This is an optimization exercise on Yosys and OpenROAD, whose aim is small area, a short achievable clock period and few clock cycles per item, not a production implementation. RTL that was checked went through simulation tests only; none was proved equivalent to the original. The series may have gaps, and a smaller design here may also do less where the tests do not look. Function not checked in run 2: the RTL went through the layout flow alone. With no activity given, the tool overestimates toggling in this design, so its power and IR-drop figures are unreliable.

Run 1, static IR drop:
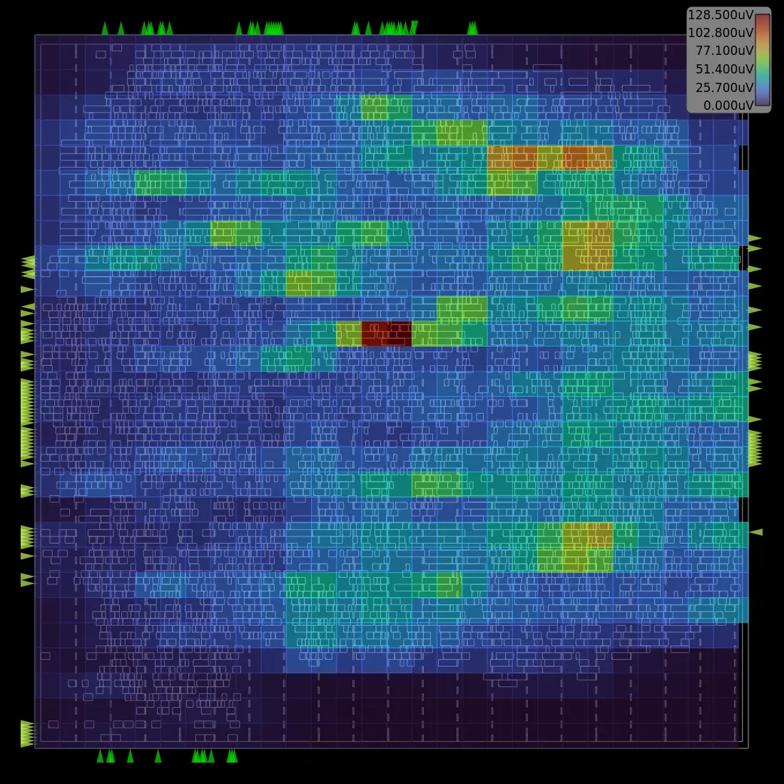
Run 1, wires at chosen ports, followed through buffers:
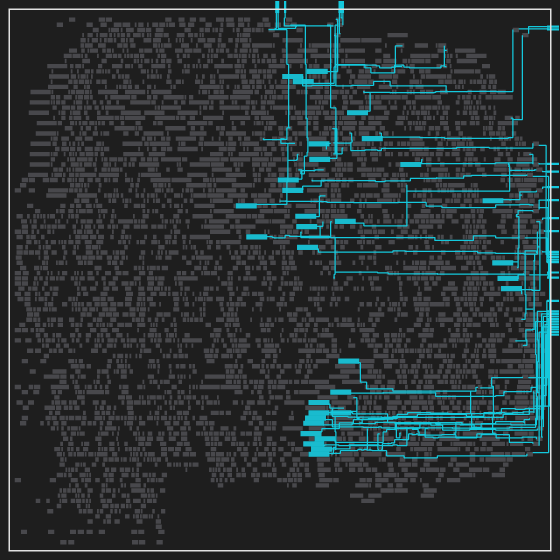
Run 1, the routed nets:
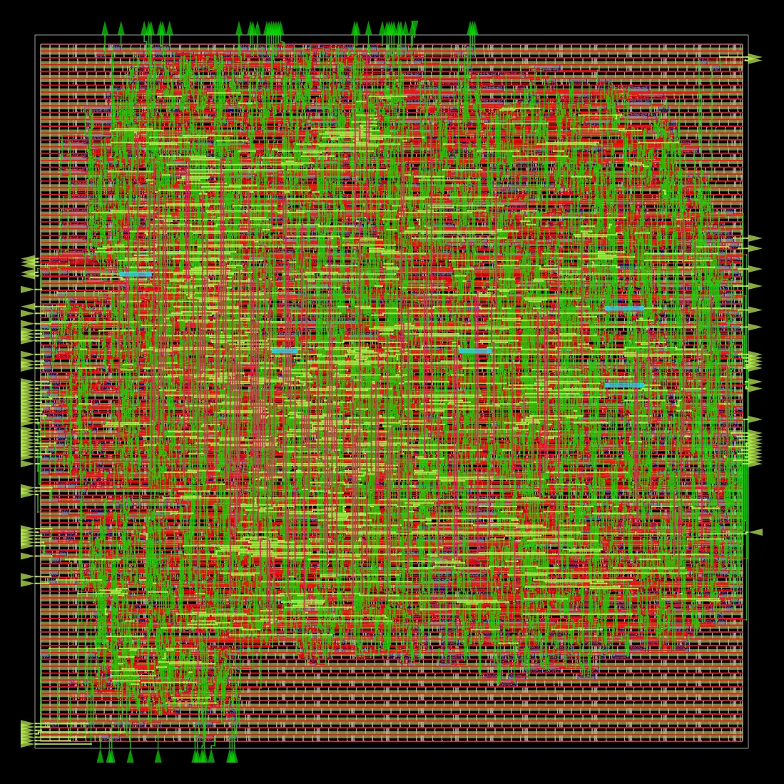
Run 1, the metal 4 layer:
Supply wires on this layer in grey.
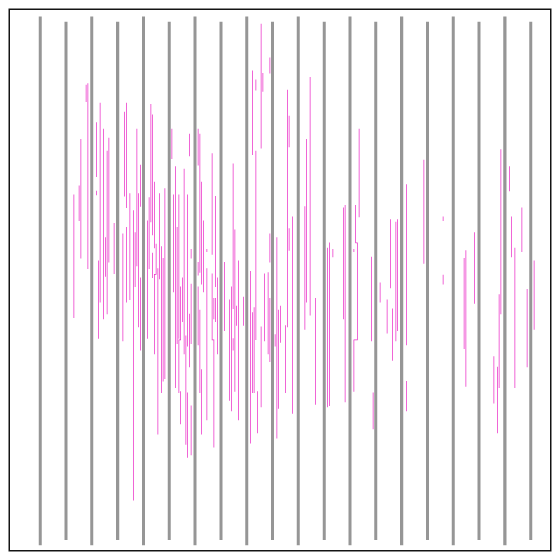
===== design.v =====
module encoder
#(parameter N = 32)
(
    input logic [N - 1 : 0] x,
    output logic [$clog2(N) - 1 : 0] out
);
always_comb
begin
    out = {$clog2(N){1'b0}};
    for (int unsigned i = 0; i < N; i++)
    begin
        if (x[i])
            out |= $clog2(N)'(i);  
    end
end
endmodule
module combArbiter
#(parameter N = 32)
(  
    input logic [N - 1 : 0] x,
    output logic [N - 1 : 0] out
);
logic [N - 1 : 0] notFoundYet;
genvar i;
assign notFoundYet[0] = 1'b1;
generate
for(i = 1; i < N; i++)
begin: arbiterFor
    assign notFoundYet[i] = (~x[i - 1]) & notFoundYet[i - 1];
end
endgenerate
assign out = x & notFoundYet;
endmodule
module zeroMSBCounter
#(parameter N = 32)
(  
    input logic [N - 1 : 0] x,
    output logic [$clog2(N) - 1 : 0] out
);
logic [N - 1 : 0] xi;
logic [N - 1 : 0] caOut;
genvar i;
generate
for(i = 0; i < N; i++)
begin: invertbits
   assign xi[i] = x[N - 1 - i];
end
endgenerate
combArbiter #(N) ca(.x(xi), .out(caOut));
encoder #(N) enc(.x(caOut), .out(out));
endmodule
module csAddSubGen
#(parameter N = 32)
(
input logic sub,
input logic [N - 1 : 0] x,
input logic [N - 1 : 0] y,
input logic [N - 1 : 0] cin,
output logic [N - 1: 0] s,
output logic [N - 1 : 0] c
);
logic [N - 1 : 0] ys;
assign ys = y ^ {N{sub}};
assign c[0] = 1'b0;
assign s[0] = x[0] ^ ys[0] ^ sub;
assign c[1] = x[0] & ys[0] | x[0] & sub | ys[0] & sub;
assign s[N - 1 : 1] = x[N - 1 : 1] ^ ys[N - 1 : 1] ^ cin[N - 1 : 1];
assign c[N - 1 : 2] = x[N - 2 : 1] & ys[N - 2 : 1] | x[N - 2 : 1] & cin[N - 2 : 1] |
 ys[N - 2 : 1] & cin[N - 2 : 1];
endmodule
module qSelPLAPos
(
    input logic [4 : 0] r5,
    input logic [3 : 0] y4,
    output logic [1 : 0] q2  
);
always_comb
begin
    case ({y4, r5})
        {4'h8, 5'h0}: q2 = 2'b00;
        {4'h8, 5'h1}: q2 = 2'b00;
        {4'h8, 5'h2}: q2 = 2'b01;
        {4'h8, 5'h3}: q2 = 2'b01;
        {4'h8, 5'h4}: q2 = 2'b01;
        {4'h8, 5'h5}: q2 = 2'b01;
        {4'h8, 5'h6}: q2 = 2'b10;
        {4'h8, 5'h7}: q2 = 2'b10;
        {4'h8, 5'h8}: q2 = 2'b10;
        {4'h8, 5'h9}: q2 = 2'b10;
        {4'h8, 5'ha}: q2 = 2'b10;
        {4'h8, 5'hb}: q2 = 2'b10;
        {4'h9, 5'h0}: q2 = 2'b00;
        {4'h9, 5'h1}: q2 = 2'b00;
        {4'h9, 5'h2}: q2 = 2'b00;
        {4'h9, 5'h3}: q2 = 2'b01;
        {4'h9, 5'h4}: q2 = 2'b01;
        {4'h9, 5'h5}: q2 = 2'b01;
        {4'h9, 5'h6}: q2 = 2'b01;
        {4'h9, 5'h7}: q2 = 2'b10;
        {4'h9, 5'h8}: q2 = 2'b10;
        {4'h9, 5'h9}: q2 = 2'b10;
        {4'h9, 5'ha}: q2 = 2'b10;
        {4'h9, 5'hb}: q2 = 2'b10;
        {4'h9, 5'hc}: q2 = 2'b10;
        {4'h9, 5'hd}: q2 = 2'b10;
        {4'ha, 5'h0}: q2 = 2'b00;
        {4'ha, 5'h1}: q2 = 2'b00;
        {4'ha, 5'h2}: q2 = 2'b00;
        {4'ha, 5'h3}: q2 = 2'b01;
        {4'ha, 5'h4}: q2 = 2'b01;
        {4'ha, 5'h5}: q2 = 2'b01;
        {4'ha, 5'h6}: q2 = 2'b01;
        {4'ha, 5'h7}: q2 = 2'b01;
        {4'ha, 5'h8}: q2 = 2'b10;
        {4'ha, 5'h9}: q2 = 2'b10;
        {4'ha, 5'ha}: q2 = 2'b10;
        {4'ha, 5'hb}: q2 = 2'b10;
        {4'ha, 5'hc}: q2 = 2'b10;
        {4'ha, 5'hd}: q2 = 2'b10;
        {4'ha, 5'he}: q2 = 2'b10;
        {4'hb, 5'h0}: q2 = 2'b00;
        {4'hb, 5'h1}: q2 = 2'b00;
        {4'hb, 5'h2}: q2 = 2'b00;
        {4'hb, 5'h3}: q2 = 2'b01;
        {4'hb, 5'h4}: q2 = 2'b01;
        {4'hb, 5'h5}: q2 = 2'b01;
        {4'hb, 5'h6}: q2 = 2'b01;
        {4'hb, 5'h7}: q2 = 2'b01;
        {4'hb, 5'h8}: q2 = 2'b01;
        {4'hb, 5'h9}: q2 = 2'b10;
        {4'hb, 5'ha}: q2 = 2'b10;
        {4'hb, 5'hb}: q2 = 2'b10;
        {4'hb, 5'hc}: q2 = 2'b10;
        {4'hb, 5'hd}: q2 = 2'b10;
        {4'hb, 5'he}: q2 = 2'b10;
        {4'hb, 5'hf}: q2 = 2'b10;
        {4'hc, 5'h0}: q2 = 2'b00;
        {4'hc, 5'h1}: q2 = 2'b00;
        {4'hc, 5'h2}: q2 = 2'b00;
        {4'hc, 5'h3}: q2 = 2'b00;
        {4'hc, 5'h4}: q2 = 2'b01;
        {4'hc, 5'h5}: q2 = 2'b01;
        {4'hc, 5'h6}: q2 = 2'b01;
        {4'hc, 5'h7}: q2 = 2'b01;
        {4'hc, 5'h8}: q2 = 2'b01;
        {4'hc, 5'h9}: q2 = 2'b01;
        {4'hc, 5'ha}: q2 = 2'b10;
        {4'hc, 5'hb}: q2 = 2'b10;
        {4'hc, 5'hc}: q2 = 2'b10;
        {4'hc, 5'hd}: q2 = 2'b10;
        {4'hc, 5'he}: q2 = 2'b10;
        {4'hc, 5'hf}: q2 = 2'b10;
        {4'hc, 5'h10}: q2 = 2'b10;
        {4'hc, 5'h11}: q2 = 2'b10;
        {4'hd, 5'h0}: q2 = 2'b00;
        {4'hd, 5'h1}: q2 = 2'b00;
        {4'hd, 5'h2}: q2 = 2'b00;
        {4'hd, 5'h3}: q2 = 2'b00;
        {4'hd, 5'h4}: q2 = 2'b01;
        {4'hd, 5'h5}: q2 = 2'b01;
        {4'hd, 5'h6}: q2 = 2'b01;
        {4'hd, 5'h7}: q2 = 2'b01;
        {4'hd, 5'h8}: q2 = 2'b01;
        {4'hd, 5'h9}: q2 = 2'b01;
        {4'hd, 5'ha}: q2 = 2'b10;
        {4'hd, 5'hb}: q2 = 2'b10;
        {4'hd, 5'hc}: q2 = 2'b10;
        {4'hd, 5'hd}: q2 = 2'b10;
        {4'hd, 5'he}: q2 = 2'b10;
        {4'hd, 5'hf}: q2 = 2'b10;
        {4'hd, 5'h10}: q2 = 2'b10;
        {4'hd, 5'h11}: q2 = 2'b10;
        {4'hd, 5'h12}: q2 = 2'b10;
        {4'he, 5'h0}: q2 = 2'b00;
        {4'he, 5'h1}: q2 = 2'b00;
        {4'he, 5'h2}: q2 = 2'b00;
        {4'he, 5'h3}: q2 = 2'b00;
        {4'he, 5'h4}: q2 = 2'b01;
        {4'he, 5'h5}: q2 = 2'b01;
        {4'he, 5'h6}: q2 = 2'b01;
        {4'he, 5'h7}: q2 = 2'b01;
        {4'he, 5'h8}: q2 = 2'b01;
        {4'he, 5'h9}: q2 = 2'b01;
        {4'he, 5'ha}: q2 = 2'b01;
        {4'he, 5'hb}: q2 = 2'b10;
        {4'he, 5'hc}: q2 = 2'b10;
        {4'he, 5'hd}: q2 = 2'b10;
        {4'he, 5'he}: q2 = 2'b10;
        {4'he, 5'hf}: q2 = 2'b10;
        {4'he, 5'h10}: q2 = 2'b10;
        {4'he, 5'h11}: q2 = 2'b10;
        {4'he, 5'h12}: q2 = 2'b10;
        {4'he, 5'h13}: q2 = 2'b10;
        {4'hf, 5'h0}: q2 = 2'b00;
        {4'hf, 5'h1}: q2 = 2'b00;
        {4'hf, 5'h2}: q2 = 2'b00;
        {4'hf, 5'h3}: q2 = 2'b00;
        {4'hf, 5'h4}: q2 = 2'b00;
        {4'hf, 5'h5}: q2 = 2'b01;
        {4'hf, 5'h6}: q2 = 2'b01;
        {4'hf, 5'h7}: q2 = 2'b01;
        {4'hf, 5'h8}: q2 = 2'b01;
        {4'hf, 5'h9}: q2 = 2'b01;
        {4'hf, 5'ha}: q2 = 2'b01;
        {4'hf, 5'hb}: q2 = 2'b01;
        {4'hf, 5'hc}: q2 = 2'b10;
        {4'hf, 5'hd}: q2 = 2'b10;
        {4'hf, 5'he}: q2 = 2'b10;
        {4'hf, 5'hf}: q2 = 2'b10;
        {4'hf, 5'h10}: q2 = 2'b10;
        {4'hf, 5'h11}: q2 = 2'b10;
        {4'hf, 5'h12}: q2 = 2'b10;
        {4'hf, 5'h13}: q2 = 2'b10;
        {4'hf, 5'h14}: q2 = 2'b10;
        {4'hf, 5'h15}: q2 = 2'b10;
		  default:       q2 = 2'b00;
    endcase
end
endmodule
module Radix4SRTDivider
#(
    parameter N = 32
)
(
    input logic rst,
    input logic clk,
    input logic start,
    input logic signedInput,
    input logic [N - 1 : 0] x,
    input logic [N - 1 : 0] y,
    output logic [N - 1 : 0] q,
    output logic [N - 1 : 0] r,
    output logic done,
    output logic divByZeroEx
);
typedef enum {RESET, START, RUN, DONE} State;
State state;
logic doneReg;
logic divByZeroExReg;
logic [N - 1 : 0] qnReg;
logic [N - 1 : 0] yReg;
logic [2 * N + 2 : 0] rxqReg;
logic [$clog2(N) - 1 : 0] counter;
logic [$clog2(N) - 1 : 0] shiftY;
logic [$clog2(N) - 1 : 0] shiftYReg;
logic [N - 1 : 0] xAbs;
logic [N - 1 : 0] yAbs;
logic [N + 2 : 0] cReg;
logic [N + 2 : 0] ca, sa, cs, ss, ca2, sa2, cs2, ss2;
logic [N + 2 : 0] ca1, sa1, cs1, ss1;  
logic [5 : 0] r6;
logic [7 : 0] r8;
logic [2 * N + 2 : 0] rxVar;
logic [N + 2 : 0] sum;
logic q0, q1, qSign;
logic oppositeSign;
logic [N - 1 : 0] nonNegRemainder;
assign q = rxqReg[N - 1 : 0];
assign r = rxqReg[2 * N - 1 : N];
assign done = doneReg;
assign divByZeroEx = divByZeroExReg;
assign sum = rxqReg[2 * N + 2 : N] + {cReg[N + 2 : 0]};
assign r8 = sum[N : N - 7];  
assign r6 = r8[7 : 2];  
assign yAbs = (y[N - 1] & signedInput) ? -y : y;
assign xAbs = (x[N - 1] & signedInput) ? -x : x;
assign nonNegRemainder = sum[N + 2] ? N'((sum + yReg) >> shiftYReg) : N'(sum >> shiftYReg);
assign oppositeSign = signedInput & (x[N - 1] ^ y[N - 1]);
zeroMSBCounter #(N) zmsb(.x(yAbs), .out(shiftY));
csAddSubGen #(N + 3) csadd1(.sub(1'b0), .cin({cReg[N + 1 : 0], 1'b0}), .x({rxqReg[2 * N + 1 : N - 1]}), .y({3'b000, yReg}), 
.s(sa1), .c(ca1));
csAddSubGen #(N + 3) cssub1(.sub(1'b1), .cin({cReg[N + 1 : 0], 1'b0}), .x({rxqReg[2 * N + 1 : N - 1]}), .y({3'b000, yReg}), 
.s(ss1), .c(cs1));
csAddSubGen #(N + 3) csadd(.sub(1'b0), .cin({cReg[N : 0], 2'b00}), .x(rxqReg[2 * N : N - 2]), .y({3'b000, yReg}), 
.s(sa), .c(ca));
csAddSubGen #(N + 3) cssub(.sub(1'b1), .cin({cReg[N : 0], 2'b00}), .x(rxqReg[2 * N : N - 2]), .y({3'b000, yReg}), 
.s(ss), .c(cs));
csAddSubGen #(N + 3) csadd2(.sub(1'b0), .cin({cReg[N : 0], 2'b00}), .x(rxqReg[2 * N : N - 2]), .y({2'b0, yReg, 1'b0}), 
.s(sa2), .c(ca2));
csAddSubGen #(N + 3) cssub2(.sub(1'b1), .cin({cReg[N : 0], 2'b00}), .x(rxqReg[2 * N : N - 2]), .y({2'b0, yReg, 1'b0}), 
.s(ss2), .c(cs2));
qSelPLAPos qSelect(r6[5] ? ~r6[4 : 0]: r6[4 : 0], yReg[N - 1 : N - 4], {q1, q0});
assign qSign = r6[5] & (!({q1, q0} == 2'b00));  
always_comb
begin: signedShift
    rxVar = xAbs << shiftY;
end
always_ff @(posedge clk)
begin: FSM
    integer i;
    if(rst)
    begin
        state <= RESET;
        doneReg <= 1'b0; 
    end
    else 
    begin
        case (state)
            RESET:
            begin
                counter <= '0;
                rxqReg <= '0;
                yReg <= '0;
                qnReg <= '0;
                cReg <= '0;
                doneReg <= 1'b0;
                divByZeroExReg <= 1'b0;
                if(start)
                    state <= START;
                else 
                    state <= RESET;  
            end
            START:
            begin
               if (y == 0)
                begin
                    doneReg <= 1'b1;
                    divByZeroExReg <= 1'b1;
                    shiftYReg <= 0;
                    yReg <= 0;
                    rxqReg <= 0;
                    state <= DONE;  
                end
                else
		begin
		    if(yAbs == 1)
		    begin
                        doneReg <= 1'b1;
                    	shiftYReg <= 0;
                    	yReg <= 0;
                    	rxqReg <=  oppositeSign ? N'(-xAbs) : xAbs;
                    	state <= DONE;
		    end
		    else
		    begin
                    	shiftYReg <= shiftY;
                    	yReg <= yAbs << shiftY;
                    	rxqReg  <=   rxVar;
                    	state <= RUN;
		    end
		end
            end
            DONE:
            begin
                state <= DONE;
            end
            RUN:
            begin
                if (counter == ((N / 2) + (N % 2)))
                begin
                    rxqReg[2 * N - 1 : N] <= nonNegRemainder >= yAbs ? nonNegRemainder - yAbs : nonNegRemainder;
                    rxqReg[N - 1 : 0] <= oppositeSign ? sum[N + 2] - rxqReg[N - 1 : 0]  + (nonNegRemainder >= yAbs): rxqReg[N - 1 : 0] - sum[N + 2] + (nonNegRemainder >= yAbs);   
		    doneReg <= 1'b1;
                    counter <= 0;    
                    state <= DONE;
                end
                else
                if (counter == N / 2 && (N % 2)) 
                begin
                    case ({qSign, q1, q0})
                        3'b000:
                        begin
                            rxqReg <= {rxqReg[2 * N + 1 : 0], 1'b0};  
                            cReg <= {cReg[N + 1 : 0], 1'b0};                     
                            qnReg <= {qnReg[N - 2 : 0], 1'b1};
                        end
                        3'b001:
                        begin
                            rxqReg <= {ss1, rxqReg[N - 2 : 0], 1'b1};  
                            cReg <=  cs1;                     
                            qnReg <= {rxqReg[N - 2 : 0], 1'b0};
                        end
                        3'b010:
                        begin
                            rxqReg <= {ss1, rxqReg[N - 2 : 0], 1'b1};  
                            cReg <=  cs1;                     
                            qnReg <= {rxqReg[N - 2 : 0], 1'b0};
                        end
                        3'b101:
                        begin
                            rxqReg <= {sa1, qnReg[N - 2 : 0], 1'b1};  
                            cReg <=  ca1;                     
                            qnReg <= {qnReg[N - 2 : 0], 1'b0};
                        end
                        3'b110:
                        begin
                            rxqReg <= {sa1, qnReg[N - 2 : 0], 1'b1};  
                            cReg <=  ca1;                     
                            qnReg <= {qnReg[N - 2 : 0], 1'b0};
                        end
                    endcase
                    state <= RUN;
                    counter <= counter + 1;                
                end
                else
                begin
                    case ({qSign, q1, q0})
                        3'b000:
                        begin
                            rxqReg <= {rxqReg[2 * N : 0], 2'b00};  
                            cReg <= {cReg[N : 0], 2'b00};                     
                            qnReg <= {qnReg[N - 3 : 0], 2'b11};
                        end
                        3'b001:
                        begin
                            rxqReg <= {ss, rxqReg[N - 3 : 0], 2'b01};  
                            cReg <=  cs;                     
                            qnReg <= {rxqReg[N - 3 : 0], 2'b00};
                        end
                        3'b010:
                        begin
                            rxqReg <= {ss2, rxqReg[N - 3 : 0], 2'b10};  
                            cReg <=  cs2;                     
                            qnReg <= {rxqReg[N - 3 : 0], 2'b01};
                        end
                        3'b101:
                        begin
                            rxqReg <= {sa, qnReg[N - 3 : 0], 2'b11};  
                            cReg <=  ca;                     
                            qnReg <= {qnReg[N - 3 : 0], 2'b10};
                        end
                        3'b110:
                        begin
                            rxqReg <= {sa2, qnReg[N - 3 : 0], 2'b10};  
                            cReg <=  ca2;                     
                            qnReg <= {qnReg[N - 3 : 0], 2'b01};
                        end
                    endcase
                    state <= RUN;
                    counter <= counter + 1;                
                end
            end   
        endcase
    end
end  
endmodule

===== run.sh =====
#!/bin/bash
# synth_recipe.tcl (not shown) runs the flow's synth.tcl, then flattens the netlist and writes it again
# the make line also repeats each setting of config.mk as NAME=value (left out here)
make -C /OpenROAD-flow-scripts/flow DESIGN_CONFIG=/design/flow/config.mk WORK_HOME=/design/flow/orfs CLKGATE_MAP_FILE= SYNTH_SCRIPT=/design/flow/synth_recipe.tcl finish

===== config.mk =====
export PLATFORM = sky130hd
export DESIGN_NAME = Radix4SRTDivider
export DESIGN_NICKNAME = Radix4SRTDivider
export VERILOG_FILES = /design/flow/design.v
export SDC_FILE = /design/flow/constraint.sdc
export NUM_CORES = 4
export LEC_CHECK = 0
export CAP_MARGIN = 20
export CORE_MARGIN = 2
export CORE_UTILIZATION = 40
export PLACE_DENSITY = 0.6
export SLEW_MARGIN = 20

===== constraint.sdc =====
create_clock -name core_clock -period 12.0 [get_ports {clk}]
set_input_delay 2.4000 -clock core_clock [delete_from_list [all_inputs] [get_ports {clk}]]
set_output_delay 2.4000 -clock core_clock [all_outputs]
set_load 0.01 [all_outputs]

==> metrics.md, run 1 <==
| Metric | Value |
|---|---|
| Status | `no timing/DRC/antenna violations` |
| Placed cell count | `5040` |
| Clock tree from TritonCTS | `yes` |
| Share of synthesized flip-flops with an asynchronous set or reset | `0` |
| Worst hold path class | `flip-flop to flip-flop` |
| Instance area at placement | `0.03536 mm2` |
| Crit path to | `rxqReg[30]` |
| Count of cells resized by post-cts repair | `17` |
| Clock buffers created by TritonCTS | `17` |
| TritonCTS sink count | `177` |
| Tap cells | `1040` |
| Fraction of area in non-clock buffers | `0.1153` |
| Dominant kind of cell by area | `multi-input gates` |
| Number of max-cap violations | `0` |
| Share of cells above drive strength 1 | `0.1567` |
| Final Cycle Share | `0.9649` |
| Final hold violation count | `0` |
| Area of all placed cells without fillers | `0.03640 mm2` |
| Launching instance or port of the critical path | `cReg[1]` |
| Number of search-and-repair iterations in the first detailed-routing pass | `6` |
| Fraction of area in multi-input gates | `0.6635` |
| Number of synthesized flops with an enable pin | `174` |
| Hold endpoint | `counter[0]` |
| Critical path launch point type | `flip-flop` |
| Cell taking the most area after synthesis | `sky130_fd_sc_hd__edfxtp_1` |
| WHS | `0.6274 ns` |
| Layout overhead on the synthesized area | `16.21%` |
| Total gr overflow | `0` |
| Highest fanout seen on the critical path | `4` |
| Worst path required time | `12.25 ns` |
| Sum of routed wire segments on met1 | `54.91 mm` |
| Maximum number of pins on one net before global-route repair | `71` |
| Layer with the highest usage after global routing | `met2` |
| Final Critical Period | `11.58 ns` |
| Largest registers ranked by flip-flop count | `rxqReg x67, cReg x34, yReg x32` |
| Number of nets in the layout | `4413` |
| Layout clock buffer count | `18` |
| Placeable Area | `0.07747 mm2` |
| Share of the synthesized area in the top cell type | `0.1668` |
| Die span in y | `283.9 um` |
| Setup TNS | `0 ns` |
| Critical path arrival | `11.83 ns` |
| Compound-Gate Fraction of Synth Area | `0.2590` |
| Top_reg_cell synth | `sky130_fd_sc_hd__edfxtp_1` |
| Routed length on met3 | `11.23 mm` |
| Proportion of synthesized area in mux cells | `0.1067` |
| Reg-to-reg endpoint | `rxqReg[30]` |
| Post-route DRC | `0` |
| Endpoint kind of the worst setup timing path | `flip-flop` |
| Overall die area | `0.08057 mm2` |
| Distinct cells, synth | `105` |
| Sequential cell area in the final layout | `0.005285 mm2` |
| Final HPWL DP | `104.8 mm` |
| Number of cells on the critical path | `52` |
| Initial detailed-routing violation count | `3795` |
| Ranking of synthesized cells by area | `sky130_fd_sc_hd__edfxtp_1 17%, sky130_fd_sc_hd__fa_1 7.9%, sky130_fd_sc_hd__ha_1 7.5%` |
| Initial core utilization | `0.4044` |
| Setup ws final | `0.4208 ns` |
| Met3 GRT Util | `0.05161` |
| #FFs+latches synth | `177` |
| Worst relative slew slack | `0.2416` |
| Maximum cell stage delay along the critical path | `0.50 ns` |
| Global-route wire length before repair | `194.0 mm` |
| Origin of the critical flop-to-flop path | `cReg[1]` |
| Syn_nets | `4173` |
| Reg2Reg Depth | `52` |
| Post-placement setup slack | `-0.6864 ns` |
| Setup Fix Bufs, Post-CTS | `2` |
| Worst clock skew | `0.02513 ns` |
| Cell type group with the largest total delay on the critical path | `compound AO/OA/AOI/OAI gates` |
| Number of flip-flops under the largest register name | `67` |
| Synth top cells by count | `351 x sky130_fd_sc_hd__nor2_1, 259 x sky130_fd_sc_hd__a21oi_1, 253 x sky130_fd_sc_hd__nand2_1` |
| Number of multi-input combinational cells | `3100` |
| Commonest non-fill, non-tap cell in the layout | `sky130_fd_sc_hd__buf_4` |
| Number of signal-net inverters in the final layout | `225` |
| Antenna violations before repair | `7` |
| Average footprint of a synthesized cell | `8.257 um2` |
| Cell seen most often among critical-path stages | `sky130_fd_sc_hd__buf_4` |
| Number of sequential cells | `177` |
| Commonest non-fill, non-tap cells in the layout | `379 x sky130_fd_sc_hd__buf_4, 344 x sky130_fd_sc_hd__nor2_1, 255 x sky130_fd_sc_hd__a21oi_1` |
| Xor and xnor fraction of the mapped netlist area | `0.08471` |
| Actual slew at the worst max-slew pin | `1.127 ns` |
| Sequential-to-total area share from yosys stat | `0.1687` |
| Adder and majority gate portion of the synthesized area | `0.1537` |
| Antenna cell count | `0` |
| Die X | `283.9 um` |
| Number of nets still failing antenna checks after routing | `0` |
| CTS max path bufs | `2` |
| Max Fclk | `86.36 MHz` |
| Buffers, non-clock | `513` |
| H-Tree Depth | `4` |
| Simple-gate share of the synthesized area | `0.1531` |
| Fillers | `7694` |
| GP Congestion | `1.051` |
| Slowest library cell on the worst path | `sky130_fd_sc_hd__mux4_2` |
| Register with the most flip-flops | `rxqReg` |
| Met1 routing resource usage after global routing | `0.4275` |
| Hold-critical path depth | `1` |
| Non-filler cells, final | `5087` |
| Uppermost layer routed | `met5` |
| Number of buffers and inverters on the critical path | `6` |
| Clock transition at path regs | `0.09 ns` |
| Row cnt | `102` |
| Total area of multi-input combinational cells | `0.02415 mm2` |
| Met2 track demand over resource | `0.4917` |
| CTS Root Cell | `sky130_fd_sc_hd__clkbuf_16` |
| Wire length on met2 | `57.92 mm` |
| Setup violations, final | `0` |
| Hold-fix buffers, CTS | `0` |
| Main combinational cell family by area after synthesis | `compound AO/OA/AOI/OAI gates` |
| Register-to-register setup slack | `0.42 ns` |
| Final slew viol count | `0` |
| Hold Crit Start | `counter[0]` |
| Insertion delay to the later sink of the worst-skew pair | `0.51 ns` |
| Worst setup path class | `flip-flop to flip-flop` |
| Utilization after layout | `0.4699` |
| Sequential cell area share | `0.1452` |
| Detail-routed via count per cell | `6.272` |
| Count of synthesis-stage warnings from yosys | `3` |
| Most common cell in the netlist | `sky130_fd_sc_hd__nor2_1` |
| Number of instances in the synthesized netlist | `3794` |
| Relative area of clock buffers and inverters in the final design | `0.01708` |
| Number of global-route vias before repair | `29800` |
| Cell area after technology mapping | `0.03133 mm2` |
Testbench counts for the RTL of run 1, summed over its fixed seeds: cycles 68,836, divisions 3,200.
About 'static IR drop':

About 'wires at chosen ports, followed through buffers':
Key: r = cyan [bits 32, direction output, end cells 32, buffers 48, wire 4870 um]
number of top-level pins: 134
Port Buffers: 133

About 'the routed nets':
average wire per standard cell: 25.73 um
Total Routing Usage GR: 0.3151

About 'the metal 4 layer':
The layer carries 6800 um of wire. The layer holds 5.2% of the routed length.
Final Routed Wirelength: 130.9 mm
via count of the routed design: 31910

## Run 2: files that changed since run 1, shown whole
removed: run.sh
==> design.v <==
module encoder
#(parameter N = 32)
(
    input logic [N - 1 : 0] x,
    output logic [$clog2(N) - 1 : 0] out
);
always_comb
begin
    out = {$clog2(N){1'b0}};
    for (int unsigned i = 0; i < N; i++)
    begin
        if (x[i])
            out |= $clog2(N)'(i);  
    end
end
endmodule
module combArbiter
#(parameter N = 32)
(  
    input logic [N - 1 : 0] x,
    output logic [N - 1 : 0] out
);
logic [N - 1 : 0] notFoundYet;
genvar i;
assign notFoundYet[0] = 1'b1;
generate
for(i = 1; i < N; i++)
begin: arbiterFor
    assign notFoundYet[i] = (~x[i - 1]) & notFoundYet[i - 1];
end
endgenerate
assign out = x & notFoundYet;
endmodule
module zeroMSBCounter
#(parameter N = 32)
(  
    input logic [N - 1 : 0] x,
    output logic [$clog2(N) - 1 : 0] out
);
logic [N - 1 : 0] xi;
logic [N - 1 : 0] caOut;
genvar i;
generate
for(i = 0; i < N; i++)
begin: invertbits
   assign xi[i] = x[N - 1 - i];
end
endgenerate
combArbiter #(N) ca(.x(xi), .out(caOut));
encoder #(N) enc(.x(caOut), .out(out));
endmodule
module csAddSubGen
#(parameter N = 32)
(
input logic sub,
input logic [N - 1 : 0] x,
input logic [N - 1 : 0] y,
input logic [N - 1 : 0] cin,
output logic [N - 1: 0] s,
output logic [N - 1 : 0] c
);
logic [N - 1 : 0] ys;
assign ys = y ^ {N{sub}};
assign c[0] = 1'b0;
assign s[0] = x[0] ^ ys[0] ^ sub;
assign c[1] = x[0] & ys[0] | x[0] & sub | ys[0] & sub;
assign s[N - 1 : 1] = x[N - 1 : 1] ^ ys[N - 1 : 1] ^ cin[N - 1 : 1];
assign c[N - 1 : 2] = x[N - 2 : 1] & ys[N - 2 : 1] | x[N - 2 : 1] & cin[N - 2 : 1] |
 ys[N - 2 : 1] & cin[N - 2 : 1];
endmodule
module qSelPLAPos
(
    input logic [4 : 0] r5,
    input logic [3 : 0] y4,
    output logic [1 : 0] q2  
);
always_comb
begin
    case ({y4, r5})
        {4'h8, 5'h0}: q2 = 2'b00;
        {4'h8, 5'h1}: q2 = 2'b00;
        {4'h8, 5'h2}: q2 = 2'b01;
        {4'h8, 5'h3}: q2 = 2'b01;
        {4'h8, 5'h4}: q2 = 2'b01;
        {4'h8, 5'h5}: q2 = 2'b01;
        {4'h8, 5'h6}: q2 = 2'b10;
        {4'h8, 5'h7}: q2 = 2'b10;
        {4'h8, 5'h8}: q2 = 2'b10;
        {4'h8, 5'h9}: q2 = 2'b10;
        {4'h8, 5'ha}: q2 = 2'b10;
        {4'h8, 5'hb}: q2 = 2'b10;
        {4'h9, 5'h0}: q2 = 2'b00;
        {4'h9, 5'h1}: q2 = 2'b00;
        {4'h9, 5'h2}: q2 = 2'b00;
        {4'h9, 5'h3}: q2 = 2'b01;
        {4'h9, 5'h4}: q2 = 2'b01;
        {4'h9, 5'h5}: q2 = 2'b01;
        {4'h9, 5'h6}: q2 = 2'b01;
        {4'h9, 5'h7}: q2 = 2'b10;
        {4'h9, 5'h8}: q2 = 2'b10;
        {4'h9, 5'h9}: q2 = 2'b10;
        {4'h9, 5'ha}: q2 = 2'b10;
        {4'h9, 5'hb}: q2 = 2'b10;
        {4'h9, 5'hc}: q2 = 2'b10;
        {4'h9, 5'hd}: q2 = 2'b10;
        {4'ha, 5'h0}: q2 = 2'b00;
        {4'ha, 5'h1}: q2 = 2'b00;
        {4'ha, 5'h2}: q2 = 2'b00;
        {4'ha, 5'h3}: q2 = 2'b01;
        {4'ha, 5'h4}: q2 = 2'b01;
        {4'ha, 5'h5}: q2 = 2'b01;
        {4'ha, 5'h6}: q2 = 2'b01;
        {4'ha, 5'h7}: q2 = 2'b01;
        {4'ha, 5'h8}: q2 = 2'b10;
        {4'ha, 5'h9}: q2 = 2'b10;
        {4'ha, 5'ha}: q2 = 2'b10;
        {4'ha, 5'hb}: q2 = 2'b10;
        {4'ha, 5'hc}: q2 = 2'b10;
        {4'ha, 5'hd}: q2 = 2'b10;
        {4'ha, 5'he}: q2 = 2'b10;
        {4'hb, 5'h0}: q2 = 2'b00;
        {4'hb, 5'h1}: q2 = 2'b00;
        {4'hb, 5'h2}: q2 = 2'b00;
        {4'hb, 5'h3}: q2 = 2'b01;
        {4'hb, 5'h4}: q2 = 2'b01;
        {4'hb, 5'h5}: q2 = 2'b01;
        {4'hb, 5'h6}: q2 = 2'b01;
        {4'hb, 5'h7}: q2 = 2'b01;
        {4'hb, 5'h8}: q2 = 2'b01;
        {4'hb, 5'h9}: q2 = 2'b10;
        {4'hb, 5'ha}: q2 = 2'b10;
        {4'hb, 5'hb}: q2 = 2'b10;
        {4'hb, 5'hc}: q2 = 2'b10;
        {4'hb, 5'hd}: q2 = 2'b10;
        {4'hb, 5'he}: q2 = 2'b10;
        {4'hb, 5'hf}: q2 = 2'b10;
        {4'hc, 5'h0}: q2 = 2'b00;
        {4'hc, 5'h1}: q2 = 2'b00;
        {4'hc, 5'h2}: q2 = 2'b00;
        {4'hc, 5'h3}: q2 = 2'b00;
        {4'hc, 5'h4}: q2 = 2'b01;
        {4'hc, 5'h5}: q2 = 2'b01;
        {4'hc, 5'h6}: q2 = 2'b01;
        {4'hc, 5'h7}: q2 = 2'b01;
        {4'hc, 5'h8}: q2 = 2'b01;
        {4'hc, 5'h9}: q2 = 2'b01;
        {4'hc, 5'ha}: q2 = 2'b10;
        {4'hc, 5'hb}: q2 = 2'b10;
        {4'hc, 5'hc}: q2 = 2'b10;
        {4'hc, 5'hd}: q2 = 2'b10;
        {4'hc, 5'he}: q2 = 2'b10;
        {4'hc, 5'hf}: q2 = 2'b10;
        {4'hc, 5'h10}: q2 = 2'b10;
        {4'hc, 5'h11}: q2 = 2'b10;
        {4'hd, 5'h0}: q2 = 2'b00;
        {4'hd, 5'h1}: q2 = 2'b00;
        {4'hd, 5'h2}: q2 = 2'b00;
        {4'hd, 5'h3}: q2 = 2'b00;
        {4'hd, 5'h4}: q2 = 2'b01;
        {4'hd, 5'h5}: q2 = 2'b01;
        {4'hd, 5'h6}: q2 = 2'b01;
        {4'hd, 5'h7}: q2 = 2'b01;
        {4'hd, 5'h8}: q2 = 2'b01;
        {4'hd, 5'h9}: q2 = 2'b01;
        {4'hd, 5'ha}: q2 = 2'b10;
        {4'hd, 5'hb}: q2 = 2'b10;
        {4'hd, 5'hc}: q2 = 2'b10;
        {4'hd, 5'hd}: q2 = 2'b10;
        {4'hd, 5'he}: q2 = 2'b10;
        {4'hd, 5'hf}: q2 = 2'b10;
        {4'hd, 5'h10}: q2 = 2'b10;
        {4'hd, 5'h11}: q2 = 2'b10;
        {4'hd, 5'h12}: q2 = 2'b10;
        {4'he, 5'h0}: q2 = 2'b00;
        {4'he, 5'h1}: q2 = 2'b00;
        {4'he, 5'h2}: q2 = 2'b00;
        {4'he, 5'h3}: q2 = 2'b00;
        {4'he, 5'h4}: q2 = 2'b01;
        {4'he, 5'h5}: q2 = 2'b01;
        {4'he, 5'h6}: q2 = 2'b01;
        {4'he, 5'h7}: q2 = 2'b01;
        {4'he, 5'h8}: q2 = 2'b01;
        {4'he, 5'h9}: q2 = 2'b01;
        {4'he, 5'ha}: q2 = 2'b01;
        {4'he, 5'hb}: q2 = 2'b10;
        {4'he, 5'hc}: q2 = 2'b10;
        {4'he, 5'hd}: q2 = 2'b10;
        {4'he, 5'he}: q2 = 2'b10;
        {4'he, 5'hf}: q2 = 2'b10;
        {4'he, 5'h10}: q2 = 2'b10;
        {4'he, 5'h11}: q2 = 2'b10;
        {4'he, 5'h12}: q2 = 2'b10;
        {4'he, 5'h13}: q2 = 2'b10;
        {4'hf, 5'h0}: q2 = 2'b00;
        {4'hf, 5'h1}: q2 = 2'b00;
        {4'hf, 5'h2}: q2 = 2'b00;
        {4'hf, 5'h3}: q2 = 2'b00;
        {4'hf, 5'h4}: q2 = 2'b00;
        {4'hf, 5'h5}: q2 = 2'b01;
        {4'hf, 5'h6}: q2 = 2'b01;
        {4'hf, 5'h7}: q2 = 2'b01;
        {4'hf, 5'h8}: q2 = 2'b01;
        {4'hf, 5'h9}: q2 = 2'b01;
        {4'hf, 5'ha}: q2 = 2'b01;
        {4'hf, 5'hb}: q2 = 2'b01;
        {4'hf, 5'hc}: q2 = 2'b10;
        {4'hf, 5'hd}: q2 = 2'b10;
        {4'hf, 5'he}: q2 = 2'b10;
        {4'hf, 5'hf}: q2 = 2'b10;
        {4'hf, 5'h10}: q2 = 2'b10;
        {4'hf, 5'h11}: q2 = 2'b10;
        {4'hf, 5'h12}: q2 = 2'b10;
        {4'hf, 5'h13}: q2 = 2'b10;
        {4'hf, 5'h14}: q2 = 2'b10;
        {4'hf, 5'h15}: q2 = 2'b10;
		  default:       q2 = 2'b00;
    endcase
end
endmodule
module Radix4SRTDivider
#(
    parameter N = 32
)
(
    input logic rst,
    input logic clk,
    input logic start,
    input logic signedInput,
    input logic [N - 1 : 0] x,
    input logic [N - 1 : 0] y,
    output logic [N - 1 : 0] q,
    output logic [N - 1 : 0] r,
    output logic done,
    output logic divByZeroEx
);
localparam W = $clog2(N);
typedef enum logic [1 : 0] {IDLE, ALIGN, RUN, FIN} State;
State state;
logic [N - 1 : 0] P;       
logic [N - 1 : 0] D;       
logic [N - 1 : 0] Q;       
logic [W - 1 : 0] cnt;
logic doneReg, dzReg, negReg;
logic [N - 1 : 0] xAbs, yAbs;
logic [N : 0] diff;
logic ge;
logic [W - 1 : 0] lzP, lzD, sh;
logic dz;
assign q = Q;
assign r = P;
assign done = doneReg;
assign divByZeroEx = dzReg;
assign xAbs = absv(x, signedInput & x[N - 1]);
assign yAbs = absv(y, signedInput & y[N - 1]);
assign diff = {1'b0, P} - {1'b0, D};
assign ge = ~diff[N];
function automatic logic [W - 1 : 0] lzc(input logic [N - 1 : 0] v);
    logic [N - 1 : 0] val;
    logic [N * W - 1 : 0] cnt;
    logic [N - 1 : 0] nval;
    logic [N * W - 1 : 0] ncnt;
    val = v;
    cnt = '0;
    for (int l = 0; l < W; l++)
    begin
        nval = '0;
        ncnt = '0;
        for (int i = 0; i < (N >> (l + 1)); i++)
        begin
            nval[i] = val[2 * i + 1] | val[2 * i];
            for (int b = 0; b < l; b++)
                ncnt[i * W + b] = val[2 * i + 1] ? cnt[(2 * i + 1) * W + b] : cnt[2 * i * W + b];
            ncnt[i * W + l] = ~val[2 * i + 1];
        end
        val = nval;
        cnt = ncnt;
    end
    lzc = cnt[W - 1 : 0];
endfunction
function automatic logic [N - 1 : 0] absv(input logic [N - 1 : 0] v, input logic neg);
    logic [N - 1 : 0] p;
    p = v;
    for (int s = 1; s < N; s = s * 2)
        p = p | (p << s);
    absv = v ^ ({p[N - 2 : 0], 1'b0} & {N{neg}});
endfunction
assign lzP = lzc(P);
assign lzD = lzc(D);
assign sh = lzD - lzP;
assign dz = D == '0;
always_ff @(posedge clk)
begin
    if (rst)
    begin
        state <= IDLE;
        doneReg <= 1'b0;
    end
    else
    begin
        case (state)
            IDLE:
            begin
                P <= xAbs;
                Q <= '0;
                negReg <= signedInput & (x[N - 1] ^ y[N - 1]);
                if (start)
                    state <= ALIGN;
            end
            ALIGN:
            begin
                dzReg <= dz;
                Q <= {N{negReg & ge & ~dz}};
                if (dz)
                    P <= '0;
                else if (negReg & ge)
                    P <= diff[N - 1 : 0];
                if (dz | ~ge)
                begin
                    doneReg <= 1'b1;
                    state <= FIN;
                end
                else
                    state <= RUN;
            end
            RUN:
            begin
                if (ge)
                    P <= diff[N - 1 : 0];
                Q <= {Q[N - 2 : 0], ge ^ negReg};
                if (cnt == '0)
                begin
                    doneReg <= 1'b1;
                    state <= FIN;
                end
            end
            default: ;
        endcase
    end
end
always_ff @(posedge clk)
begin
    case (state)
        IDLE:    D <= yAbs;
        ALIGN:   D <= D << sh;
        default: D <= D >> 1;
    endcase
    cnt <= (state == ALIGN) ? sh : cnt - 1'b1;
end
endmodule
==> flow/run.sh <==
#!/bin/bash
# Own layout flow: the standard flow (standard synthesis unchanged), with
# port buffers inserted as buf_1 (the repair upsizes the ones that matter)
# and timing repair aimed below the clock period.
set -euo pipefail
bash standard.sh synth > synth.log 2>&1
bash standard.sh SETUP_SLACK_MARGIN=7.5 \
  "BUFFER_PORTS_ARGS=-buffer_cell sky130_fd_sc_hd__buf_1" finish > layout.log 2>&1
==> standard.sh <==
#!/bin/bash
# synth_recipe.tcl (not shown) runs the flow's synth.tcl, then flattens the netlist and writes it again
# the make line also repeats each setting of config.mk as NAME=value (left out here)
make -C /OpenROAD-flow-scripts/flow DESIGN_CONFIG=/design/flow/config.mk WORK_HOME=/design/flow/orfs CLKGATE_MAP_FILE= SYNTH_SCRIPT=/design/flow/synth_recipe.tcl "${@:-finish}"
Run 2, static IR drop:
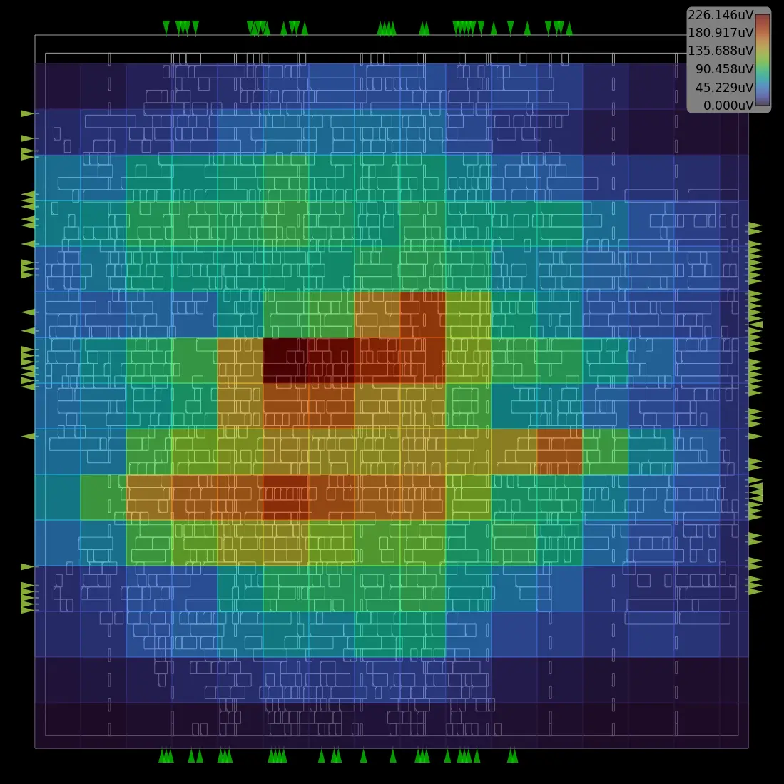

Run 2, the metal 4 layer:
Supply wires on this layer in grey.
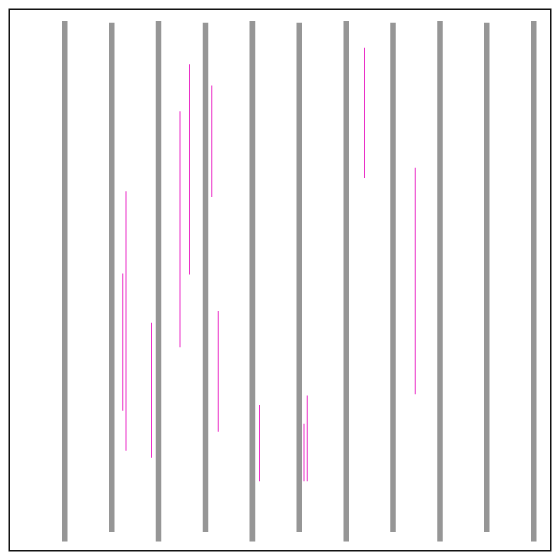
The layer holds 1.9% of the routed length. The longest straight run is 74.8 um. The wires run mostly vertical.
via count of the routed design: 8737
Final Routed Wirelength: 26.82 mm

==> metrics.md, run 2 <==
| Metric | Value |
|---|---|
| Final HPWL DP | `20.07 mm (-81%)` |
| Number of max-cap violations | `0 (unchanged)` |
| Commonest non-fill, non-tap cell in the layout | `sky130_fd_sc_hd__nand2_1` |
| Detail-routed via count per cell | `5.666 (-9.7%)` |
| Area of all placed cells without fillers | `0.01082 mm2 (-70%)` |
| Layout clock buffer count | `10 (-8)` |
| Worst clock skew | `0.009539 ns (-0.01559 ns)` |
| Maximum number of pins on one net before global-route repair | `68 (-4.2%)` |
| Maximum cell stage delay along the critical path | `0.53 ns (+0.03 ns)` |
| Post-route DRC | `0 (unchanged)` |
| WHS | `0.4715 ns (-0.1559 ns)` |
| Endpoint kind of the worst setup timing path | `flip-flop` |
| Commonest non-fill, non-tap cells in the layout | `150 x sky130_fd_sc_hd__nand2_1, 130 x sky130_fd_sc_hd__buf_1, 84 x sky130_fd_sc_hd__o21ai_0` |
| Wire length on met2 | `13.17 mm (-77%)` |
| Post-placement setup slack | `6.591 ns (+7.277 ns)` |
| Number of global-route vias before repair | `8162 (-73%)` |
| Actual slew at the worst max-slew pin | `0.8253 ns (-0.3018 ns)` |
| Setup ws final | `7.037 ns (+6.616 ns)` |
| Hold Crit Start | `cnt[0]` |
| Most common cell in the netlist | `sky130_fd_sc_hd__nand2_1` |
| #FFs+latches synth | `106 (-40%)` |
| Status | `no timing/DRC/antenna violations` |
| Synth top cells by count | `152 x sky130_fd_sc_hd__nand2_1, 87 x sky130_fd_sc_hd__o21ai_0, 75 x sky130_fd_sc_hd__nor2_1` |
| Proportion of synthesized area in mux cells | `0.07540 (-0.03132)` |
| Simple-gate share of the synthesized area | `0.1802 (+0.02711)` |
| Final hold violation count | `0 (unchanged)` |
| Number of top-level pins | `134 (unchanged)` |
| Largest registers ranked by flip-flop count | `D x32, P x32, Q x32` |
| Total gr overflow | `0 (unchanged)` |
| Cell area after technology mapping | `0.009276 mm2 (-70%)` |
| GP Congestion | `0.8804 (-16%)` |
| Sequential-to-total area share from yosys stat | `0.3000 (+0.1313)` |
| Count of synthesis-stage warnings from yosys | `1 (-2)` |
| CTS max path bufs | `2 (unchanged)` |
| Reg2Reg Depth | `17 (-67%)` |
| Die span in y | `156.3 um (-45%)` |
| Adder and majority gate portion of the synthesized area | `0.06231 (-0.09138)` |
| Cell taking the most area after synthesis | `sky130_fd_sc_hd__edfxtp_1` |
| Uppermost layer routed | `met4` |
| Layer with the highest usage after global routing | `met2` |
| Number of multi-input combinational cells | `900 (-71%)` |
| Register-to-register setup slack | `7.68 ns (+7.26 ns)` |
| Setup TNS | `0 ns (unchanged)` |
| Relative area of clock buffers and inverters in the final design | `0.02868 (+0.01160)` |
| Setup violations, final | `0 (unchanged)` |
| Share of synthesized flip-flops with an asynchronous set or reset | `0 (unchanged)` |
| Number of cells on the critical path | `9 (-83%)` |
| Highest fanout seen on the critical path | `4 (unchanged)` |
| Number of synthesized flops with an enable pin | `66 (-62%)` |
| Antenna violations before repair | `0 (-7)` |
| Tap cells | `285 (-73%)` |
| Die X | `156.3 um (-45%)` |
| Placeable Area | `0.02271 mm2 (-71%)` |
| Clock transition at path regs | `0.07 ns (-0.02 ns)` |
==> run 3: changes to the inputs <==
--- a/design.v
+++ b/design.v
@@ -247,3 +247,2 @@
 logic [W - 1 : 0] lzP, lzD, sh;
-logic dz;
 assign q = Q;
@@ -289,3 +288,2 @@
 assign sh = lzD - lzP;
-assign dz = D == '0;
 always_ff @(posedge clk)
@@ -304,2 +302,3 @@
                 Q <= '0;
+                dzReg <= (y == '0);
                 negReg <= signedInput & (x[N - 1] ^ y[N - 1]);
@@ -310,5 +309,4 @@
             begin
-                dzReg <= dz;
-                Q <= {N{negReg & ge & ~dz}};
-                if (dz)
+                Q <= {N{negReg & ge & ~dzReg}};
+                if (dzReg)
                     P <= '0;
@@ -316,3 +314,3 @@
                     P <= diff[N - 1 : 0];
-                if (dz | ~ge)
+                if (dzReg | ~ge)
                 begin
==> run.sh (new file) <==
#!/bin/bash
# synth_recipe.tcl (not shown) runs the flow's synth.tcl, then flattens the netlist and writes it again
# the make line also repeats each setting of config.mk as NAME=value (left out here)
make -C /OpenROAD-flow-scripts/flow DESIGN_CONFIG=/design/flow/config.mk WORK_HOME=/design/flow/orfs CLKGATE_MAP_FILE= SYNTH_SCRIPT=/design/flow/synth_recipe.tcl finish
removed: flow/run.sh
removed: standard.sh
Run 3, static IR drop:
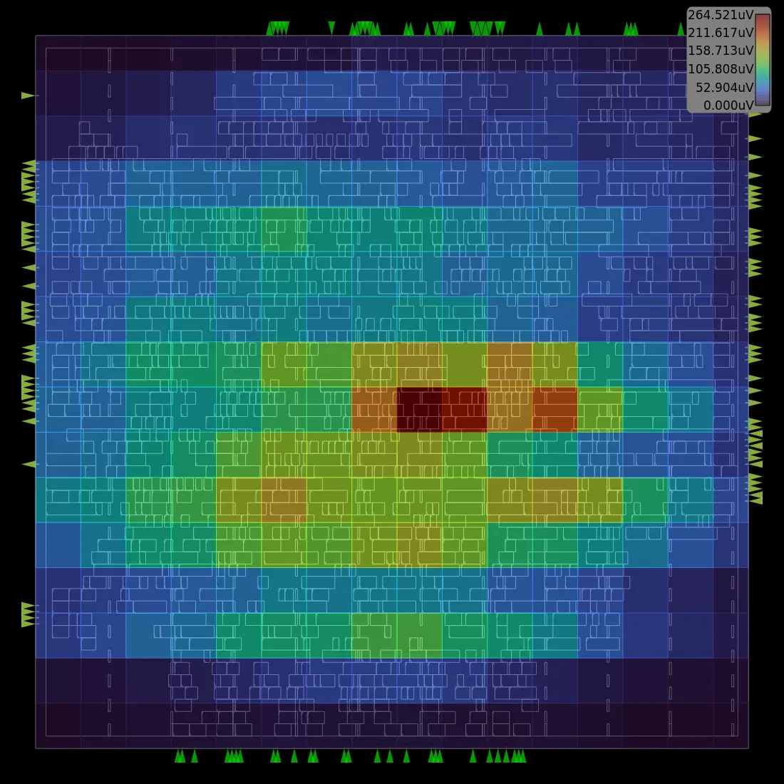

==> metrics.md, run 3 <==
| Metric | Value |
|---|---|
| Launching instance or port of the critical path | `x[2]` |
| Compound-Gate Fraction of Synth Area | `0.2446` |
| Buffers, non-clock | `146` |
| Antenna cell count | `0` |
| Layer with the highest usage after global routing | `met2` |
| Endpoint kind of the worst setup timing path | `flip-flop` |
| Total gr overflow | `0 (unchanged)` |
| WHS | `0.4897 ns (+0.01820 ns)` |
| Met2 track demand over resource | `0.3768` |
| GP Congestion | `0.8942 (+1.6%)` |
| Reg2Reg Depth | `14 (-3)` |
| Number of top-level pins | `134 (unchanged)` |
| Port Buffers | `133` |
| Sum of routed wire segments on met1 | `12.23 mm` |
| Detail-routed via count per cell | `5.813 (+2.6%)` |
| Maximum cell stage delay along the critical path | `0.75 ns (+0.22 ns)` |
| Ranking of synthesized cells by area | `sky130_fd_sc_hd__edfxtp_1 21%, sky130_fd_sc_hd__dfxtp_1 8.5%, sky130_fd_sc_hd__mux4_2 6.2%` |
| Relative area of clock buffers and inverters in the final design | `0.02753 (-0.001156)` |
| Final HPWL DP | `20.96 mm (+4.5%)` |
| Synth top cells by count | `125 x sky130_fd_sc_hd__nand2_1, 71 x sky130_fd_sc_hd__a21oi_1, 69 x sky130_fd_sc_hd__inv_1` |
| Number of global-route vias before repair | `8357 (+2.4%)` |
| CTS max path bufs | `2 (unchanged)` |
| Area of all placed cells without fillers | `0.01141 mm2 (+5.5%)` |
| Worst setup path class | `primary input to flip-flop` |
| Setup TNS | `0 ns (unchanged)` |
| Count of synthesis-stage warnings from yosys | `1 (unchanged)` |
| Instance area at placement | `0.01109 mm2` |
| Die span in y | `157.8 um (+0.96%)` |
| Simple-gate share of the synthesized area | `0.1675 (-0.01274)` |
| Number of synthesized flops with an enable pin | `66 (unchanged)` |
| Number of buffers and inverters on the critical path | `1` |
| Setup repair after global routing missed its margin | `no` |
| Share of synthesized flip-flops with an asynchronous set or reset | `0 (unchanged)` |
| Worst relative slew slack | `0.3318` |
| Sequential-to-total area share from yosys stat | `0.2942 (-0.005793)` |
| Number of instances in the synthesized netlist | `1106` |
| Slowest library cell on the worst path | `sky130_fd_sc_hd__nor4_1` |
| Clock transition at path regs | `0.08 ns (about the same)` |
| Largest registers ranked by flip-flop count | `D x32, P x32, Q x32` |
| Commonest non-fill, non-tap cell in the layout | `sky130_fd_sc_hd__clkdlybuf4s50_1` |
| Adder and majority gate portion of the synthesized area | `0.06111 (-0.001203)` |
| Setup Fix Bufs, Post-CTS | `0` |
| Cell taking the most area after synthesis | `sky130_fd_sc_hd__edfxtp_1` |
| Uppermost layer routed | `met5` |
| Register-to-register setup slack | `7.07 ns (-0.61 ns)` |
| Antenna violations before repair | `1 (+1)` |
| Hold Crit Start | `doneReg` |
| Placeable Area | `0.02333 mm2 (+2.7%)` |
| Most common cell in the netlist | `sky130_fd_sc_hd__nand2_1` |
| Tap cells | `319 (+12%)` |
| Commonest non-fill, non-tap cells in the layout | `133 x sky130_fd_sc_hd__clkdlybuf4s50_1, 125 x sky130_fd_sc_hd__nand2_1, 71 x sky130_fd_sc_hd__a21oi_1` |
| Number of nets still failing antenna checks after routing | `0` |
| Clock buffers created by TritonCTS | `9` |
| Post-placement setup slack | `6.351 ns (-0.2396 ns)` |
| Via count of the routed design | `8882 (+1.7%)` |
| Number of multi-input combinational cells | `871 (-3.2%)` |
| Final hold violation count | `0 (unchanged)` |
| Max Fclk | `190.2 MHz` |
| Highest fanout seen on the critical path | `5 (+1)` |
| Average wire per standard cell | `18.15 um` |
| Number of sequential cells | `106` |
| Initial detailed-routing violation count | `696` |
| Distinct cells, synth | `67` |
| Hold endpoint | `doneReg` |
| Placed cell count | `1512` |
| Actual slew at the worst max-slew pin | `1.001 ns (+0.1759 ns)` |
| Cell area after technology mapping | `0.009459 mm2 (+2.0%)` |
| Setup ws final | `6.742 ns (-0.2952 ns)` |
| Xor and xnor fraction of the mapped netlist area | `0.08519` |
| Routed length on met3 | `1.533 mm` |
| Number of max-cap violations | `0 (unchanged)` |
| Final Routed Wirelength | `27.74 mm (+3.4%)` |
| Sequential cell area share | `0.2439` |
| Worst hold path class | `flip-flop to flip-flop` |
| Status | `no timing/DRC/antenna violations` |
| Setup violations, final | `0 (unchanged)` |
| Worst clock skew | `0.007844 ns (-0.001695 ns)` |
| Number of cells on the critical path | `9 (unchanged)` |
| Number of search-and-repair iterations in the first detailed-routing pass | `6` |
| Proportion of synthesized area in mux cells | `0.09577 (+0.02037)` |
| Post-route DRC | `0 (unchanged)` |
| Critical path arrival | `5.37 ns` |
| #FFs+latches synth | `106 (unchanged)` |
| Row cnt | `56` |
| Die X | `157.8 um (+0.96%)` |
| Average footprint of a synthesized cell | `8.553 um2` |
| Wire length on met2 | `13.37 mm (+1.5%)` |
| Maximum number of pins on one net before global-route repair | `69 (+1.5%)` |
| Layout clock buffer count | `9 (-1)` |
Testbench counts for the RTL of run 3, summed over its fixed seeds: cycles 32,836, divisions 3,200.
Run 3, zoomed window:
Region (93, 93) to (143, 143) um. Cells in grey, sequential cells in the stronger grey; small squares are vias.
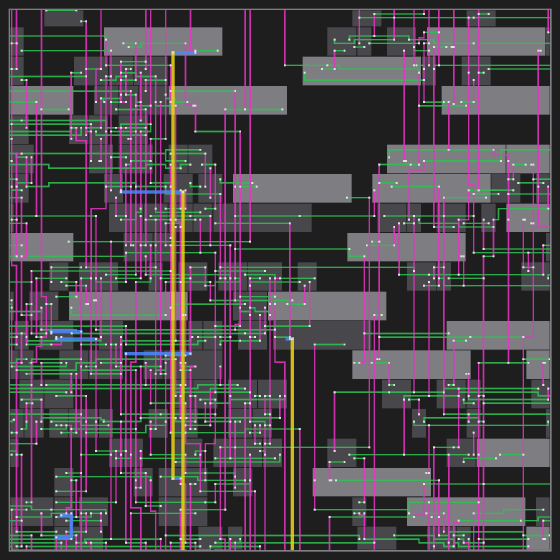
Key: met1 = green; met3 = blue; met4 = yellow; met2 = magenta
126 logic cells have their middle in the window. Sequential cells in the window: 18. Most frequent: edfxtp_1 (18), a21boi_0 (16), nand2_1 (15). Netlist names of flops here include Q (11), P (7).

==> run 4: changes to the inputs <==
--- a/design.v
+++ b/design.v
@@ -236,13 +236,15 @@
 localparam W = $clog2(N);
-typedef enum logic [1 : 0] {IDLE, ALIGN, RUN, FIN} State;
-State state;
+logic sIdle, sA1, sA2, sRun, last;
 logic [N - 1 : 0] P;       
-logic [N - 1 : 0] D;       
+logic [N : 0] D;           
 logic [N - 1 : 0] Q;       
 logic [W - 1 : 0] cnt;
-logic doneReg, dzReg, negReg;
-logic [N - 1 : 0] xAbs, yAbs;
-logic [N : 0] diff;
+logic doneReg, dzReg, negReg, cx, cy;
+logic [N - 1 : 0] p1, d1;
+logic [N + 1 : 0] diff;
 logic ge;
-logic [W - 1 : 0] lzP, lzD, sh;
+logic [W - 1 : 0] lzP, lzD;
+logic [W : 0] sh;
+logic dz;
+logic [2 * N : 0] dShift;
 assign q = Q;
@@ -251,13 +253,9 @@
 assign divByZeroEx = dzReg;
-assign xAbs = absv(x, signedInput & x[N - 1]);
-assign yAbs = absv(y, signedInput & y[N - 1]);
-assign diff = {1'b0, P} - {1'b0, D};
-assign ge = ~diff[N];
 function automatic logic [W - 1 : 0] lzc(input logic [N - 1 : 0] v);
     logic [N - 1 : 0] val;
-    logic [N * W - 1 : 0] cnt;
+    logic [N * W - 1 : 0] c;
     logic [N - 1 : 0] nval;
-    logic [N * W - 1 : 0] ncnt;
+    logic [N * W - 1 : 0] nc;
     val = v;
-    cnt = '0;
+    c = '0;
     for (int l = 0; l < W; l++)
@@ -265,3 +263,3 @@
         nval = '0;
-        ncnt = '0;
+        nc = '0;
         for (int i = 0; i < (N >> (l + 1)); i++)
@@ -270,20 +268,28 @@
             for (int b = 0; b < l; b++)
-                ncnt[i * W + b] = val[2 * i + 1] ? cnt[(2 * i + 1) * W + b] : cnt[2 * i * W + b];
-            ncnt[i * W + l] = ~val[2 * i + 1];
+                nc[i * W + b] = val[2 * i + 1] ? c[(2 * i + 1) * W + b] : c[2 * i * W + b];
+            nc[i * W + l] = ~val[2 * i + 1];
         end
         val = nval;
-        cnt = ncnt;
+        c = nc;
     end
-    lzc = cnt[W - 1 : 0];
+    lzc = c[W - 1 : 0];
 endfunction
-function automatic logic [N - 1 : 0] absv(input logic [N - 1 : 0] v, input logic neg);
-    logic [N - 1 : 0] p;
-    p = v;
-    for (int s = 1; s < N; s = s * 2)
-        p = p | (p << s);
-    absv = v ^ ({p[N - 2 : 0], 1'b0} & {N{neg}});
-endfunction
-assign lzP = lzc(P);
-assign lzD = lzc(D);
-assign sh = lzD - lzP;
+assign p1 = P;
+assign d1 = D[N - 1 : 0];
+assign lzP = lzc(p1);
+assign lzD = lzc(d1);
+assign dz = (d1 == '0) & ~cy;
+assign sh = {1'b0, lzD} - {1'b0, lzP} + cx;
+logic [N + 2 : 0] diffc;
+assign diffc = {2'b00, P, 1'b1} + {~sA1, ~D & {(N + 1){~sA1}}, sA1 ? cx : ~cy};
+assign last = (cnt == '1);
+assign diff = diffc[N + 2 : 1];
+assign ge = ~diff[N + 1];
+logic [N : 0] shStage [0 : W];
+assign shStage[0] = D;
+for (genvar i = 0; i < W; i++)
+begin : shifter
+    assign shStage[i + 1] = cnt[i] ? {shStage[i][N - (1 << i) : 0], {(1 << i){cy}}} : shStage[i];
+end
+assign dShift = {shStage[W], {N{1'b0}}};
 always_ff @(posedge clk)
@@ -292,3 +298,6 @@
     begin
-        state <= IDLE;
+        sIdle <= 1'b1;
+        sA1 <= 1'b0;
+        sA2 <= 1'b0;
+        sRun <= 1'b0;
         doneReg <= 1'b0;
@@ -297,40 +306,35 @@
     begin
-        case (state)
-            IDLE:
-            begin
-                P <= xAbs;
-                Q <= '0;
-                dzReg <= (y == '0);
-                negReg <= signedInput & (x[N - 1] ^ y[N - 1]);
-                if (start)
-                    state <= ALIGN;
-            end
-            ALIGN:
-            begin
-                Q <= {N{negReg & ge & ~dzReg}};
-                if (dzReg)
-                    P <= '0;
-                else if (negReg & ge)
-                    P <= diff[N - 1 : 0];
-                if (dzReg | ~ge)
-                begin
-                    doneReg <= 1'b1;
-                    state <= FIN;
-                end
-                else
-                    state <= RUN;
-            end
-            RUN:
-            begin
-                if (ge)
-                    P <= diff[N - 1 : 0];
-                Q <= {Q[N - 2 : 0], ge ^ negReg};
-                if (cnt == '0)
-                begin
-                    doneReg <= 1'b1;
-                    state <= FIN;
-                end
-            end
-            default: ;
-        endcase
+        sIdle <= sIdle & ~start;
+        sA1 <= sIdle & start;
+        sA2 <= sA1 & ~(dz | sh[W]);
+        sRun <= (sA2 & ge) | (sRun & ~last);
+        doneReg <= doneReg | (sA1 & (dz | sh[W])) | (sA2 & ~ge) | (sRun & last);
+    end
+end
+always_ff @(posedge clk)
+begin
+    if (sIdle)
+    begin
+        P <= x ^ {N{signedInput & x[N - 1]}};
+        Q <= '0;
+        cx <= signedInput & x[N - 1];
+        cy <= signedInput & y[N - 1];
+        negReg <= signedInput & (x[N - 1] ^ y[N - 1]);
+    end
+    if (sA1)
+    begin
+        P <= dz ? '0 : diff[N - 1 : 0];
+        dzReg <= dz;
+    end
+    if (sA2)
+    begin
+        Q <= {N{negReg & ge}};
+        if (negReg & ge)
+            P <= diff[N - 1 : 0];
+    end
+    if (sRun)
+    begin
+        if (ge)
+            P <= diff[N - 1 : 0];
+        Q <= {Q[N - 2 : 0], ge ^ negReg};
     end
@@ -339,8 +343,9 @@
 begin
-    case (state)
-        IDLE:    D <= yAbs;
-        ALIGN:   D <= D << sh;
-        default: D <= D >> 1;
-    endcase
-    cnt <= (state == ALIGN) ? sh : cnt - 1'b1;
+    if (sIdle | sA1)
+        D <= {1'b0, y ^ {N{signedInput & y[N - 1]}}};
+    else if (sA2)
+        D <= dShift[2 * N : N];
+    else
+        D <= {1'b0, D[N : 1]};
+    cnt <= sA1 ? sh[W - 1 : 0] : cnt - 1'b1;
 end
==> flow/run.sh (new file) <==
#!/bin/bash
# Own layout flow: the standard flow (standard synthesis unchanged), with
# port buffers inserted as buf_1 (the repair upsizes the ones that matter)
# and timing repair aimed below the clock period.
set -euo pipefail
bash standard.sh synth > synth.log 2>&1
bash standard.sh SETUP_SLACK_MARGIN=8.3 \
  "BUFFER_PORTS_ARGS=-buffer_cell sky130_fd_sc_hd__buf_1" finish > layout.log 2>&1
==> standard.sh (new file) <==
#!/bin/bash
# synth_recipe.tcl (not shown) runs the flow's synth.tcl, then flattens the netlist and writes it again
# the make line also repeats each setting of config.mk as NAME=value (left out here)
make -C /OpenROAD-flow-scripts/flow DESIGN_CONFIG=/design/flow/config.mk WORK_HOME=/design/flow/orfs CLKGATE_MAP_FILE= SYNTH_SCRIPT=/design/flow/synth_recipe.tcl "${@:-finish}"
removed: run.sh
Run 4, static IR drop:
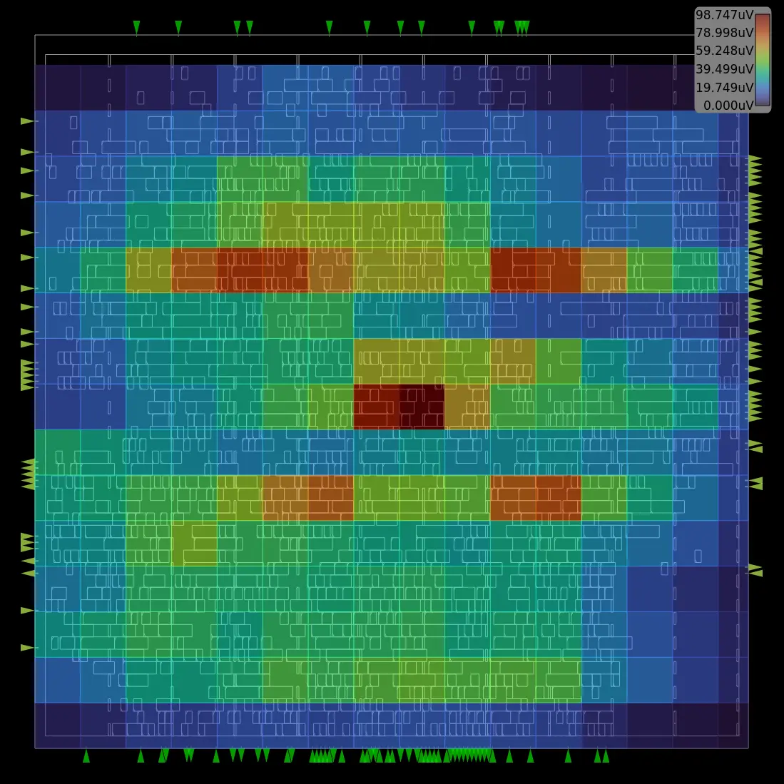

==> metrics.md, run 4 <==
| Metric | Value |
|---|---|
| Status | `no timing/DRC/antenna violations` |
| Layout clock buffer count | `9 (unchanged)` |
| Crit path to | `doneReg` |
| Number of cells on the critical path | `14 (+5)` |
| Register-to-register setup slack | `8.34 ns (+1.27 ns)` |
| Die X | `156.6 um (-0.73%)` |
| Share of synthesized flip-flops with an asynchronous set or reset | `0 (unchanged)` |
| Reg-to-reg endpoint | `doneReg` |
| Synth top cells by count | `192 x sky130_fd_sc_hd__nand2_1, 137 x sky130_fd_sc_hd__nor2_1, 97 x sky130_fd_sc_hd__a21oi_1` |
| Register with the most flip-flops | `D` |
| Layout overhead on the synthesized area | `17.20%` |
| Row cnt | `55 (-1.8%)` |
| Sequential cell area share | `0.2393 (-0.004570)` |
| Final HPWL DP | `20.05 mm (-4.4%)` |
| Post-placement setup slack | `7.131 ns (+0.7795 ns)` |
| Utilization after layout | `0.4794` |
| Setup ws final | `8.336 ns (+1.594 ns)` |
| Commonest non-fill, non-tap cell in the layout | `sky130_fd_sc_hd__nand2_1` |
| Maximum number of pins on one net before global-route repair | `67 (-2.9%)` |
| Number of search-and-repair iterations in the first detailed-routing pass | `5 (-1)` |
| Overall die area | `0.02453 mm2` |
| Die span in y | `156.6 um (-0.73%)` |
| Final Cycle Share | `0.3054` |
| Met1 routing resource usage after global routing | `0.3371` |
| Cell taking the most area after synthesis | `sky130_fd_sc_hd__dfxtp_1` |
| Clock transition at path regs | `0.08 ns (about the same)` |
| Number of global-route vias before repair | `8422 (+0.78%)` |
| Instance area at placement | `0.009956 mm2 (-10%)` |
| Antenna violations before repair | `0 (-1)` |
| Wire length on met2 | `13.23 mm (-1.1%)` |
| Clock buffers created by TritonCTS | `9 (unchanged)` |
| Detail-routed via count per cell | `5.615 (-3.4%)` |
| Count of synthesis-stage warnings from yosys | `2 (+1)` |
| Final hold violation count | `0 (unchanged)` |
| Via count of the routed design | `8996 (+1.3%)` |
| Number of multi-input combinational cells | `953 (+9.4%)` |
| Relative area of clock buffers and inverters in the final design | `0.02761 (+0.00008415)` |
| Number of flip-flops under the largest register name | `33` |
| Cell type group with the largest total delay on the critical path | `compound AO/OA/AOI/OAI gates` |
| Critical path arrival | `3.96 ns (-1.41 ns)` |
| Total area of multi-input combinational cells | `0.006540 mm2` |
| Average wire per standard cell | `18.37 um (+1.2%)` |
| Setup Fix Bufs, Post-CTS | `10 (+10)` |
| Initial detailed-routing violation count | `811 (+17%)` |
| Cell seen most often among critical-path stages | `sky130_fd_sc_hd__ha_1` |
| TritonCTS sink count | `111` |
| Maximum cell stage delay along the critical path | `0.60 ns (-0.15 ns)` |
| Actual slew at the worst max-slew pin | `1.082 ns (+0.08111 ns)` |
| Placed cell count | `1557 (+3.0%)` |
| Most common cell in the netlist | `sky130_fd_sc_hd__nand2_1` |
| Worst path required time | `12.30 ns` |
| Adder and majority gate portion of the synthesized area | `0.06607 (+0.004956)` |
| Syn_nets | `1304` |
| Total gr overflow | `0 (unchanged)` |
| Fraction of area in non-clock buffers | `0.08627` |
| Setup repair after global routing missed its margin | `yes` |
| Endpoint kind of the worst setup timing path | `flip-flop` |
| Layer with the highest usage after global routing | `met2` |
| Tap cells | `313 (-1.9%)` |
| Worst relative slew slack | `0.2774 (-0.05434)` |
| Worst hold path class | `flip-flop to flip-flop` |
| Setup TNS | `0 ns (unchanged)` |
| Area of all placed cells without fillers | `0.01092 mm2 (-4.3%)` |
| Xor and xnor fraction of the mapped netlist area | `0.09212 (+0.006932)` |
| Number of signal-net inverters in the final layout | `35` |
| Critical path launch point type | `flip-flop` |
| Port Buffers | `133 (unchanged)` |
| Global-route wire length before repair | `45.82 mm` |
| Antenna cell count | `0 (unchanged)` |
| Insertion delay to the later sink of the worst-skew pair | `0.38 ns` |
| Sequential cell area in the final layout | `0.002614 mm2` |
| Final slew viol count | `0` |
| Share of cells above drive strength 1 | `0.1210` |
| Non-filler cells, final | `1602` |
| Met3 GRT Util | `0.02742` |
| Highest fanout seen on the critical path | `6 (+1)` |
| Largest registers ranked by flip-flop count | `D x33, P x32, Q x32` |
| Met2 track demand over resource | `0.3734 (-0.003411)` |
| Count of cells resized by post-cts repair | `23` |
| Number of instances in the synthesized netlist | `1188 (+7.4%)` |
| CTS Root Cell | `sky130_fd_sc_hd__clkbuf_16` |
| Reg2Reg Depth | `14 (unchanged)` |
| Sequential-to-total area share from yosys stat | `0.2782 (-0.01595)` |
| GP Congestion | `0.8754 (-2.1%)` |
| Origin of the critical flop-to-flop path | `P[30]` |
| Max Fclk | `272.9 MHz (+43%)` |
| CTS max path bufs | `2 (unchanged)` |
| Number of buffers and inverters on the critical path | `1 (unchanged)` |
| Worst setup path class | `flip-flop to flip-flop` |
| Placeable Area | `0.02278 mm2 (-2.4%)` |
| Share of the synthesized area in the top cell type | `0.1590` |
| Simple-gate share of the synthesized area | `0.1892 (+0.02174)` |
| Ranking of synthesized cells by area | `sky130_fd_sc_hd__dfxtp_1 16%, sky130_fd_sc_hd__edfxtp_1 12%, sky130_fd_sc_hd__nand2_1 7.7%` |
| Number of nets in the layout | `1400` |
| Commonest non-fill, non-tap cells in the layout | `188 x sky130_fd_sc_hd__nand2_1, 136 x sky130_fd_sc_hd__nor2_1, 133 x sky130_fd_sc_hd__buf_1` |
| Number of max-cap violations | `0 (unchanged)` |
| Worst clock skew | `0.01169 ns (+0.003843 ns)` |
| Slowest library cell on the worst path | `sky130_fd_sc_hd__or4_4` |
| H-Tree Depth | `3` |
| Cells along the critical path | `or4_4 -> nor4b_4 -> nand3_2 -> o221a_2 -> ha_1 -> inv_1 -> ha_1 -> a21o_1 -> a21oi_2 -> o21bai_1 -> a21oi_1 -> xor2_1 -> o21ai_0 -> a31oi_1` |
| Final Critical Period | `3.664 ns` |
| #FFs+latches synth | `111 (+4.7%)` |
| Fillers | `2321` |
| Distinct cells, synth | `68 (+1.5%)` |
| Post-route DRC | `0 (unchanged)` |
| Launching instance or port of the critical path | `P[30]` |
| Average footprint of a synthesized cell | `7.843 um2 (-8.3%)` |
| Hold-fix buffers, CTS | `0` |
| Main combinational cell family by area after synthesis | `compound AO/OA/AOI/OAI gates` |
| Proportion of synthesized area in mux cells | `0.09789 (+0.002125)` |
| Clock tree from TritonCTS | `yes` |
| Hold endpoint | `D[2]` |
| Dominant kind of cell by area | `multi-input gates` |
| Number of sequential cells | `111 (+4.7%)` |
| Top_reg_cell synth | `sky130_fd_sc_hd__dfxtp_1` |
| Sum of routed wire segments on met1 | `14.11 mm (+15%)` |
| WHS | `0.5464 ns (+0.05669 ns)` |
| Cell area after technology mapping | `0.009318 mm2 (-1.5%)` |
| Fraction of area in multi-input gates | `0.5989` |
| Setup violations, final | `0 (unchanged)` |
| Number of synthesized flops with an enable pin | `37 (-44%)` |
| Initial core utilization | `0.4091` |
| Number of top-level pins | `134 (unchanged)` |
| Hold Crit Start | `D[3]` |
| Total Routing Usage GR | `0.2352` |
| Buffers, non-clock | `174 (+19%)` |
| Hold-critical path depth | `2` |
| Compound-Gate Fraction of Synth Area | `0.2234 (-0.02113)` |
| Number of nets still failing antenna checks after routing | `0 (unchanged)` |
Testbench counts for the RTL of run 4, summed over its fixed seeds: cycles 34,820, divisions 3,200.
Run 4, the routed nets:
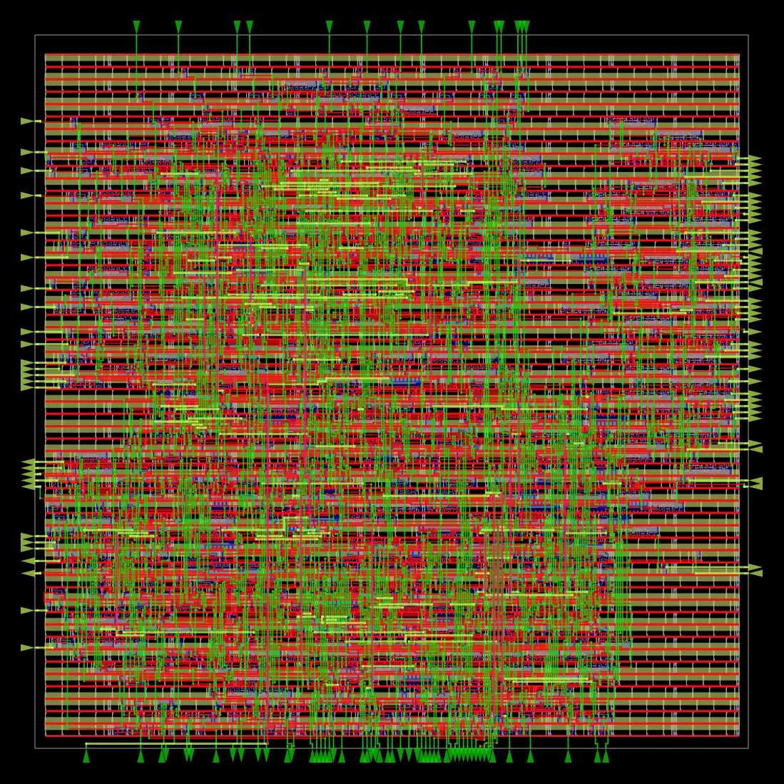
Final Routed Wirelength: 29.43 mm
uppermost layer routed: met4
routed length on met3: 1.512 mm

re-timing with driven ports:
No port has a modelled driver above. Below, the same layouts with a new extraction and two added sets of constraints.
Step 1, drivers: a clkbuf_16 drives clk and a buf_2 each remaining input, both assumed.
Step 2 adds t to the input delays and takes it off the output delays; t is the mean of the earliest and latest rising clock arrival at the registers after step 1. Input paths then give back, and output paths get back, about the clock's delay inside the block.
Three values: no drivers, after step 1, after step 2; two values: the first two.
run	t (ns)	setup slack, ns	worst slew at a driven data input, ns
run 1	0.562	0.421 / 0.421 / 0.421	0.06
run 2	0.406	7.037 / 7.052 / 6.645	0.06
run 3	0.406	6.742 / 6.768 / 6.362	0.06
run 4	0.419	8.336 / 8.336 / 8.039	0.06
After both steps setup and hold are still met in every run listed. For run 2, which loses most, drivers alone change the setup slack by +0.015 ns; drivers and shift together by -0.392 ns.
